What follows belongs to an exercise in optimizing a design on an open flow for small area; a production flow would make more cautious choices.
RTL that was checked went through simulation tests only; none was proved equivalent to the original.
Some runs may be left out. An edit can pass the tests and still lose a function that they never use.
Function not checked in runs 3, 4 and 7: the RTL went through the layout flow alone.

===== flow/config.mk =====
export PLATFORM = sky130hd
export DESIGN_NAME = pit
export DESIGN_NICKNAME = pit
export VERILOG_FILES = /design/flow/design.v
export SDC_FILE = /design/flow/constraint.sdc
export NUM_CORES = 4
export LEC_CHECK = 0
export CAP_MARGIN = 20
export CORE_MARGIN = 2
export CORE_UTILIZATION = 40
export SLEW_MARGIN = 20

===== flow/design.v =====
`timescale 1 ns / 1 ps
module pit_sv #(
    parameter integer C_S_AXI_ADDR_WIDTH = 4
)
(
    input logic                             s_axi_aclk,
    input logic                             s_axi_aresetn,
    input logic                             s_axi_awvalid,
    output logic                            s_axi_awready,
    input logic [C_S_AXI_ADDR_WIDTH-1:0]    s_axi_awaddr,
    input logic [2:0]                       s_axi_awprot,
    input logic                             s_axi_wvalid,
    output logic                            s_axi_wready,
    input logic [31:0]                      s_axi_wdata,
    input logic [3:0]                       s_axi_wstrb,
    output logic                            s_axi_bvalid,
    input logic                             s_axi_bready,
    output logic [1:0]                      s_axi_bresp,
    input logic                             s_axi_arvalid,
    output logic                            s_axi_arready,
    input logic [C_S_AXI_ADDR_WIDTH-1:0]    s_axi_araddr,
    input logic [2:0]                       s_axi_arprot,
    output logic [31:0]                     s_axi_rdata,
    output logic [1:0]                      s_axi_rresp,
    output logic                            s_axi_rvalid,
    input logic                             s_axi_rready,
    output logic                            irq
);
typedef enum logic [2:0] { WRITE_IDLE, WRITE_WAIT_HANDSHAKE, WRITE_WAIT_RESPONSE } write_states;
typedef enum logic [2:0] { READ_IDLE, READ_WAIT_HANDSHAKE, READ_WAIT_RESPONSE } read_states;
write_states cs_write;
read_states cs_read;
logic reset;
logic [31:0] timer_counter;
logic [31:0] control_register;
logic [31:0] delay_value_register;
logic [C_S_AXI_ADDR_WIDTH-1:0] write_address;
logic [C_S_AXI_ADDR_WIDTH-1:0] read_address;
localparam CONTROL_REG_OFFSET = 32'h00;
localparam DELAY_REG_OFFSET = 32'h04;
assign s_axi_awready = (cs_write == WRITE_WAIT_HANDSHAKE);
assign s_axi_wready = (cs_write == WRITE_WAIT_HANDSHAKE);
assign s_axi_bvalid = (cs_write == WRITE_WAIT_RESPONSE);
assign s_axi_arready = (cs_read == READ_WAIT_HANDSHAKE);
assign s_axi_rvalid = (cs_read == READ_WAIT_RESPONSE);
assign s_axi_bresp = 0;
assign s_axi_rresp = 0;
assign reset = !s_axi_aresetn;
always_ff @(posedge s_axi_aclk) begin
    if (reset) begin 
        cs_write <= WRITE_IDLE;
        delay_value_register <= 0;
        control_register <= 0;
    end
    else begin
        if (cs_write == WRITE_IDLE) begin
            if (s_axi_awvalid && s_axi_wvalid) begin
                cs_write <= WRITE_WAIT_HANDSHAKE;
                write_address <= s_axi_awaddr;
            end
            else cs_write <= cs_write;
        end
        else if (cs_write == WRITE_WAIT_HANDSHAKE) begin
            cs_write <= WRITE_WAIT_RESPONSE;
            if (write_address == CONTROL_REG_OFFSET) control_register <= s_axi_wdata;
            else delay_value_register <= s_axi_wdata;
        end
        else begin 
            if (s_axi_bvalid && s_axi_bready) cs_write <= WRITE_IDLE;
            else cs_write <= cs_write;
        end
    end
end
always_ff @(posedge s_axi_aclk) begin
    if (reset) cs_read <= READ_IDLE;
    else begin
        if (cs_read == READ_IDLE) begin 
            if (s_axi_arvalid) begin 
                cs_read <= READ_WAIT_HANDSHAKE;
                read_address <= s_axi_araddr;
            end
            else cs_read <= cs_read;
        end
        else if (cs_read == READ_WAIT_HANDSHAKE) begin
            cs_read <= READ_WAIT_RESPONSE;
            if (read_address == CONTROL_REG_OFFSET) s_axi_rdata <= control_register;
            else s_axi_rdata <= delay_value_register;
        end
        else begin
            if (s_axi_rvalid && s_axi_rready) cs_read <= READ_IDLE;
            else cs_read <= cs_read;
        end
    end
end
always_ff @(posedge s_axi_aclk) begin 
    if (reset) begin
        timer_counter <= 0;
        irq <= 0;
    end
    else begin 
        if (s_axi_wready && write_address == DELAY_REG_OFFSET) timer_counter <= s_axi_wdata - 1;
        else if (control_register[0]) begin
            if (timer_counter == 0) begin
                timer_counter <= delay_value_register -1;
                if (control_register[1]) irq <= 1;
            end
            else begin
                timer_counter <= timer_counter -1;
                irq <= 0;
            end
        end
        else timer_counter <= timer_counter;
    end
end
endmodule
`timescale 1 ns / 1 ps
module pit #(
    parameter integer C_S_AXI_ADDR_WIDTH = 4
)
(
    input wire                              s_axi_aclk,
    input wire                              s_axi_aresetn,
    input wire                              s_axi_awvalid,
    output wire                             s_axi_awready,
    input wire [C_S_AXI_ADDR_WIDTH-1:0]     s_axi_awaddr,
    input wire [2:0]                        s_axi_awprot,
    input wire                              s_axi_wvalid,
    output wire                             s_axi_wready,
    input wire [31:0]                       s_axi_wdata,
    input wire [3:0]                        s_axi_wstrb,
    output wire                             s_axi_bvalid,
    input wire                              s_axi_bready,
    output wire [1:0]                       s_axi_bresp,
    input wire                              s_axi_arvalid,
    output wire                             s_axi_arready,
    input wire [C_S_AXI_ADDR_WIDTH-1:0]     s_axi_araddr,
    input wire [2:0]                        s_axi_arprot,
    output wire [31:0]                      s_axi_rdata,
    output wire [1:0]                       s_axi_rresp,
    output wire                             s_axi_rvalid,
    input wire                              s_axi_rready,
    output wire                             irq
);
	pit_sv 
        #(.C_S_AXI_ADDR_WIDTH(C_S_AXI_ADDR_WIDTH))
    pit_sv_inst (    
    .s_axi_aclk(s_axi_aclk),
    .s_axi_aresetn(s_axi_aresetn),
    .s_axi_awvalid(s_axi_awvalid),
    .s_axi_awready(s_axi_awready),
    .s_axi_awaddr(s_axi_awaddr),
    .s_axi_awprot(s_axi_awprot),
    .s_axi_wvalid(s_axi_wvalid),
    .s_axi_wready(s_axi_wready),
    .s_axi_wdata(s_axi_wdata),
    .s_axi_wstrb(s_axi_wstrb),
    .s_axi_bvalid(s_axi_bvalid),
    .s_axi_bready(s_axi_bready),
    .s_axi_bresp(s_axi_bresp),
    .s_axi_arvalid(s_axi_arvalid),
    .s_axi_arready(s_axi_arready),
    .s_axi_araddr(s_axi_araddr),
    .s_axi_arprot(s_axi_arprot),
    .s_axi_rdata(s_axi_rdata),
    .s_axi_rresp(s_axi_rresp),
    .s_axi_rvalid(s_axi_rvalid),
    .s_axi_rready(s_axi_rready),
    .irq(irq)
	);
endmodule

===== flow/constraint.sdc =====
create_clock -name core_clock -period 10.0 [get_ports {s_axi_aclk}]
set_input_delay 2.0000 -clock core_clock [delete_from_list [all_inputs] [get_ports {s_axi_aclk}]]
set_output_delay 2.0000 -clock core_clock [all_outputs]
set_load 0.01 [all_outputs]

===== flow/run.sh =====
#!/bin/bash
# synth_recipe.tcl (not shown) runs the flow's synth.tcl, then flattens the netlist and writes it again
# the make line also repeats each setting of config.mk as NAME=value (left out here)
make -C /OpenROAD-flow-scripts/flow DESIGN_CONFIG=/design/flow/config.mk WORK_HOME=/design/flow/orfs CLKGATE_MAP_FILE= SYNTH_SCRIPT=/design/flow/synth_recipe.tcl finish

**Run 1: wires at chosen ports, followed through buffers**

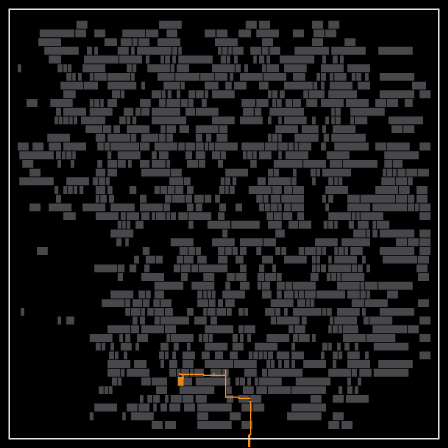
| color | port | bits | direction | edge | end cells | buffers | wire |
|---|---|---|---|---|---|---|---|
| orange | s_axi_awready | 1 | output | south | 1 | 1 | 46.1 um |
# port buffers: 84
io pins: 99

**Run 1: signal routing as the flow saved it**

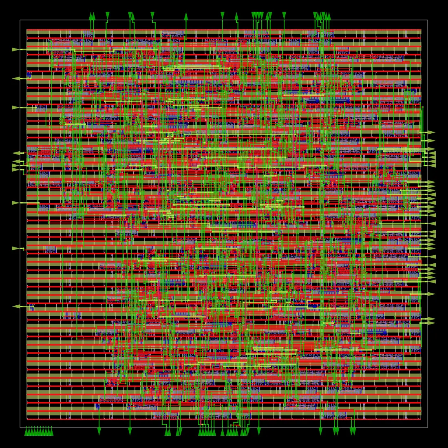
top layer in use: met4
met1 wire length: 8620 um
wire per inst: 18.3 um

**Run 1: register map, names as in the netlist**

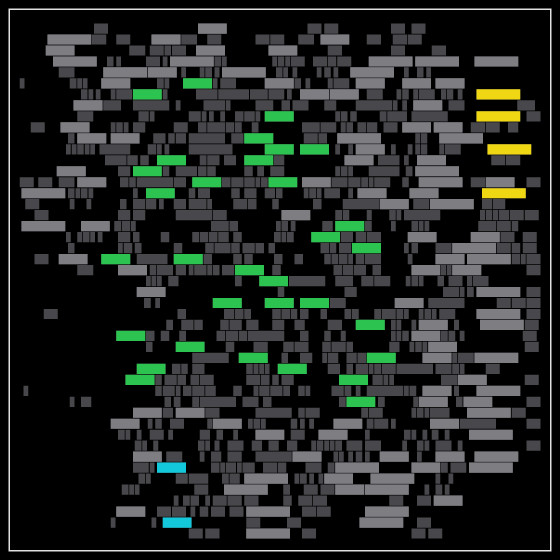
| color | netlist name | flops |
|---|---|---|
| yellow | pit_sv_inst.read_address | 4 |
| cyan | pit_sv_inst.cs_write | 2 |
| green | pit_sv_inst.timer_counter | 32 |
not colored: 103

**Run 1: met1 routing**

Supply wires on this layer in gray.
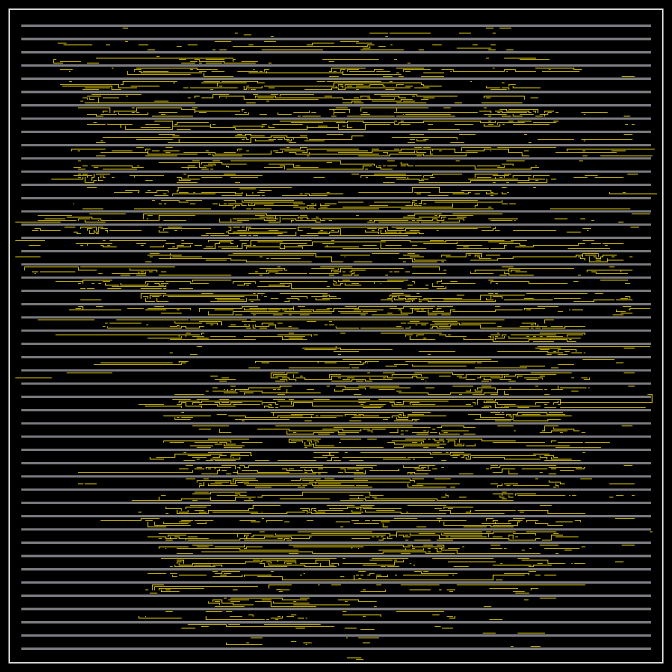
longest straight run: 52.0 um
wire length on this layer: 8620 um
share of all routed wire: 46%
main direction: horizontal
nets with wire on the layer: 776
met1 GRT Util: 29.4%
WL final: 18600 um
Vias: 5744

==> summary.txt, run 1 <==
Die Ht ~130 um; commonest non-fill, non-tap cell in the layout nand2_1; CTS Sinks about 140; worst slew pin tran 1.00 ns; share of cells above drive strength 1 between 10% and 20%; CP arrival around 5.5 ns; area of the multi-input gates 3270 um2; outcome timing/DRC/antenna clean; Yosys warning total 1; HP Class reg2reg; Final Hold Viols 0; Final ANT Viol Nets 0; most frequent cells in the layout 150 x nand2_1, 101 x dfxtp_1, 84 x clkdlybuf4s50_1, 74 x a21oi_1, 40 x edfxtp_1; antenna violations before repair 0; Die W ~130 um; Clock buffer cells 20; initial core utilization between 40% and 50%; Reg area 3220 um2; Finished Cell Area 8300 um2; fin cells 1018; Biggest Area Class multi-input combinational cells; post-DP HPWL about 12000 um; GP Congestion ~0.83; WP data required a little over 10 ns; Crit. Startpoint s_axi_wdata[1]; WP depth 10; cells after synthesis between 700 and 800; CTS root buf clkbuf_16; Synth async-reset ratio 0%; cts repair resizes 0; cts hold-fix bufs 0; Startpoint Class input port; hold path startpoint pit_sv_inst.control_register[11]; CP max stage cell nor3_2; Post-DP Area slightly below 8000 um2; post-synth cell types 62; final critical-path required period ~5.2 ns; f_max between 150 and 200 MHz; Endpoint, Worst Hold pit_sv_inst.control_register[11]; largest net degree at the start of global routing 85; dominant synthesized flop cell dfxtp_1; Site Rows 47; RSZ-0062 raised after global routing false; number of synthesized register bits 141; placed cell count ~1000; r2r endpoint pit_sv_inst.timer_counter[18]; Multi-In Gates approximately 520; crit path cell chain clkdlybuf4s50_1 -> mux2_1 -> a31oi_1 -> ha_1 -> inv_1 -> a311oi_2 -> nand4b_1 -> nor3_2 -> nor4bb_1 -> nor3_1; setup_tns 0 ns; cell family with most CP delay simple AND/OR/NAND/NOR gates
-- run 1: logic make-up (layout without fill, tap and decap cells) --
family                     Yosys count  count (layout)  share of synthesized area (%)
AOI/OAI and AO/OA                  186             186                           17.9
xor gates and xnor gates             8               8                           1.04
adders and majority gates            1               1                          0.186
buffers and inverters               60             133                           4.21
DFF                                141             141                           47.8
muxes                               60              60                           9.97
other                                1               4                         0.0556
and+or+nand+nor                    265             265                           18.8
-- run 1: state kept, by name, summed over array words and instances (netlist names) --
signal,flops
pit_sv_inst.delay_value_register,32
pit_sv_inst.control_register,32
pit_sv_inst.read_address,4
pit_sv_inst.s_axi_rdata,32
pit_sv_inst.write_address,4
pit_sv_inst.timer_counter,32
pit_sv_inst.irq,1
pit_sv_inst.cs_read,2
pit_sv_inst.cs_write,2
-- run 1: cells in the mapped netlist (all sizes together), types with 2 or more instances --
cell | instances | area share [%]
or4 | 2 | 0.28
a311oi | 11 | 1.5
nor3 | 12 | 0.97
nand4b | 2 | 0.26
nor2b | 3 | 0.28
a211o | 2 | 0.26
o31a | 2 | 0.26
o211a | 2 | 0.30
and3 | 2 | 0.19
o31ai | 2 | 0.22
inv | 4 | 0.22
a211oi | 6 | 0.67
mux2i | 15 | 2.2
nand2 | 150 | 8.4
clkbuf | 38 | 2.1
a31oi | 24 | 3.1
xnor2 | 7 | 0.91
mux2 | 45 | 7.7
dfxtp | 101 | 30
nor2 | 29 | 1.6
buf | 17 | 1.8
a21oi | 74 | 5.5
o21a | 7 | 0.78
or3 | 5 | 0.46
o21ai | 39 | 2.9
nand2b | 6 | 0.67
nand3 | 7 | 0.67
edfxtp | 40 | 18
nor3b | 3 | 0.33
and4 | 3 | 0.39
nand4 | 13 | 1.4
and2 | 4 | 0.37
a31o | 11 | 1.4
nor4 | 20 | 2.0
a21o | 3 | 0.33
-- run 1: layer usage --
layer  share of wire (%)  vias to the layer above  GRT usage [%]
li1                    -                     2744              -
met1                  46                     2793           29.4
met2                  47                      178           33.6
met3                 5.5                       29           4.80
met4                 1.3                        0           6.91
met5                   0                        -              0
## Run 2: files that changed since run 1, shown whole
==> flow/design.v <==
`timescale 1 ns / 1 ps
module pit_sv #(
    parameter integer C_S_AXI_ADDR_WIDTH = 4
)
(
    input logic                             s_axi_aclk,
    input logic                             s_axi_aresetn,
    input logic                             s_axi_awvalid,
    output logic                            s_axi_awready,
    input logic [C_S_AXI_ADDR_WIDTH-1:0]    s_axi_awaddr,
    input logic [2:0]                       s_axi_awprot,
    input logic                             s_axi_wvalid,
    output logic                            s_axi_wready,
    input logic [31:0]                      s_axi_wdata,
    input logic [3:0]                       s_axi_wstrb,
    output logic                            s_axi_bvalid,
    input logic                             s_axi_bready,
    output logic [1:0]                      s_axi_bresp,
    input logic                             s_axi_arvalid,
    output logic                            s_axi_arready,
    input logic [C_S_AXI_ADDR_WIDTH-1:0]    s_axi_araddr,
    input logic [2:0]                       s_axi_arprot,
    output logic [31:0]                     s_axi_rdata,
    output logic [1:0]                      s_axi_rresp,
    output logic                            s_axi_rvalid,
    input logic                             s_axi_rready,
    output logic                            irq
);
logic rst;
logic w_hs, w_resp, r_hs, r_resp;
logic ctrl_z, dly_z, cnt_z;           
logic [31:0] ctrl, dly, cnt;
assign rst = !s_axi_aresetn;
assign s_axi_awready = w_hs;
assign s_axi_wready  = w_hs;
assign s_axi_bvalid  = w_resp;
assign s_axi_arready = r_hs;
assign s_axi_rvalid  = r_resp;
assign s_axi_bresp = 2'b00;
assign s_axi_rresp = 2'b00;
wire w_ctrl = w_hs && (s_axi_awaddr == 4'h0);
wire w_dly  = w_hs && (s_axi_awaddr != 4'h0);
wire w_cnt  = w_hs && (s_axi_awaddr == 4'h4);
wire en0 = ctrl[0] && !ctrl_z;
wire en1 = ctrl[1] && !ctrl_z;
wire zero = cnt_z || (cnt == 32'd1);
always_ff @(posedge s_axi_aclk) begin
    if (rst) begin
        w_hs <= 1'b0; w_resp <= 1'b0;
        r_hs <= 1'b0; r_resp <= 1'b0;
    end else begin
        w_hs   <= !w_hs && !w_resp && s_axi_awvalid && s_axi_wvalid;
        w_resp <= w_hs || (w_resp && !s_axi_bready);
        r_hs   <= !r_hs && !r_resp && s_axi_arvalid;
        r_resp <= r_hs || (r_resp && !s_axi_rready);
    end
end
always_ff @(posedge s_axi_aclk) begin
    if (w_ctrl) ctrl <= s_axi_wdata;
    if (w_dly)  dly  <= s_axi_wdata;
end
always_ff @(posedge s_axi_aclk) begin
    if (rst) begin
        ctrl_z <= 1'b1; dly_z <= 1'b1; cnt_z <= 1'b1;
    end else begin
        if (w_ctrl) ctrl_z <= 1'b0;
        if (w_dly)  dly_z  <= 1'b0;
        if (w_cnt || en0) cnt_z <= 1'b0;
    end
end
always_ff @(posedge s_axi_aclk) begin
    if (!r_resp)
        s_axi_rdata <= (s_axi_araddr == 4'h0) ? (ctrl_z ? 32'd0 : ctrl)
                                              : (dly_z  ? 32'd0 : dly);
end
always_ff @(posedge s_axi_aclk) begin
    if (w_cnt) cnt <= s_axi_wdata;
    else if (en0) cnt <= zero ? (dly_z ? 32'd0 : dly) : cnt - 32'd1;
end
always_ff @(posedge s_axi_aclk) begin
    if (rst) irq <= 1'b0;
    else if (!w_cnt && en0) begin
        if (zero) irq <= irq || en1;
        else irq <= 1'b0;
    end
end
endmodule
`timescale 1 ns / 1 ps
module pit #(
    parameter integer C_S_AXI_ADDR_WIDTH = 4
)
(
    input wire                              s_axi_aclk,
    input wire                              s_axi_aresetn,
    input wire                              s_axi_awvalid,
    output wire                             s_axi_awready,
    input wire [C_S_AXI_ADDR_WIDTH-1:0]     s_axi_awaddr,
    input wire [2:0]                        s_axi_awprot,
    input wire                              s_axi_wvalid,
    output wire                             s_axi_wready,
    input wire [31:0]                       s_axi_wdata,
    input wire [3:0]                        s_axi_wstrb,
    output wire                             s_axi_bvalid,
    input wire                              s_axi_bready,
    output wire [1:0]                       s_axi_bresp,
    input wire                              s_axi_arvalid,
    output wire                             s_axi_arready,
    input wire [C_S_AXI_ADDR_WIDTH-1:0]     s_axi_araddr,
    input wire [2:0]                        s_axi_arprot,
    output wire [31:0]                      s_axi_rdata,
    output wire [1:0]                       s_axi_rresp,
    output wire                             s_axi_rvalid,
    input wire                              s_axi_rready,
    output wire                             irq
);
	pit_sv 
        #(.C_S_AXI_ADDR_WIDTH(C_S_AXI_ADDR_WIDTH))
    pit_sv_inst (    
    .s_axi_aclk(s_axi_aclk),
    .s_axi_aresetn(s_axi_aresetn),
    .s_axi_awvalid(s_axi_awvalid),
    .s_axi_awready(s_axi_awready),
    .s_axi_awaddr(s_axi_awaddr),
    .s_axi_awprot(s_axi_awprot),
    .s_axi_wvalid(s_axi_wvalid),
    .s_axi_wready(s_axi_wready),
    .s_axi_wdata(s_axi_wdata),
    .s_axi_wstrb(s_axi_wstrb),
    .s_axi_bvalid(s_axi_bvalid),
    .s_axi_bready(s_axi_bready),
    .s_axi_bresp(s_axi_bresp),
    .s_axi_arvalid(s_axi_arvalid),
    .s_axi_arready(s_axi_arready),
    .s_axi_araddr(s_axi_araddr),
    .s_axi_arprot(s_axi_arprot),
    .s_axi_rdata(s_axi_rdata),
    .s_axi_rresp(s_axi_rresp),
    .s_axi_rvalid(s_axi_rvalid),
    .s_axi_rready(s_axi_rready),
    .irq(irq)
	);
endmodule
==> run 2 against run 1 <==
Maximum frequency increased by 26%. Area after synthesis is 11% lower. Register-to-register slack gained 1.4 ns. Critical path type unchanged.
==> summary.txt, run 2 <==
most frequent cells in the layout 128 x edfxtp_1, 84 x clkdlybuf4s50_1, 61 x nand2_1, 58 x nand3_1, 36 x o21ai_0; HP Class reg2reg; WL final 13500 um (-28%); outcome timing/DRC/antenna clean; largest cells by area after synthesis edfxtp_1 64%, nand3_1 4.8%, nand2_1 3.8%; wire per inst 17.7 um (-3.3%); f_max 245 MHz (+26%); Final ANT Viol Nets 0 (unchanged); cts repair resizes 0 (unchanged); CTS Sinks 136 (-3.5%); Die W 127 um (-5.3%); CP arrival 4.21 ns (-1.26 ns); RSZ-0062 raised after global routing false; io pins 99 (unchanged); share of cells above drive strength 1 8.82% (-6.5 points); worst slew pin tran 1.04 ns (+0.0360 ns); Synth top cells by count 128 x edfxtp_1, 61 x nand2_1, 58 x nand3_1; setup_tns 0 ns (unchanged); Vias 4169 (-27%); CP max FO 22; placed cell count 730 (-26%); Seq/Total Area, Yosys about two thirds; cts hold-fix bufs 0 (unchanged); # port buffers 84 (unchanged); final critical-path required period 4.09 ns (-1.08 ns); worst setup path class in2reg; clock skew 0.00672 ns; Mapped Area about 6000 um2; Die Ht 127 um (-5.3%); CTS root buf clkbuf_16; leading area contributor after synthesis edfxtp_1; Reg area 4000 um2 (+24%); CTS buffer count 17; largest net degree at the start of global routing 66 (-22%); GP Congestion 0.866 (+3.9%); H-tree depth 4; dominant synthesized flop cell edfxtp_1; commonest non-fill, non-tap cell in the layout edfxtp_1; Site Rows 44 (-6.4%); post-synth cell types 51 (-18%); Yosys warning total 1 (unchanged); first-pass GRT wire length ~22000 um; antenna violations before repair 0 (unchanged); WP data required 10.12 ns (-0.19 ns); initial core utilization 41.1% (+0.33 points); number of synthesized register bits 136 (-3.5%); Final Hold Viols 0 (unchanged); fin cells 762 (-25%); top-area cell type share of the netlist area 63.8% (+34 points); cells after synthesis 485 (-33%); Startpoint Class input port; count leader, synth edfxtp_1; post-DP HPWL 8330 um (-30%); area of the multi-input gates 1880 um2 (-43%); ant diodes 0; Synth async-reset ratio 0% (unchanged)
run 2: kinds of logic after synthesis:
family,share of synthesized area (%)
AND/OR/NAND/NOR,16.8
flip-flops,66.5
AO/OA/AOI/OAI,9.46
buffers and inverters,2.83
XOR/XNOR,3.91
adder cells (fa/ha/maj),0.416
other,0.0623
run 2: final timing paths:
kind	start	depth (start not counted)	slack, ns	endpoint
max	s_axi_awaddr[1]	5	5.91	pit_sv_inst.cnt[19]
min	pit_sv_inst.r_hs	1	0.45	pit_sv_inst.r_hs
max reg2reg	pit_sv_inst.cnt[10]	5	6.82	pit_sv_inst.cnt[3]
min reg2reg	pit_sv_inst.r_hs	1	0.45	pit_sv_inst.r_hs
run 2: layer usage:
metal | up-vias | global-route usage, % | part of all wire (%)
li1 | 2037 | - | -
met1 | 2001 | 22.7 | 45
met2 | 108 | 28.4 | 48
met3 | 23 | 4.09 | 5.0
met4 | 0 | 8.02 | 2.0
met5 | - | 0 | 0
run 2: per-stage QoR:
stage                     area [um2]  utilization (%)  hold WS, ns
after floorplan                 6030                -        0.446
after global placement          7030             48.0        0.426
after detailed placement        7030             48.0        0.444
after CTS                       7660             52.3        0.450
after global routing            7660             52.3        0.467
final                           7660             52.3        0.451
run 2: area by class of cell:
class / count / area share (%)
multi-input combinational: 313 / 24.5
clock inverter: 15 / 2.69
inverter: 5 / 0.245
tap: 184 / 3.01
clock buffer: 17 / 5.55
timing repair buffer: 92 / 11.8
sequential: 136 / 52.3
run 2: critical path, stage by stage:
cell	delay, ns
clkdlybuf4s50_1	0.43
nor3_1	0.24
nand3_1	0.74
nand2_1	0.61
o221ai_1	0.18
**Run 2: clock distribution**

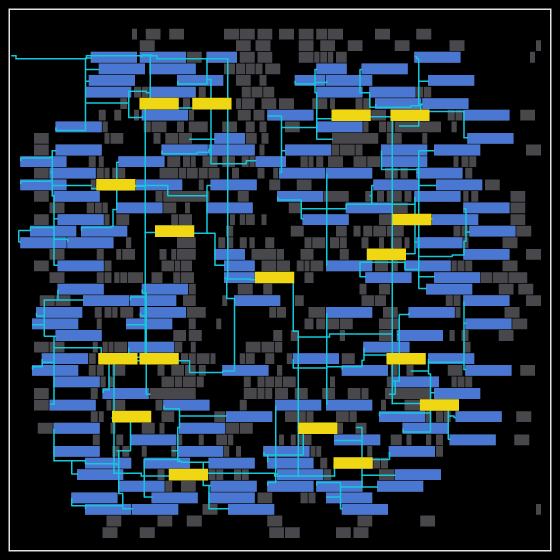
[cyan] clock wires | length: 1680 um
[blue] flip-flops | count: 136
[yellow] clock drivers | count: 17
flops lie: all over the die
routed clock nets: 18

**Run 2: met1 routing**

Supply wires on this layer in gray.
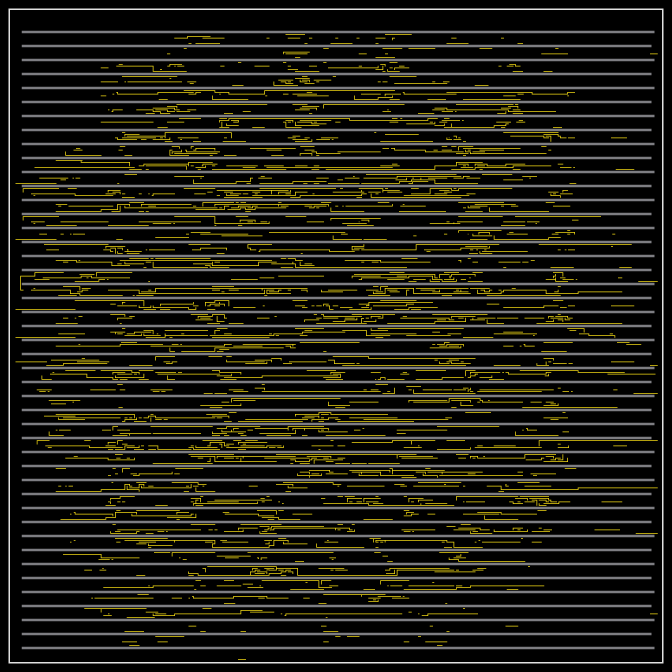
nets with wire on the layer: 574
main direction: horizontal
wire length on this layer: 6020 um
longest straight run: 29.4 um
share of all routed wire: 45%

==> run 3: changes to the inputs <==
--- a/flow/design.v
+++ b/flow/design.v
@@ -30,5 +30,5 @@
 logic w_hs, w_resp, r_hs, r_resp;
 logic ctrl_z, dly_z, cnt_z;           
-logic [31:0] ctrl, dly, cnt;
+logic [31:0] ctrl, dly;
 assign rst = !s_axi_aresetn;
 assign s_axi_awready = w_hs;
@@ -44,5 +44,4 @@
 wire en0 = ctrl[0] && !ctrl_z;
 wire en1 = ctrl[1] && !ctrl_z;
-wire zero = cnt_z || (cnt == 32'd1);
 always_ff @(posedge s_axi_aclk) begin
     if (rst) begin
@@ -69,13 +68,28 @@
     end
 end
-always_ff @(posedge s_axi_aclk) begin
-    if (!r_resp)
-        s_axi_rdata <= (s_axi_araddr == 4'h0) ? (ctrl_z ? 32'd0 : ctrl)
-                                              : (dly_z  ? 32'd0 : dly);
-end
-always_ff @(posedge s_axi_aclk) begin
-    if (w_cnt) cnt <= s_axi_wdata;
-    else if (en0) cnt <= zero ? (dly_z ? 32'd0 : dly) : cnt - 32'd1;
-end
+logic [31:0] rdata_n;
+wire rd_c = !r_resp && (s_axi_araddr == 4'h0) && !ctrl_z;
+wire rd_d = !r_resp && (s_axi_araddr != 4'h0) && !dly_z;
+assign s_axi_rdata = ~rdata_n;
+always_ff @(posedge s_axi_aclk)
+    rdata_n <= ~(({32{rd_c}} & ctrl) | ({32{rd_d}} & dly) | ({32{r_resp}} & s_axi_rdata));
+logic [31:0] cnt_n;
+wire zero = cnt_z || (cnt_n == 32'hFFFF_FFFE);
+wire ld_w = w_cnt;                                
+wire ld_r = !w_cnt && en0 && zero && !dly_z;      
+wire dec  = !w_cnt && !(en0 && zero);             
+wire [32:0] brw;                                  
+assign brw[0] = !w_cnt && en0 && !zero;
+genvar i;
+generate for (i = 0; i < 32; i = i + 1) begin : g_cnt
+    assign brw[i+1] = brw[i] && cnt_n[i];
+end endgenerate
+wire ld = w_cnt || (en0 && zero);
+logic [31:0] cnt_nx;
+always_comb
+    for (int j = 0; j < 32; j++)
+        cnt_nx[j] = brw[j] ? !cnt_n[j] : (ld ? !((ld_w && s_axi_wdata[j]) || (ld_r && dly[j])) : cnt_n[j]);
+always_ff @(posedge s_axi_aclk)
+    cnt_n <= cnt_nx;
 always_ff @(posedge s_axi_aclk) begin
     if (rst) irq <= 1'b0;
==> flow/flow/run.sh (new file) <==
#!/bin/bash
set -o pipefail
export BUFFER_PORTS_ARGS="-buffer_cell sky130_fd_sc_hd__buf_1"
export CTS_ARGS="-sink_clustering_enable -repair_clock_nets -dont_use_dummy_load -buf_list {sky130_fd_sc_hd__clkbuf_4 sky130_fd_sc_hd__clkbuf_8}"
bash standard.sh > standard.log 2>&1
==> flow/standard.sh (new file) <==
#!/bin/bash
# synth_recipe.tcl (not shown) runs the flow's synth.tcl, then flattens the netlist and writes it again
# the make line also repeats each setting of config.mk as NAME=value (left out here)
make -C /OpenROAD-flow-scripts/flow DESIGN_CONFIG=/design/flow/config.mk WORK_HOME=/design/flow/orfs CLKGATE_MAP_FILE= SYNTH_SCRIPT=/design/flow/synth_recipe.tcl "${@:-finish}"
removed: flow/run.sh
==> run 3 against run 2 <==
Flip-flop and latch count unchanged. Critical path depth up 1. Sequential share of layout area up 7.6 points. Area after synthesis down 9.7%. Critical path type unchanged. Worst hold slack worse by 0.015 ns. Largest cell class unchanged. Critical endpoint is now pit_sv_inst.cnt_n[31]. Non-clock buffer count down 1. Design area down 20%.
==> summary.txt, run 3 <==
HP Class reg2reg; Layout fillers between 1000 and 1500; hold path startpoint pit_sv_inst.ctrl[21]; outcome timing/DRC/antenna clean; # port buffers 84 (unchanged); RR Startpoint pit_sv_inst.cnt_n[4]; clock skew 0.0195 ns (+0.0128 ns); CTS root buf clkbuf_8; area of the multi-input gates 1500 um2 (-20%); ant diodes 0 (unchanged); initial core utilization 41.1% (-0.052 points); first-pass GRT wire length 18700 um (-14%); Crit. Startpoint s_axi_awaddr[2]; H-tree depth 4 (unchanged); top-area cell type share of the netlist area 53.0% (-11 points); final critical-path required period 4.12 ns (+0.0353 ns); Worst setup EP type flip-flop; worst setup path class in2reg; commonest non-fill, non-tap cell in the layout edfxtp_1; cts hold-fix bufs 0 (unchanged); CP max FO 33 (+50%); grt total ovfl 0; share of cells above drive strength 1 11.0% (+2.1 points); post-synth cell types 44 (-14%); Yosys warning total 1 (unchanged); worst slew pin tran 0.939 ns (-0.0992 ns); Final Hold Viols 0 (unchanged); WL final 11800 um (-13%); most frequent cells in the layout 96 x edfxtp_1, 84 x buf_1, 42 x nand2_1, 40 x dfxtp_1, 39 x inv_1; RSZ-0062 raised after global routing false; Die W 121 um (-4.8%); dominant synthesized flop cell edfxtp_1; Die Ht 121 um (-4.8%); Final ANT Viol Nets 0 (unchanged); post-DP HPWL 7720 um (-7.4%); total track usage roughly 17%; Reg area 3680 um2 (-8.0%); cts repair resizes 0 (unchanged); CTS Sinks 136 (unchanged); leading area contributor after synthesis edfxtp_1; f_max 243 MHz (-0.86%); Synth top cells by count 96 x edfxtp_1, 42 x nand2_1, 40 x dfxtp_1; WP data required 10.12 ns (about the same); Synth async-reset ratio 0% (unchanged); largest cells by area after synthesis edfxtp_1 53%, dfxtp_1 15%, a222oi_1 6.6%; post-route clock period utilization between 40% and 50%; cells after synthesis 400 (-18%); Worst-path clk slew roughly 0.070 ns; count leader, synth edfxtp_1; Pins Over Slew Limit 0; io pins 99 (unchanged); largest net degree at the start of global routing 37 (-44%); Startpoint Class input port; CP arrival 4.24 ns (+0.03 ns); antenna violations before repair 0 (unchanged); CTS buffer count 17 (unchanged); Mapped Area 5440 um2 (-9.7%); GP Congestion 0.755 (-13%); Seq/Total Area, Yosys 67.7% (+1.2 points); setup_tns 0 ns (unchanged); number of synthesized register bits 136 (unchanged); Site Rows 42 (-4.5%)
[run 3: final timing paths]
check | slack [ns] | endpoint | cells past startpoint
setup reg to reg | 6.60 | pit_sv_inst.cnt_n[31] | 6
hold reg to reg | 0.44 | pit_sv_inst.rdata_n[21] | 1
hold / removal | 0.44 | pit_sv_inst.rdata_n[21] | 1
setup / recovery | 5.88 | pit_sv_inst.cnt_n[31] | 6
[run 3: through the flow]
stage | setup slack (ns) | util [%] | std cells | instance area, um2 | hold slack [ns]
floorplan | 6.06 | - | 403 | 5450 | 0.425
global placement | 5.39 | 44.6 | 643 | 5910 | 0.426
detailed placement | 5.40 | 44.7 | 643 | 5910 | 0.434
CTS | 5.84 | 46.4 | 660 | 6150 | 0.435
global route | 5.62 | 46.4 | 660 | 6150 | 0.461
finish | 5.88 | 46.4 | 660 | 6150 | 0.436
[run 3: layout make-up]
type / count / area share [%]
inverters: 39 / 2.38
clock buffers: 17 / 3.80
flip-flops and latches: 136 / 59.9
multi-input cells: 201 / 24.4
repair buffers: 91 / 5.98
well taps: 176 / 3.58
[run 3: cell families (layout without fill, tap and decap cells)]
kind of cell    count (synthesis)  after routing  share of synthesized area (%)
flops                         136            136                           67.7
buf+inv                        66            147                           5.34
compound gates                 91             91                           16.5
simple gates                  106            106                           10.4
other cells                     1              4                         0.0690
[run 3: worst max-delay path: stages]
cell and delay [ns]:
buf_1 0.08, and2_1 0.18, and2_2 0.51, a2111oi_4 0.87, buf_4 0.46, a221oi_1 0.13
[run 3: metal layers]
metal	GRT usage [%]	share of wire, %
met1	22.4	47
met4	5.31	1.0
met5	0	0
met2	27.0	47
met3	4.43	5.6
**Run 3: signal routing as the flow saved it**

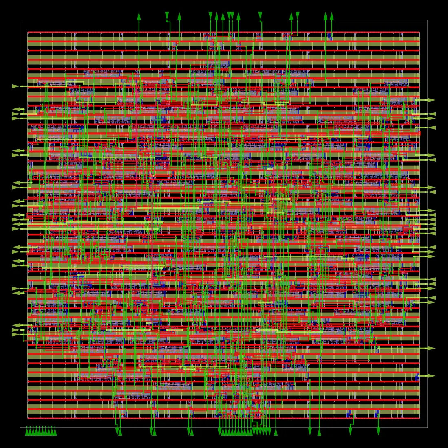
Vias: 3582
routed wl met3: 663 um
wire per inst: 17.9 um

**Run 3: signal wires on met3**

Bar = 20 um.
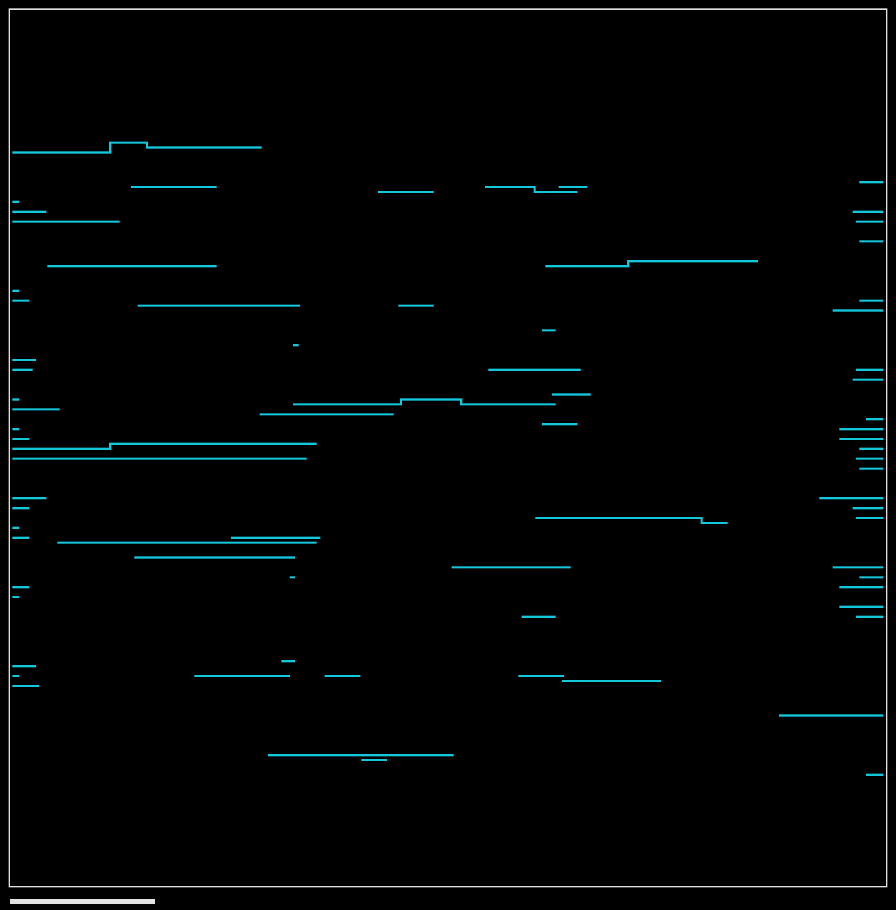
main direction: horizontal
longest straight run: 40.2 um

==> run 4: changes to the inputs <==
--- a/flow/design.v
+++ b/flow/design.v
@@ -82,14 +82,10 @@
 assign brw[0] = !w_cnt && en0 && !zero;
 genvar i;
-generate for (i = 0; i < 32; i = i + 1) begin : g_cnt
+generate for (i = 0; i < 32; i = i + 2) begin : g_cnt
     assign brw[i+1] = brw[i] && cnt_n[i];
+    assign brw[i+2] = brw[i] && (cnt_n[i] && cnt_n[i+1]);
 end endgenerate
-wire ld = w_cnt || (en0 && zero);
-logic [31:0] cnt_nx;
-always_comb
-    for (int j = 0; j < 32; j++)
-        cnt_nx[j] = brw[j] ? !cnt_n[j] : (ld ? !((ld_w && s_axi_wdata[j]) || (ld_r && dly[j])) : cnt_n[j]);
 always_ff @(posedge s_axi_aclk)
-    cnt_n <= cnt_nx;
+    cnt_n <= ~(({32{ld_w}} & s_axi_wdata) | ({32{ld_r}} & dly) | ({32{dec}} & ~(cnt_n ^ brw[31:0])));
 always_ff @(posedge s_axi_aclk) begin
     if (rst) irq <= 1'b0;
==> flow/flow/run.sh (replaced) <==
#!/bin/bash
set -o pipefail
export BUFFER_PORTS_ARGS="-buffer_cell sky130_fd_sc_hd__buf_1"
export CTS_ARGS="-sink_clustering_enable -repair_clock_nets -dont_use_dummy_load -buf_list {sky130_fd_sc_hd__clkbuf_4}"
bash standard.sh > standard.log 2>&1
==> run 4 against run 3 <==
Final cell count grew 4.5%. Wire length grew 1.9%. Die area shrank 1.1%. Clock skew grew 0.0049 ns. Still clean. Non-clock buffer count grew 1.
==> summary.txt, run 4 <==
outcome timing/DRC/antenna clean; CTS buffer count 17 (unchanged); # port buffers 84 (unchanged); postcts setup bufs 0; top-area cell type share of the netlist area 35.8% (-17 points); die area 14400 um2; max_cap viols 0; core region area 13200 um2; hold path startpoint pit_sv_inst.ctrl[17]; Final ANT Viol Nets 0 (unchanged); most frequent cells in the layout 84 x buf_1, 72 x dfxtp_1, 64 x edfxtp_1, 54 x inv_1, 46 x a222oi_1; vias per cell 5.32; CP max FO 19 (-42%); leading area contributor after synthesis edfxtp_1; post-DP HPWL 7620 um (-1.2%); GP Congestion 0.787 (+4.2%); Pins Over Slew Limit 0 (unchanged); TritonCTS clock tree built; Worst-path clk slew 0.10 ns (+0.03 ns); Mapped Area 5380 um2 (-1.2%); first-pass GRT wire length 19200 um (+2.4%); cts repair resizes 0 (unchanged); setup_tns 0 ns (unchanged); worst setup path class in2reg; PnR worst setup slack 6.20 ns (+0.318 ns); cells after synthesis 428 (+7.0%); DRC viols 0; largest net degree at the start of global routing 38 (+2.7%); Die W 120 um (-0.56%); initial DRC count about 310; Yosys warning total 1 (unchanged); nets a little under 600; largest cells by area after synthesis edfxtp_1 36%, dfxtp_1 27%, a222oi_1 8.6%; Crit. Startpoint s_axi_araddr[1]; Startpoint Class input port; post-route clock period utilization 38.0% (-3.2 points); pre-CTS setup slack 5.43 ns (+0.0338 ns); HP Class reg2reg; EDFF count, synth 64; Synth top cells by count 72 x dfxtp_1, 64 x edfxtp_1, 54 x inv_1; Avg Cell Area, Syn roughly 13 um2; 1st-pass router iterations 8; worst slew pin tran 0.988 ns (+0.0494 ns); fin util 45.7% (-0.78 points); WP data required 10.35 ns (+0.23 ns); ant diodes 0 (unchanged); wire per inst 17.4 um (-2.6%); commonest non-fill, non-tap cell in the layout buf_1; number of global-route vias before repair approximately 3700; Max clock buf depth 2; share of cells above drive strength 1 7.20% (-3.8 points); CP arrival 4.16 ns (-0.08 ns); final critical-path required period 3.80 ns (-0.318 ns); Seq/Total Area, Yosys 62.6% (-5.2 points); CTS Sinks 136 (unchanged); Final Hold Viols 0 (unchanged); Worst setup EP type flip-flop; total track usage 17.5% (+0.68 points); post-synth cell types 35 (-20%); RR Startpoint pit_sv_inst.cnt_n[5]; RSZ-0062 raised after global routing false; cts hold-fix bufs 0 (unchanged); Die Ht 120 um (-0.56%); clock skew 0.0244 ns (+0.00493 ns); initial core utilization 40.8% (-0.31 points); f_max 263 MHz (+8.3%); grt total ovfl 0 (unchanged); Synth async-reset ratio 0% (unchanged); H-tree depth 4 (unchanged); Rel. slew slack about a third; # setup viols final 0; io pins 99 (unchanged); count leader, synth dfxtp_1; Worst-Skew Late Latency approximately 0.52 ns; antenna violations before repair 0 (unchanged); CTS root buf clkbuf_4; Layout area overhead 12.0%; Site Rows 42 (unchanged); number of synthesized register bits 136 (unchanged); dominant synthesized flop cell dfxtp_1
==> run 4: stage by stage <==
step / hold slack (ns) / instance area, um2 / instances
after CTS: 0.422 / 5990 / 689
final: 0.417 / 6020 / 690
after detailed placement: 0.421 / 5860 / 672
after global placement: 0.414 / 5860 / 672
after floorplan: 0.413 / 5390 / 431
after global routing: 0.437 / 6020 / 690
==> run 4: area by class of cell <==
type	count	area, um2
multi-input cells	215	1720
well taps	176	220
clock buffers	17	128
fillers	1228	7170
flip-flops and latches	136	3360
repair buffers	92	388
inverters	54	203
==> run 4: metal layers <==
| metal | wire length, um | share of wire [%] | vias to the layer above | global-route usage [%] |
|---|---|---|---|---|
| met2 | 5540 | 46 | 105 | 27.4 |
| met3 | 672 | 5.6 | 18 | 4.66 |
| li1 | - | - | 1772 | - |
| met1 | 5580 | 46 | 1778 | 22.9 |
| met5 | 0 | 0 | - | 0 |
| met4 | 231 | 1.9 | 0 | 7.35 |
==> run 4: cell families after synthesis <==
| family | count (synthesis) | share of synthesized area [%] |
|---|---|---|
| compound gates | 89 | 14.2 |
| xor+xnor | 32 | 5.21 |
| fa+ha+maj | 16 | 3.72 |
| buf+inv | 80 | 6.28 |
| flops | 136 | 62.6 |
| mux | 1 | 0.186 |
| other cells | 1 | 0.0698 |
| simple gates | 73 | 7.75 |
==> run 4: critical path, stage by stage <==
cell      delay, ns
buf_1          0.07
nor4_1         0.84
nor3b_4        0.76
buf_4          0.39
a222oi_1       0.10
==> run 4: final timing paths <==
kind / to / slack, ns / cells past startpoint
hold reg to reg: pit_sv_inst.rdata_n[17] / 0.42 / 1
hold / removal: pit_sv_inst.rdata_n[17] / 0.42 / 1
setup / recovery: pit_sv_inst.rdata_n[16] / 6.20 / 5
setup reg to reg: pit_sv_inst.cnt_n[17] / 7.61 / 9
**Run 4: met1 routing**

Supply wires on this layer in gray.
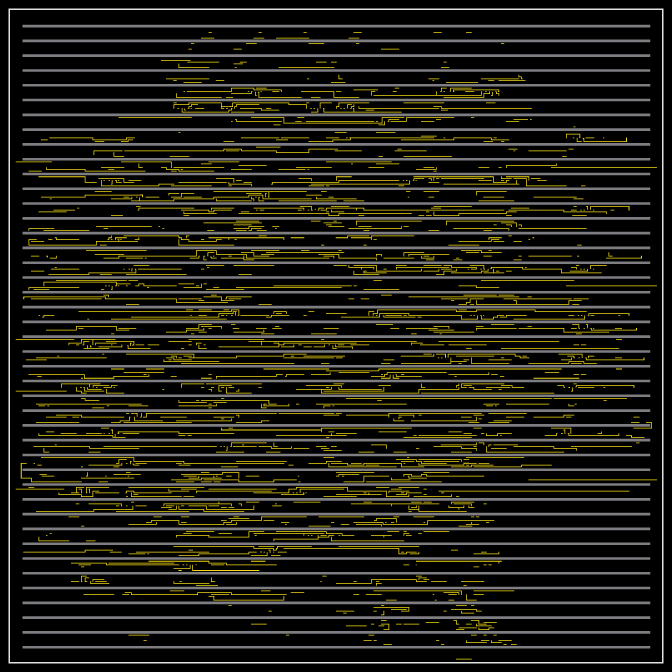
main direction: horizontal
share of all routed wire: 46%
met1 GRT Util: 22.9%
Vias: 3673
WL final: 12000 um

**Run 4: wires at chosen ports, followed through buffers**

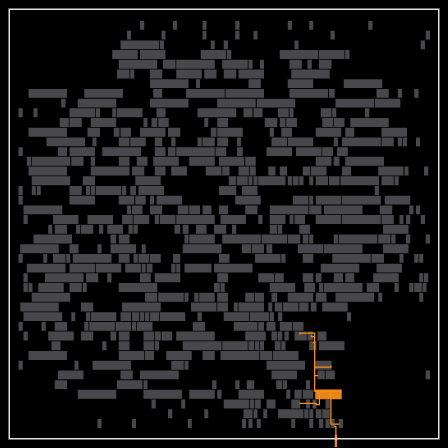
| color | port | bits | direction | edge | end cells | buffers | wire |
|---|---|---|---|---|---|---|---|
| orange | s_axi_awready | 1 | output | south | 1 | 1 | 60.2 um |

==> run 5: changes to the inputs <==
--- a/flow/design.v
+++ b/flow/design.v
@@ -82,7 +82,12 @@
 assign brw[0] = !w_cnt && en0 && !zero;
 genvar i;
-generate for (i = 0; i < 32; i = i + 2) begin : g_cnt
+generate for (i = 0; i < 32; i = i + 4) begin : g_cnt
+    wire p1 = cnt_n[i] && cnt_n[i+1];
+    wire p2 = p1 && cnt_n[i+2];
+    wire p3 = p2 && cnt_n[i+3];
     assign brw[i+1] = brw[i] && cnt_n[i];
-    assign brw[i+2] = brw[i] && (cnt_n[i] && cnt_n[i+1]);
+    assign brw[i+2] = brw[i] && p1;
+    assign brw[i+3] = brw[i] && p2;
+    assign brw[i+4] = brw[i] && p3;
 end endgenerate
 always_ff @(posedge s_axi_aclk)
==> run 5 against run 4 <==
Worst setup slack gained 0.13 ns. Worst hold slack gained 0.014 ns. Highest routed layer unchanged. Count of clock-buffer cells in the layout did not move. Flip-flop and latch count unchanged. Via count shrank 3.5%. Critical endpoint is now pit_sv_inst.rdata_n[2]. Global-route usage about the same.
==> summary.txt, run 5 <==
PnR worst setup slack 6.33 ns (+0.132 ns); # setup viols final 0 (unchanged); reg2reg setup slack 7.30 ns (-0.31 ns); count leader, synth dfxtp_1; io pins 99 (unchanged); crit path cell chain buf_1 -> nor4_1 -> nor3b_2 -> buf_4 -> a222oi_1; CTS Sinks 136 (unchanged); largest cells by area after synthesis edfxtp_1 37%, dfxtp_1 28%, a222oi_1 12%; EDFF count, synth 64 (unchanged); CTS buffer count 17 (unchanged); Die Ht 118 um (-1.8%); r2r endpoint pit_sv_inst.cnt_n[1]; Avg Cell Area, Syn 13.3 um2 (+5.8%); Seq/Total Area, Yosys 64.9% (+2.3 points); RR Startpoint pit_sv_inst.cnt_n[6]; fin util 45.9% (+0.23 points); Die W 118 um (-1.8%); largest net degree at the start of global routing 38 (unchanged); CP arrival 4.04 ns (-0.12 ns); RSZ-0062 raised after global routing false; global route hottest layer met2; max_cap viols 0 (unchanged); post-route clock period utilization 36.7% (-1.3 points); Rel. slew slack 29.6% (-4.0 points); wire per inst 17.9 um (+3.0%); placed cell count 631 (-6.1%); nets 543 (-7.8%); leading area contributor after synthesis edfxtp_1; Worst setup EP type flip-flop; dominant synthesized flop cell dfxtp_1; antenna violations before repair 0 (unchanged); 1st-pass router iterations 10 (+2); worst setup path class in2reg; cells after synthesis 390 (-8.9%); TritonCTS clock tree built; grt total ovfl 0 (unchanged); top-area cell type share of the netlist area 37.1% (+1.3 points); die area 13900 um2 (-3.5%); HP Class reg2reg; pre-CTS setup slack 5.71 ns (+0.280 ns); DRC viols 0 (unchanged); post-synth cell types 44 (+26%); final critical-path required period 3.67 ns (-0.132 ns); # port buffers 84 (unchanged); Yosys warning total 1 (unchanged); hold path startpoint pit_sv_inst.ctrl[24]; Final Hold Viols 0 (unchanged); number of global-route vias before repair 3646 (-0.46%); most frequent cells in the layout 84 x buf_1, 72 x dfxtp_1, 64 x edfxtp_1, 62 x a222oi_1, 44 x inv_1; cts repair resizes 0 (unchanged); Synth async-reset ratio 0% (unchanged); hold depth 1 (unchanged); GR Util met2 26.4% (-1.0 points); Worst path max stage delay 0.77 ns (-0.07 ns); H-tree depth 4 (unchanged); Worst-path clk slew 0.08 ns (-0.02 ns); CP max FO 21 (+2); total track usage 17.6% (+0.049 points); GP Congestion 0.787 (about the same); Startpoint Class input port; vias per cell 5.47 (+2.7%); Layout area overhead 11.8%; Endpoint, Worst Hold pit_sv_inst.rdata_n[24]; outcome timing/DRC/antenna clean; f_max 272 MHz (+3.6%); share of cells above drive strength 1 7.77% (+0.57 points); initial DRC count 406 (+31%); first-pass GRT wire length 19000 um (-0.72%); Mapped Area 5180 um2 (-3.6%); post-DP HPWL 7350 um (-3.6%); Worst R2R Path Depth 6 (-3); setup_tns 0 ns (unchanged); met1 GRT Util 23.6% (+0.71 points); worst slew pin tran 1.05 ns (+0.0664 ns); cts hold-fix bufs 0 (unchanged); Site Rows 41 (-2.4%); Max clock buf depth 2 (unchanged); fin cells 648 (-6.1%); number of synthesized register bits 136 (unchanged); CTS root buf clkbuf_4; WP data required 10.36 ns (about the same); commonest non-fill, non-tap cell in the layout buf_1; Synth top cells by count 72 x dfxtp_1, 64 x edfxtp_1, 62 x a222oi_1; ant diodes 0 (unchanged); Pins Over Slew Limit 0 (unchanged); core region area 12600 um2 (-4.3%); postcts setup bufs 0 (unchanged); CP max stage cell nor3b_2; Final ANT Viol Nets 0 (unchanged); initial core utilization 41.1% (+0.31 points)
## run 5: cell types whose count changed after synthesis, sizes merged, moves of 3 or more
cell	delta
a221oi	-16
a222oi	+16
o21ai	-17
inv	-10
nand2	-17
nand3	+3
ha	-8
and2	+3
xnor2	-3
xor2	-8
## run 5: area by class of cell
cell class,instances,area (um2)
Fill cell,1215,6830
Timing Repair Buffer,92,375
Multi-Input combinational cell,187,1540
Inverter,44,165
Clock buffer,17,128
Sequential cell,136,3360
Tap cell,172,215
## run 5: metal layers
metal / routed length, um / up-vias / part of all wire [%]
met3: 820 / 8 / 7.1
met1: 5490 / 1714 / 47
met5: 0 / - / 0
li1: - / 1692 / -
met4: 93 / 0 / 0.80
met2: 5210 / 130 / 45
## run 5: critical path: cells and delay by family
| family | cells | cell delay, ns |
|---|---|---|
| AO/OA/AOI/OAI | 1 | 0.10 |
| AND/OR/NAND/NOR | 2 | 1.42 |
| buffers and inverters | 2 | 0.51 |
## run 5: logic make-up after synthesis
logic type,count (synthesis),share of synthesized area [%]
AOI/OAI and AO/OA,82,14.9
xor gates and xnor gates,21,3.55
adders and majority gates,8,1.93
and+or+nand+nor,72,8.72
buffers and inverters,70,5.96
DFF,136,64.9
other,1,0.0724
## run 5: worst max path at each step
| stage | depth (start not counted) | slack, ns | end | from |
|---|---|---|---|---|
| after detailed placement | 5 | 5.71 | pit_sv_inst.rdata_n[17] | s_axi_araddr[1] |
| final | 5 | 6.33 | pit_sv_inst.rdata_n[2] | s_axi_araddr[1] |
| after global placement | 5 | 5.75 | pit_sv_inst.rdata_n[20] | s_axi_araddr[1] |
| after floorplan | 2 | 6.06 | pit_sv_inst.dly[0] | s_axi_awaddr[0] |
| after global routing | 5 | 6.15 | pit_sv_inst.rdata_n[2] | s_axi_araddr[1] |
| after CTS | 5 | 6.31 | pit_sv_inst.rdata_n[3] | s_axi_araddr[1] |
## run 5: through the flow
step	cell area [um2]	hold slack, ns
after floorplan	5190	0.413
after global placement	5660	0.415
after detailed placement	5660	0.420
after CTS	5790	0.432
after global routing	5790	0.447
final	5790	0.431
**Run 5: signal wires on met3**

Bar = 20 um.
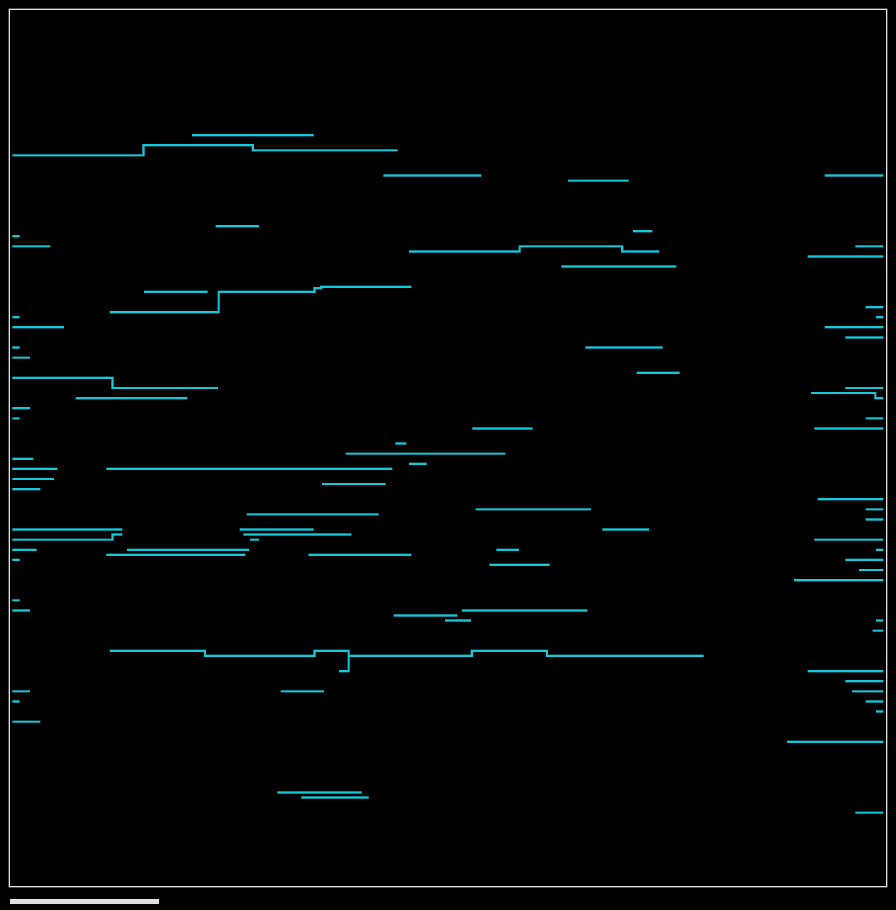
nets with wire on the layer: 75
longest straight run: 38.2 um
main direction: horizontal
share of all routed wire: 7.1%
wire length on this layer: 821 um
met3 usage: 5.77%
Vias: 3544
WL final: 11600 um

**Run 5: clock distribution**

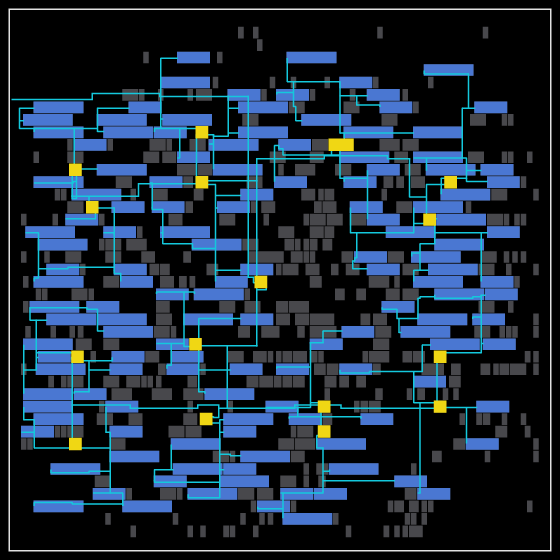
[yellow] clock drivers | count: 17
[cyan] clock wires | length: 1520 um
[blue] flip-flops | count: 136
routed clock nets: 18
clock skew: 0.0340 ns
Worst-Skew Late Latency: 0.52 ns

==> run 6: changes to the inputs <==
--- a/flow/config.mk
+++ b/flow/config.mk
@@ -6,6 +6,6 @@
 export NUM_CORES = 4
 export LEC_CHECK = 0
-export CAP_MARGIN = 20
+export CAP_MARGIN = 0
 export CORE_MARGIN = 2
 export CORE_UTILIZATION = 40
-export SLEW_MARGIN = 20
+export SLEW_MARGIN = 0
==> run 6 against run 5 <==
Worst setup slack did not move. Largest cell class unchanged. Die area did not move. Global-route usage did not move.
==> summary.txt, run 6 <==
outcome timing/DRC/antenna clean; Mapped Area 5180 um2 (unchanged); number of global-route vias before repair 3646 (unchanged); ant diodes 0 (unchanged); grt total ovfl 0 (unchanged); Seq/Total Area, Yosys 64.9% (unchanged); global route hottest layer met2; hold path startpoint pit_sv_inst.ctrl[24]; cells after synthesis 390 (unchanged); most frequent cells in the layout 84 x buf_1, 72 x dfxtp_1, 64 x edfxtp_1, 62 x a222oi_1, 44 x inv_1; Pins Over Slew Limit 0 (unchanged); # setup viols final 0 (unchanged); Worst-path clk slew 0.08 ns (about the same); dominant synthesized flop cell dfxtp_1; Synth top cells by count 72 x dfxtp_1, 64 x edfxtp_1, 62 x a222oi_1; f_max 272 MHz (unchanged); Avg Cell Area, Syn 13.3 um2 (unchanged); first-pass GRT wire length 19000 um (unchanged); GR Util met2 26.4% (unchanged); 1st-pass router iterations 10 (unchanged); Synth Area in Compound Gates 14.9% (unchanged); largest net degree at the start of global routing 38 (unchanged); WP data required 10.36 ns (about the same); post-route clock period utilization 36.7% (unchanged); met3 usage 5.77% (unchanged); Layout fillers 1215 (unchanged); Final ANT Viol Nets 0 (unchanged); TritonCTS clock tree built; cts repair resizes 0 (unchanged); max_cap viols 0 (unchanged); Vias 3544 (unchanged); initial DRC count 406 (unchanged); HP Class reg2reg; final critical-path required period 3.67 ns (unchanged); post-DP HPWL 7350 um (unchanged); io pins 99 (unchanged); leading area contributor after synthesis edfxtp_1; Die Ht 118 um (unchanged); clock skew 0.0340 ns (unchanged); worst slew pin tran 1.05 ns (unchanged); GP Congestion 0.787 (unchanged); antenna violations before repair 0 (unchanged); RR Startpoint pit_sv_inst.cnt_n[6]; cts hold-fix bufs 0 (unchanged); Yosys warning total 1 (unchanged); CTS root buf clkbuf_4; Finished Cell Area 5790 um2 (unchanged); # port buffers 84 (unchanged); H-tree depth 4 (unchanged); postcts setup bufs 0 (unchanged); Rel. slew slack 29.6% (unchanged); Crit. Startpoint s_axi_araddr[1]; vias per cell 5.47 (unchanged); count leader, synth dfxtp_1; initial core utilization 41.1% (unchanged); WL final 11600 um (unchanged); CTS buffer count 17 (unchanged); CP arrival 4.04 ns (about the same); Post-DP Area 5660 um2 (unchanged); commonest non-fill, non-tap cell in the layout buf_1; Worst-Skew Late Latency 0.52 ns (about the same); EDFF count, synth 64 (unchanged); post-synthesis xor/xnor area fraction 3.55% (unchanged); die area 13900 um2 (unchanged); Die W 118 um (unchanged); wire per inst 17.9 um (unchanged); CTS Sinks 136 (unchanged); Layout area overhead 11.8% (unchanged); core region area 12600 um2 (unchanged); Final Hold Viols 0 (unchanged); nets 543 (unchanged); Worst setup EP type flip-flop; post-synth cell types 44 (unchanged); mux cell area share after synthesis 0% (unchanged); CP max FO 21 (unchanged); largest family of logic cells by synthesized area compound AO/OA/AOI/OAI gates; RSZ-0062 raised after global routing false; largest cells by area after synthesis edfxtp_1 37%, dfxtp_1 28%, a222oi_1 12%; Startpoint Class input port; setup_tns 0 ns (unchanged); share of cells above drive strength 1 7.77% (unchanged); fin cells 648 (unchanged); Synth async-reset ratio 0% (unchanged); Site Rows 41 (unchanged); worst setup path class in2reg; Synth Area in Simple Gates 8.72% (unchanged); top-area cell type share of the netlist area 37.1% (unchanged); number of synthesized register bits 136 (unchanged); DRC viols 0 (unchanged); Synth Area in Adders 1.93% (unchanged); Max clock buf depth 2 (unchanged)
-- run 6: cell counts after synthesis --
No cell type changed its count.
-- run 6: final cells by class --
type | count | area (um2) | area share, %
Tap cell | 172 | 215 | 3.72
Multi-Input combinational cell | 187 | 1540 | 26.7
Clock buffer | 17 | 128 | 2.20
Timing Repair Buffer | 92 | 375 | 6.48
Sequential cell | 136 | 3360 | 58.1
Inverter | 44 | 165 | 2.85
-- run 6: kinds of logic (layout without fill, tap and decap cells) --
group / count (synthesis) / after routing
simple gates: 72 / 72
flops: 136 / 136
buf+inv: 70 / 153
compound gates: 82 / 82
fa+ha+maj: 8 / 8
other cells: 1 / 4
xor+xnor: 21 / 21
-- run 6: stage by stage --
stage                     util, %  hold slack (ns)  worst slack, ns
after floorplan                 -            0.413             6.06
after global placement       44.9            0.415             5.75
after detailed placement     44.9            0.420             5.71
after CTS                    45.9            0.432             6.31
after global routing         45.9            0.447             6.15
final                        45.9            0.431             6.33
-- run 6: per-layer routing --
metal / up-vias / share of wire [%] / wire length, um
li1: 1692 / - / -
met1: 1714 / 47 / 5490
met2: 130 / 45 / 5210
met3: 8 / 7.1 / 820
met4: 0 / 0.80 / 93
met5: - / 0 / 0
-- run 6: worst max-delay path, stage by stage --
cell and delay, ns:
buf_1 0.09, nor4_1 0.65, nor3b_2 0.77, buf_4 0.42, a222oi_1 0.10
-- run 6: path summary, 6_finish.rpt --
| kind | end | slack [ns] | depth (start not counted) |
|---|---|---|---|
| worst max register to register | pit_sv_inst.cnt_n[1] | 7.30 | 6 |
| worst min register to register | pit_sv_inst.rdata_n[24] | 0.43 | 1 |
| worst max-delay path | pit_sv_inst.rdata_n[2] | 6.33 | 5 |
| worst min-delay path | pit_sv_inst.rdata_n[24] | 0.43 | 1 |
**Run 6: wires at chosen ports, followed through buffers**

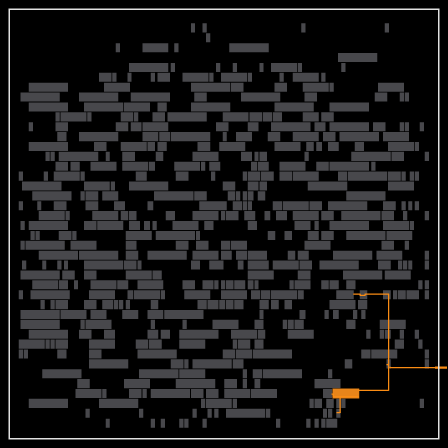
| color | port | bits | direction | edge | end cells | buffers | wire |
|---|---|---|---|---|---|---|---|
| orange | s_axi_awready | 1 | output | east | 1 | 1 | 71.8 um |

**Run 6: met1 routing**

Supply wires on this layer in gray.
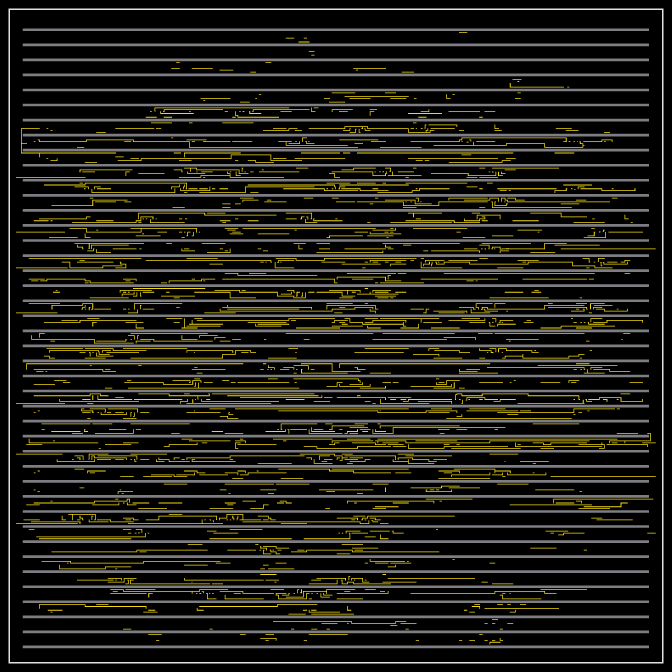
main direction: horizontal
nets with wire on the layer: 483
wire length on this layer: 5490 um
share of all routed wire: 47%
longest straight run: 43.2 um
met1 GRT Util: 23.6%

==> run 7: changes to the inputs <==
--- a/flow/design.v
+++ b/flow/design.v
@@ -92,5 +92,5 @@
 end endgenerate
 always_ff @(posedge s_axi_aclk)
-    cnt_n <= ~(({32{ld_w}} & s_axi_wdata) | ({32{ld_r}} & dly) | ({32{dec}} & ~(cnt_n ^ brw[31:0])));
+    cnt_n <= ~(({32{ld_w}} & s_axi_wdata) | ({32{ld_r}} & dly) | ({32{dec}} & ~(cnt_n | brw[31:0])) | brw[32:1]);
 always_ff @(posedge s_axi_aclk) begin
     if (rst) irq <= 1'b0;
==> flow/flow/run.sh (replaced) <==
#!/bin/bash
# Layout flow: the standard flow (standard.sh) with three changes.
# - Synthesis is the standard synthesis script, except that ABC maps the
#   combinational logic with the area-oriented script flow/abc_area.script
#   and half adders are not extracted (ADDER_MAP_FILE empty). Registers are
#   mapped exactly as in the standard synthesis (ABC does not touch them).
# - Ports are buffered with the smallest buffer, sky130_fd_sc_hd__buf_1.
# - The clock tree uses clkbuf_4 and no dummy loads.
set -euo pipefail
HERE=$(pwd)
cat > my_synth.tcl <<EOT
proc abc {args} {
  set i [lsearch \$args -script]
  if {\$i >= 0} { lset args [expr {\$i + 1}] $HERE/flow/abc_area.script }
  yosys abc {*}\$args
}
source $HERE/synth_recipe.tcl
EOT
bash standard.sh SYNTH_SCRIPT=$HERE/my_synth.tcl ADDER_MAP_FILE= synth > synth.log 2>&1
export BUFFER_PORTS_ARGS="-buffer_cell sky130_fd_sc_hd__buf_1"
export CTS_ARGS="-sink_clustering_enable -repair_clock_nets -dont_use_dummy_load -buf_list {sky130_fd_sc_hd__clkbuf_4}"
bash standard.sh > standard.log 2>&1
==> flow/flow/abc_area.script (new file) <==
strash
dch
amap
--- a/flow/config.mk
+++ b/flow/config.mk
@@ -6,6 +6,6 @@
 export NUM_CORES = 4
 export LEC_CHECK = 0
-export CAP_MARGIN = 0
+export CAP_MARGIN = 20
 export CORE_MARGIN = 2
 export CORE_UTILIZATION = 40
-export SLEW_MARGIN = 0
+export SLEW_MARGIN = 20
==> run 7 against run 6 <==
Highest routed layer unchanged. Critical endpoint is now pit_sv_inst.cnt_n[27]. Synthesized cell count shrank 0.77%. Still clean on timing, DRC and antenna. Flip-flop and latch count did not move. Via count barely moved. Sequential share of layout area grew 1.9 points. Largest cell class unchanged.
==> summary.txt, run 7 <==
CTS Sinks 136 (unchanged); share of cells above drive strength 1 6.28% (-1.5 points); wire per inst 17.1 um (-4.6%); Die Ht 115 um (-2.8%); cts hold-fix bufs 0 (unchanged); count leader, synth dfxtp_1; Startpoint Class input port; CP arrival 6.12 ns (+2.08 ns); RSZ-0062 raised after global routing false; largest cells by area after synthesis edfxtp_1 39%, dfxtp_1 29%, a222oi_1 6.8%; Synth top cells by count 72 x dfxtp_1, 64 x edfxtp_1, 43 x clkinv_1; Worst R2R Path Depth 15 (+9); Vias 3546 (+0.056%); CTS buffer count 17 (unchanged); setup_tns 0 ns (unchanged); HP Class reg2reg; WP data required 10.43 ns (+0.07 ns); Max clock buf depth 2 (unchanged); io pins 99 (unchanged); Worst setup EP type flip-flop; reg2reg setup slack 5.54 ns (-1.76 ns); CTS root buf clkbuf_4; most frequent cells in the layout 84 x buf_1, 72 x dfxtp_1, 64 x edfxtp_1, 43 x clkinv_1, 40 x nor3_1; Final ANT Viol Nets 0 (unchanged); Yosys warning total 1 (unchanged); outcome timing/DRC/antenna clean; met1 GRT Util 23.1% (-0.57 points); initial DRC count 318 (-22%); clock skew 0.0292 ns (-0.00472 ns); leading area contributor after synthesis edfxtp_1; ant diodes 0 (unchanged); WL final 11000 um (-5.6%); Final Hold Viols 0 (unchanged); global route hottest layer met2; final critical-path required period 5.69 ns (+2.02 ns); hold depth 1 (unchanged); r2r endpoint pit_sv_inst.cnt_n[27]; TritonCTS clock tree built; number of global-route vias before repair 3523 (-3.4%); Endpoint, Worst Hold pit_sv_inst.rdata_n[16]; Mapped Area 4890 um2 (-5.7%); die area 13100 um2 (-5.5%); Seq/Total Area, Yosys 68.8% (+3.9 points); Crit. Startpoint s_axi_awaddr[1]; f_max 176 MHz (-36%); grt total ovfl 0 (unchanged); cells after synthesis 387 (-0.77%); max_cap viols 0 (unchanged); 1st-pass router iterations 5 (-5); vias per cell 5.53 (+1.1%); hold path startpoint pit_sv_inst.ctrl[16]; post-route clock period utilization 56.9% (+20 points); first-pass GRT wire length 17600 um (-7.4%); commonest non-fill, non-tap cell in the layout buf_1; initial core utilization 40.9% (-0.19 points); met3 usage 5.61% (-0.15 points); Avg Cell Area, Syn 12.6 um2 (-4.9%); top-area cell type share of the netlist area 39.3% (+2.2 points); core region area 12000 um2 (-5.2%); GP Congestion 0.772 (-2.0%); postcts setup bufs 0 (unchanged); nets 553 (+1.8%); Layout area overhead 14.8%; post-synth cell types 26 (-41%); DRC viols 0 (unchanged); antenna violations before repair 0 (unchanged); Site Rows 40 (-2.4%); largest net degree at the start of global routing 36 (-5.3%); Pins Over Slew Limit 0 (unchanged); GR Util met2 27.8% (+1.4 points); # setup viols final 0 (unchanged); worst slew pin tran 1.07 ns (+0.0160 ns); H-tree depth 4 (unchanged); cts repair resizes 0 (unchanged); Worst-path clk slew 0.10 ns (+0.02 ns); dominant synthesized flop cell dfxtp_1; Worst-Skew Late Latency 0.50 ns (-0.02 ns); Synth async-reset ratio 0% (unchanged); RR Startpoint pit_sv_inst.cnt_n[25]; Die W 115 um (-2.8%); Rel. slew slack 28.5% (-1.1 points); number of synthesized register bits 136 (unchanged)
## run 7: cell count changes after synthesis, moves of 7 or more
cell / delta
a21oi_1: +17
a222oi_1: -29
a22o_1: +18
and2_0: +7
and3_1: +8
clkbuf_1: -14
clkinv_1: +43
ha_1: -8
inv_1: -44
nor3_1: +36
xnor2_1: -13
xor2_1: -8
## run 7: how the worst max path moves through the flow
stage                                       end  slack, ns  cells after the start
after floorplan           pit_sv_inst.cnt_n[12]       4.21                      7
after global placement    pit_sv_inst.cnt_n[27]       3.89                     18
after detailed placement  pit_sv_inst.cnt_n[27]       3.80                     18
after CTS                 pit_sv_inst.cnt_n[27]       4.37                     18
after global routing      pit_sv_inst.cnt_n[27]       3.87                     18
final                     pit_sv_inst.cnt_n[27]       4.31                     18
## run 7: metrics by stage
| stage | util, % | hold WS (ns) | std cells | setup slack, ns | instance area (um2) |
|---|---|---|---|---|---|
| after floorplan | - | 0.422 | 390 | 4.21 | 4900 |
| after global placement | 45.6 | 0.434 | 623 | 3.89 | 5450 |
| after detailed placement | 45.6 | 0.440 | 623 | 3.80 | 5450 |
| after CTS | 46.6 | 0.434 | 640 | 4.37 | 5580 |
| after global routing | 46.9 | 0.454 | 641 | 3.87 | 5610 |
| final | 46.9 | 0.432 | 641 | 4.31 | 5610 |
## run 7: per-layer routing
layer,up-vias,wire (um)
met5,-,0
met4,0,92
met3,7,655
met2,106,5030
met1,1700,5190
li1,1733,-
## run 7: kinds of logic after synthesis
family | synth area share, %
AND/OR/NAND/NOR | 11.8
flip-flops | 68.8
other | 0.0767
AO/OA/AOI/OAI | 15.3
buffers and inverters | 4.07
## run 7: critical path: stages
cell	delay, ns
buf_1	0.06
or2_0	0.13
nor2_1	0.05
nand3_1	0.16
clkinv_1	0.08
buf_4	0.27
nor2_1	0.18
nand2_1	0.11
nor4_1	0.57
nor2b_1	0.34
clkinv_1	0.20
nor4_1	0.70
clkinv_1	0.29
nor2_1	0.29
and2_0	0.23
and3_1	0.21
nor3_1	0.06
nor3_1	0.17
## run 7: area by class of cell
class / count / area, um2
timing repair buffer: 92 / 388
multi-input combinational: 206 / 1390
fill: 1092 / 6350
tap: 147 / 184
clock buffer: 17 / 128
sequential: 136 / 3360
inverter: 43 / 161
**Run 7: wires at chosen ports, followed through buffers**

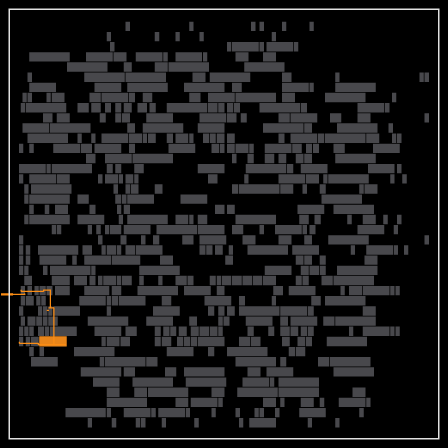
| color | port | bits | direction | edge | end cells | buffers | wire |
|---|---|---|---|---|---|---|---|
| orange | s_axi_awready | 1 | output | west | 1 | 1 | 41.7 um |

**Run 7: met1 routing**

Supply wires on this layer in gray.
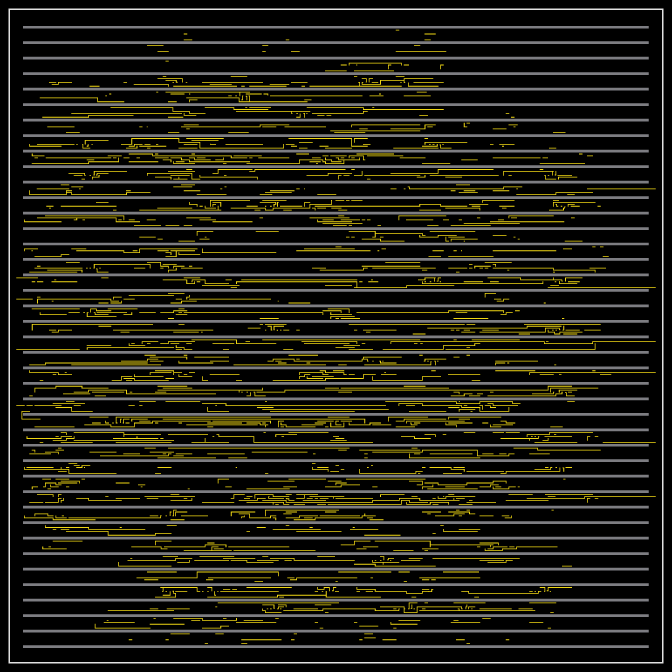
share of all routed wire: 47%
wire length on this layer: 5190 um
main direction: horizontal

==> run 8: changes to the inputs <==
--- a/flow/design.v
+++ b/flow/design.v
@@ -82,15 +82,9 @@
 assign brw[0] = !w_cnt && en0 && !zero;
 genvar i;
-generate for (i = 0; i < 32; i = i + 4) begin : g_cnt
-    wire p1 = cnt_n[i] && cnt_n[i+1];
-    wire p2 = p1 && cnt_n[i+2];
-    wire p3 = p2 && cnt_n[i+3];
+generate for (i = 0; i < 32; i = i + 1) begin : g_cnt
     assign brw[i+1] = brw[i] && cnt_n[i];
-    assign brw[i+2] = brw[i] && p1;
-    assign brw[i+3] = brw[i] && p2;
-    assign brw[i+4] = brw[i] && p3;
 end endgenerate
 always_ff @(posedge s_axi_aclk)
-    cnt_n <= ~(({32{ld_w}} & s_axi_wdata) | ({32{ld_r}} & dly) | ({32{dec}} & ~(cnt_n | brw[31:0])) | brw[32:1]);
+    cnt_n <= ~(({32{ld_w}} & s_axi_wdata) | ({32{ld_r}} & dly) | ({32{dec}} & ~(cnt_n ^ brw[31:0])));
 always_ff @(posedge s_axi_aclk) begin
     if (rst) irq <= 1'b0;
==> flow/flow/abc_area.script (replaced) <==
&get -n
&st
&dch -f
&nf -a
&put
==> run 8 against run 7 <==
Still clean on timing, DRC and antenna. Global-route usage down 0.77 points. Register-to-register slack better by 0.84 ns. Worst setup slack better by 1.1 ns. First-iteration DRC count up 10%. Wire length down 5.0%. Die area down 0.57%. Via count down 2.8%. Synthesized cell count down 9.0%. Clock skew up 0.0068 ns. Highest routed layer unchanged.
==> summary.txt, run 8 <==
outcome timing/DRC/antenna clean; Rel. slew slack 26.8% (-1.7 points); global route hottest layer met2; Layout fillers 1105 (+1.2%); placed cell count 589 (-5.5%); grt total ovfl 0 (unchanged); Yosys warning total 1 (unchanged); vias per cell 5.69 (+2.8%); postcts setup bufs 0 (unchanged); largest net degree at the start of global routing 38 (+5.6%); Avg Cell Area, Syn 13.8 um2 (+9.3%); commonest non-fill, non-tap cell in the layout buf_1; EDFF count, synth 64; final critical-path required period 4.59 ns (-1.10 ns); number of global-route vias before repair 3245 (-7.9%); Mapped Area 4860 um2 (-0.59%); Worst R2R Path Depth 10 (-5); antenna violations before repair 0 (unchanged); TritonCTS clock tree built; GR Util met2 27.5% (-0.31 points); io pins 99 (unchanged); setup_tns 0 ns (unchanged); 1st-pass router iterations 8 (+3); Post-DP Area 5430 um2 (-0.30%); Worst-Skew Late Latency 0.53 ns (+0.03 ns); CTS root buf clkbuf_4; Max clock buf depth 2 (unchanged); CTS buffer count 17 (unchanged); CTS Sinks 136 (unchanged); Startpoint Class input port; f_max 218 MHz (+24%); WP data required 10.42 ns (about the same); Layout area overhead 14.4%; Die W 114 um (-0.28%); CP Capture Point pit_sv_inst.cnt_n[30]; nets 518 (-6.3%); # setup viols final 0 (unchanged); Site Rows 40 (unchanged); leading area contributor after synthesis edfxtp_1; Finished Cell Area 5560 um2 (-0.91%); Final Hold Viols 0 (unchanged); count leader, synth dfxtp_1; post-route clock period utilization 45.9% (-11 points); routed wl met3 590 um (-9.9%); Worst-path clk slew 0.12 ns (+0.02 ns); Synth top cells by count 72 x dfxtp_1, 64 x edfxtp_1, 56 x a222oi_1; post-synth cell types 34 (+31%); RSZ-0062 raised after global routing false; clock skew 0.0361 ns (+0.00683 ns); share of cells above drive strength 1 6.75% (+0.48 points); Synth async-reset ratio 0% (unchanged); reg2reg setup slack 6.38 ns (+0.84 ns); top-area cell type share of the netlist area 39.5% (+0.23 points); cts hold-fix bufs 0 (unchanged); CP arrival 5.01 ns (-1.11 ns); Die Ht 114 um (-0.28%); Crit. Startpoint s_axi_awaddr[2]; Seq/Total Area, Yosys 69.2% (+0.41 points); wire per inst 17.2 um (+0.50%); Pins Over Slew Limit 0 (unchanged); dominant synthesized flop cell dfxtp_1; initial core utilization 40.8% (-0.070 points); Worst setup EP type flip-flop; max_cap viols 0 (unchanged); core region area 11900 um2 (-0.42%); met1 GRT Util 21.3% (-1.8 points); Final ANT Viol Nets 0 (unchanged); met1 wire length 4730 um (-8.8%); number of synthesized register bits 136 (unchanged); first-pass GRT wire length 16600 um (-5.6%); fin cells 606 (-5.5%); initial DRC count 351 (+10%); worst slew pin tran 1.10 ns (+0.0259 ns); ant diodes 0 (unchanged); cts repair resizes 0 (unchanged); GP Congestion 0.727 (-5.8%); most frequent cells in the layout 84 x buf_1, 72 x dfxtp_1, 64 x edfxtp_1, 56 x a222oi_1, 38 x clkinv_1; HP Class reg2reg; top layer in use met4; RR Startpoint pit_sv_inst.cnt_n[21]
-- run 8: worst min-delay path by stage --
| stage | startpoint | slack, ns | cells past startpoint | end |
|---|---|---|---|---|
| after floorplan | pit_sv_inst.ctrl[31] | 0.42 | 1 | pit_sv_inst.rdata_n[31] |
| after global placement | pit_sv_inst.w_resp | 0.42 | 1 | pit_sv_inst.w_hs |
| after detailed placement | pit_sv_inst.ctrl[2] | 0.44 | 1 | pit_sv_inst.rdata_n[2] |
| after CTS | pit_sv_inst.ctrl[31] | 0.42 | 1 | pit_sv_inst.rdata_n[31] |
| after global routing | pit_sv_inst.ctrl[31] | 0.45 | 1 | pit_sv_inst.rdata_n[31] |
| final | pit_sv_inst.ctrl[31] | 0.42 | 1 | pit_sv_inst.rdata_n[31] |
-- run 8: worst max-delay path, stage by stage --
cell and delay, ns:
buf_1 0.08, nand2_1 0.07, nor4_2 0.04, buf_4 0.26, nor2_1 0.23, nand4_1 0.24
nor4_1 0.23, buf_4 0.20, nor4b_2 0.83, nand4_1 0.32, xnor2_1 0.20, a222oi_1 0.29
-- run 8: cells by family (layout without fill, tap and decap cells) --
group | after synthesis | count (layout) | synth area share (%)
simple gates | 61 | 61 | 6.77
compound gates | 93 | 93 | 17.0
buf+inv | 43 | 147 | 3.71
xor+xnor | 18 | 18 | 3.24
other cells | 1 | 4 | 0.0772
flops | 136 | 136 | 69.2
-- run 8: through the flow --
stage,setup WS [ns],util (%),hold WS [ns]
after global routing,5.08,46.7,0.448
after detailed placement,4.84,45.6,0.435
after CTS,5.40,46.7,0.421
after global placement,4.93,45.6,0.418
final,5.41,46.7,0.424
after floorplan,3.46,-,0.425
-- run 8: layout make-up --
type	count	area (um2)	share of cell area (%)
Sequential cell	136	3360	60.5
Tap cell	147	184	3.31
Multi-Input combinational cell	176	1370	24.6
Timing Repair Buffer	92	375	6.75
Inverter	38	143	2.57
Clock buffer	17	128	2.30
**Run 8: signal wires on met3**

Bar = 20 um.
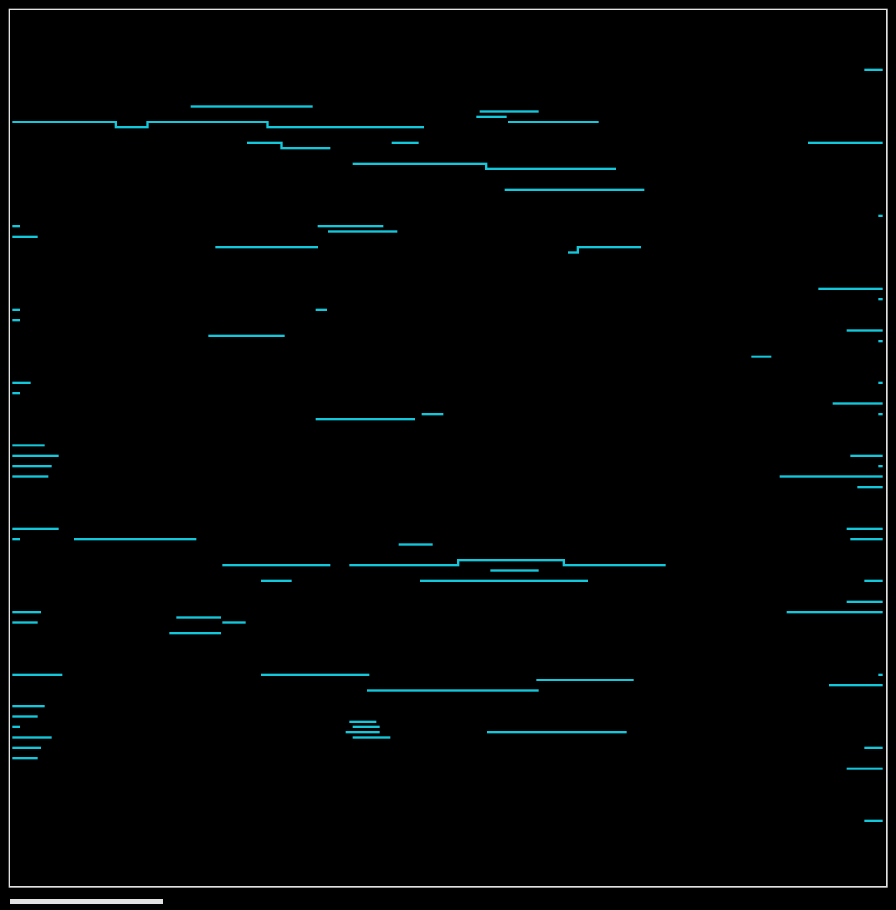
share of all routed wire: 5.7%
longest straight run: 22.1 um
main direction: horizontal
wire length on this layer: 591 um
nets with wire on the layer: 61
Vias: 3446
WL final: 10400 um
met3 usage: 5.51%

**Run 8: wires at chosen ports, followed through buffers**

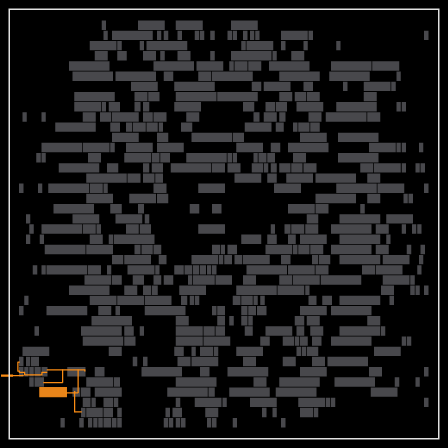
| color | port | bits | direction | edge | end cells | buffers | wire |
|---|---|---|---|---|---|---|---|
| orange | s_axi_awready | 1 | output | west | 1 | 1 | 51.7 um |


==> layout pictures side by side <==
Signal routing as the flow saved it.
picture 1
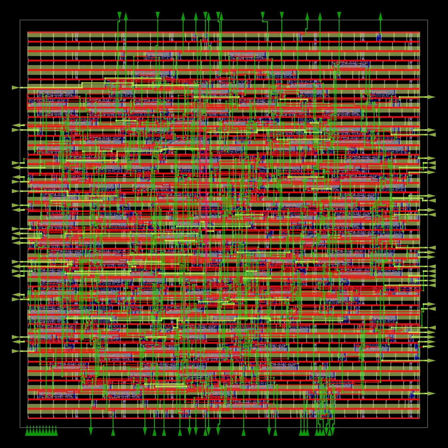
picture 2
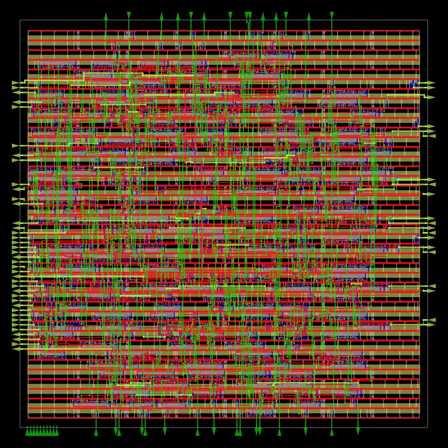
picture 3
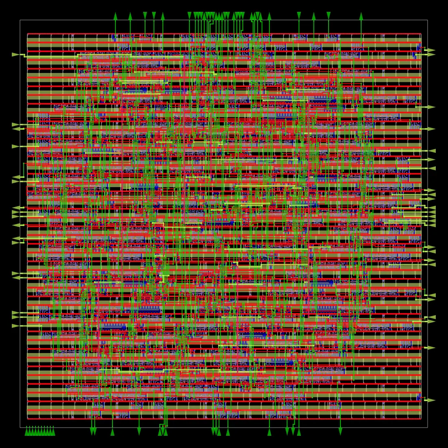
picture 4
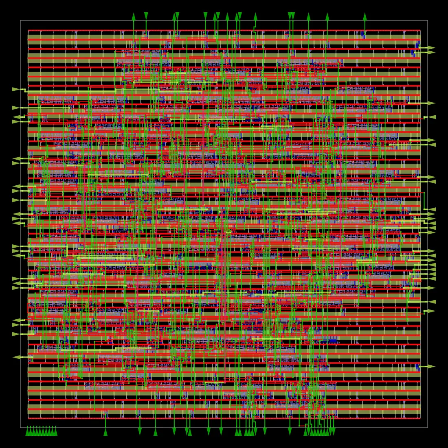
picture 5
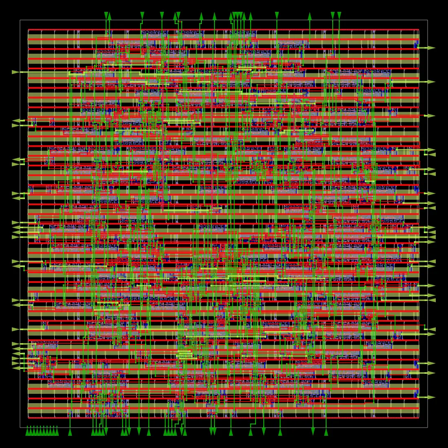
For run 7, see picture 2.
For run 2, see picture 3.
For run 4, see picture 4.
For run 5, see picture 1.
For run 8, see picture 5.


==> layout pictures side by side <==
Signal wires on met3.
panel A
Bar = 50 um.
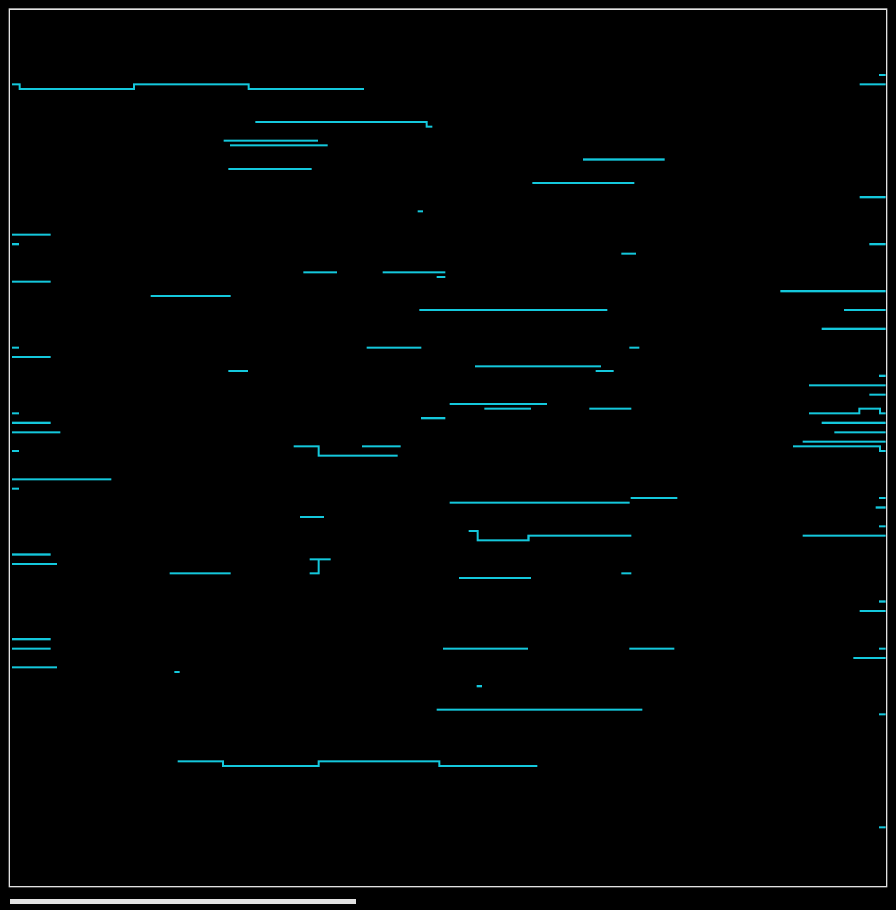
panel B
Bar = 20 um.
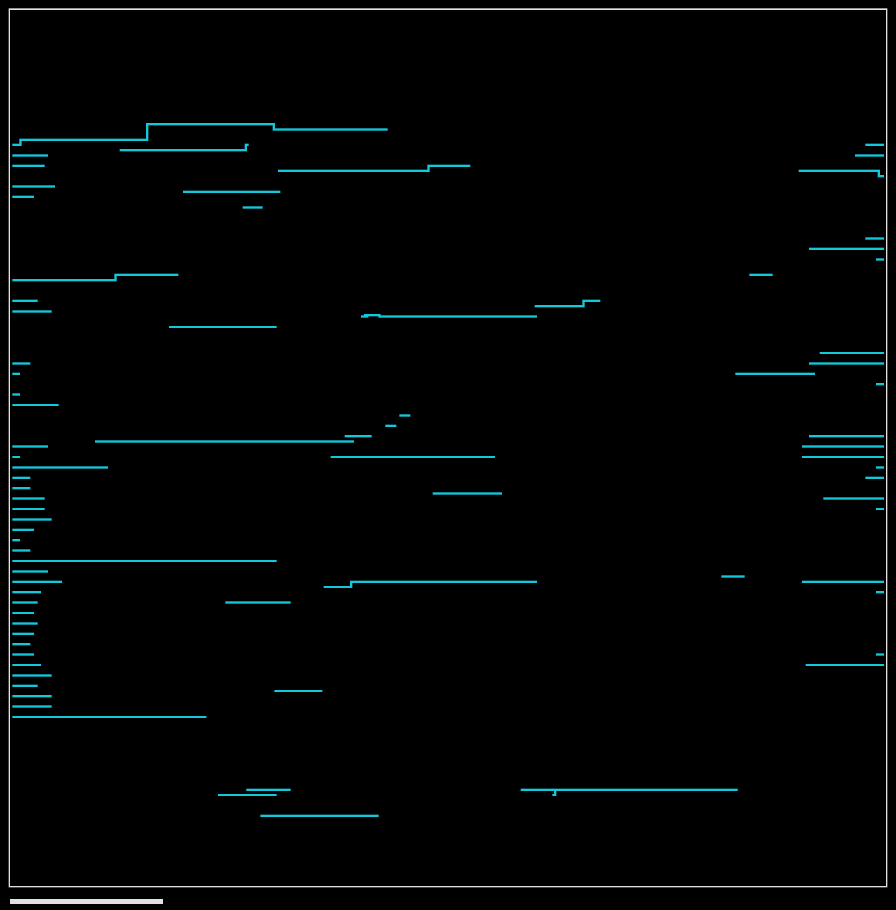
panel C
Bar = 20 um.
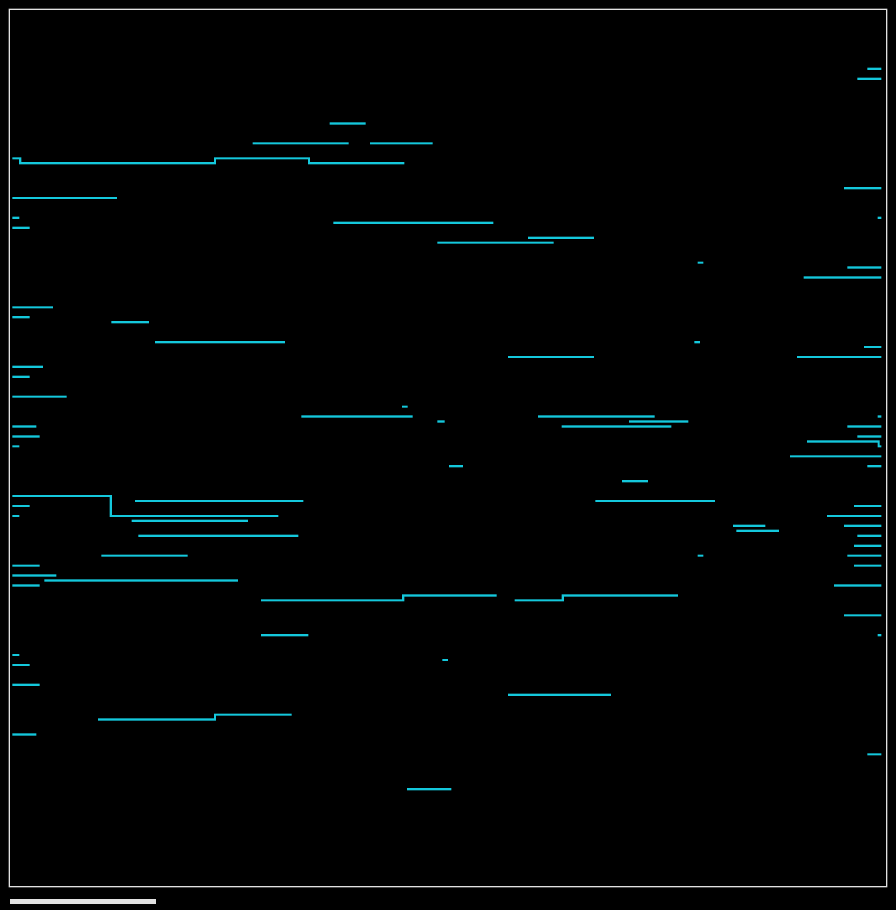
Panel B comes from run 7.
Panel C comes from run 4.
Panel A comes from run 2.

Key to panel C:
wire length on this layer: 672 um
main direction: horizontal
share of all routed wire: 5.6%

==> afterwards: timing with drivers on the ports <==
How much do the figures lean on ideal ports? The routed layouts below were timed once more, with nothing changed but the port constraints.
Step 1 assumes that a clkbuf_16 drives the clock port and a buf_2 every other input.
Step 2 adds t to the input delays and takes it off the output delays; t is the mean of the earliest and latest rising clock arrival at the registers after step 1. Input paths then give back, and output paths get back, about the clock's delay inside the block.
a / b / c = ideal / step 1 / step 2; a / b = the first two.
| run | t, ns | slack for setup (ns) | hold slack, ns | latest minus earliest clock arrival (ns) | pins driven straight from the clock port |
|---|---|---|---|---|---|
| run 1 | 0.472 | 4.835 / 4.852 / 4.380 | 0.451 / 0.451 / 0.451 | 0.009 / 0.009 | 1 |
| run 2 | 0.459 | 5.914 / 5.934 / 5.475 | 0.451 / 0.451 / 0.451 | 0.006 / 0.007 | 1 |
| run 3 | 0.456 | 5.879 / 5.889 / 5.433 | 0.436 / 0.436 / 0.436 | 0.020 / 0.020 | 1 |
| run 4 | 0.541 | 6.197 / 6.202 / 5.661 | 0.417 / 0.417 / 0.417 | 0.025 / 0.024 | 1 |
| run 5 | 0.540 | 6.329 / 6.328 / 5.787 | 0.431 / 0.431 / 0.431 | 0.035 / 0.035 | 1 |
| run 6 | 0.540 | 6.329 / 6.328 / 5.787 | 0.431 / 0.431 / 0.431 | 0.035 / 0.035 | 1 |
| run 7 | 0.519 | 4.307 / 4.315 / 3.796 | 0.432 / 0.432 / 0.432 | 0.030 / 0.030 | 1 |
| run 8 | 0.547 | 5.409 / 5.420 / 4.873 | 0.424 / 0.424 / 0.424 | 0.037 / 0.036 | 1 |
After both steps every run listed still meets setup and hold.
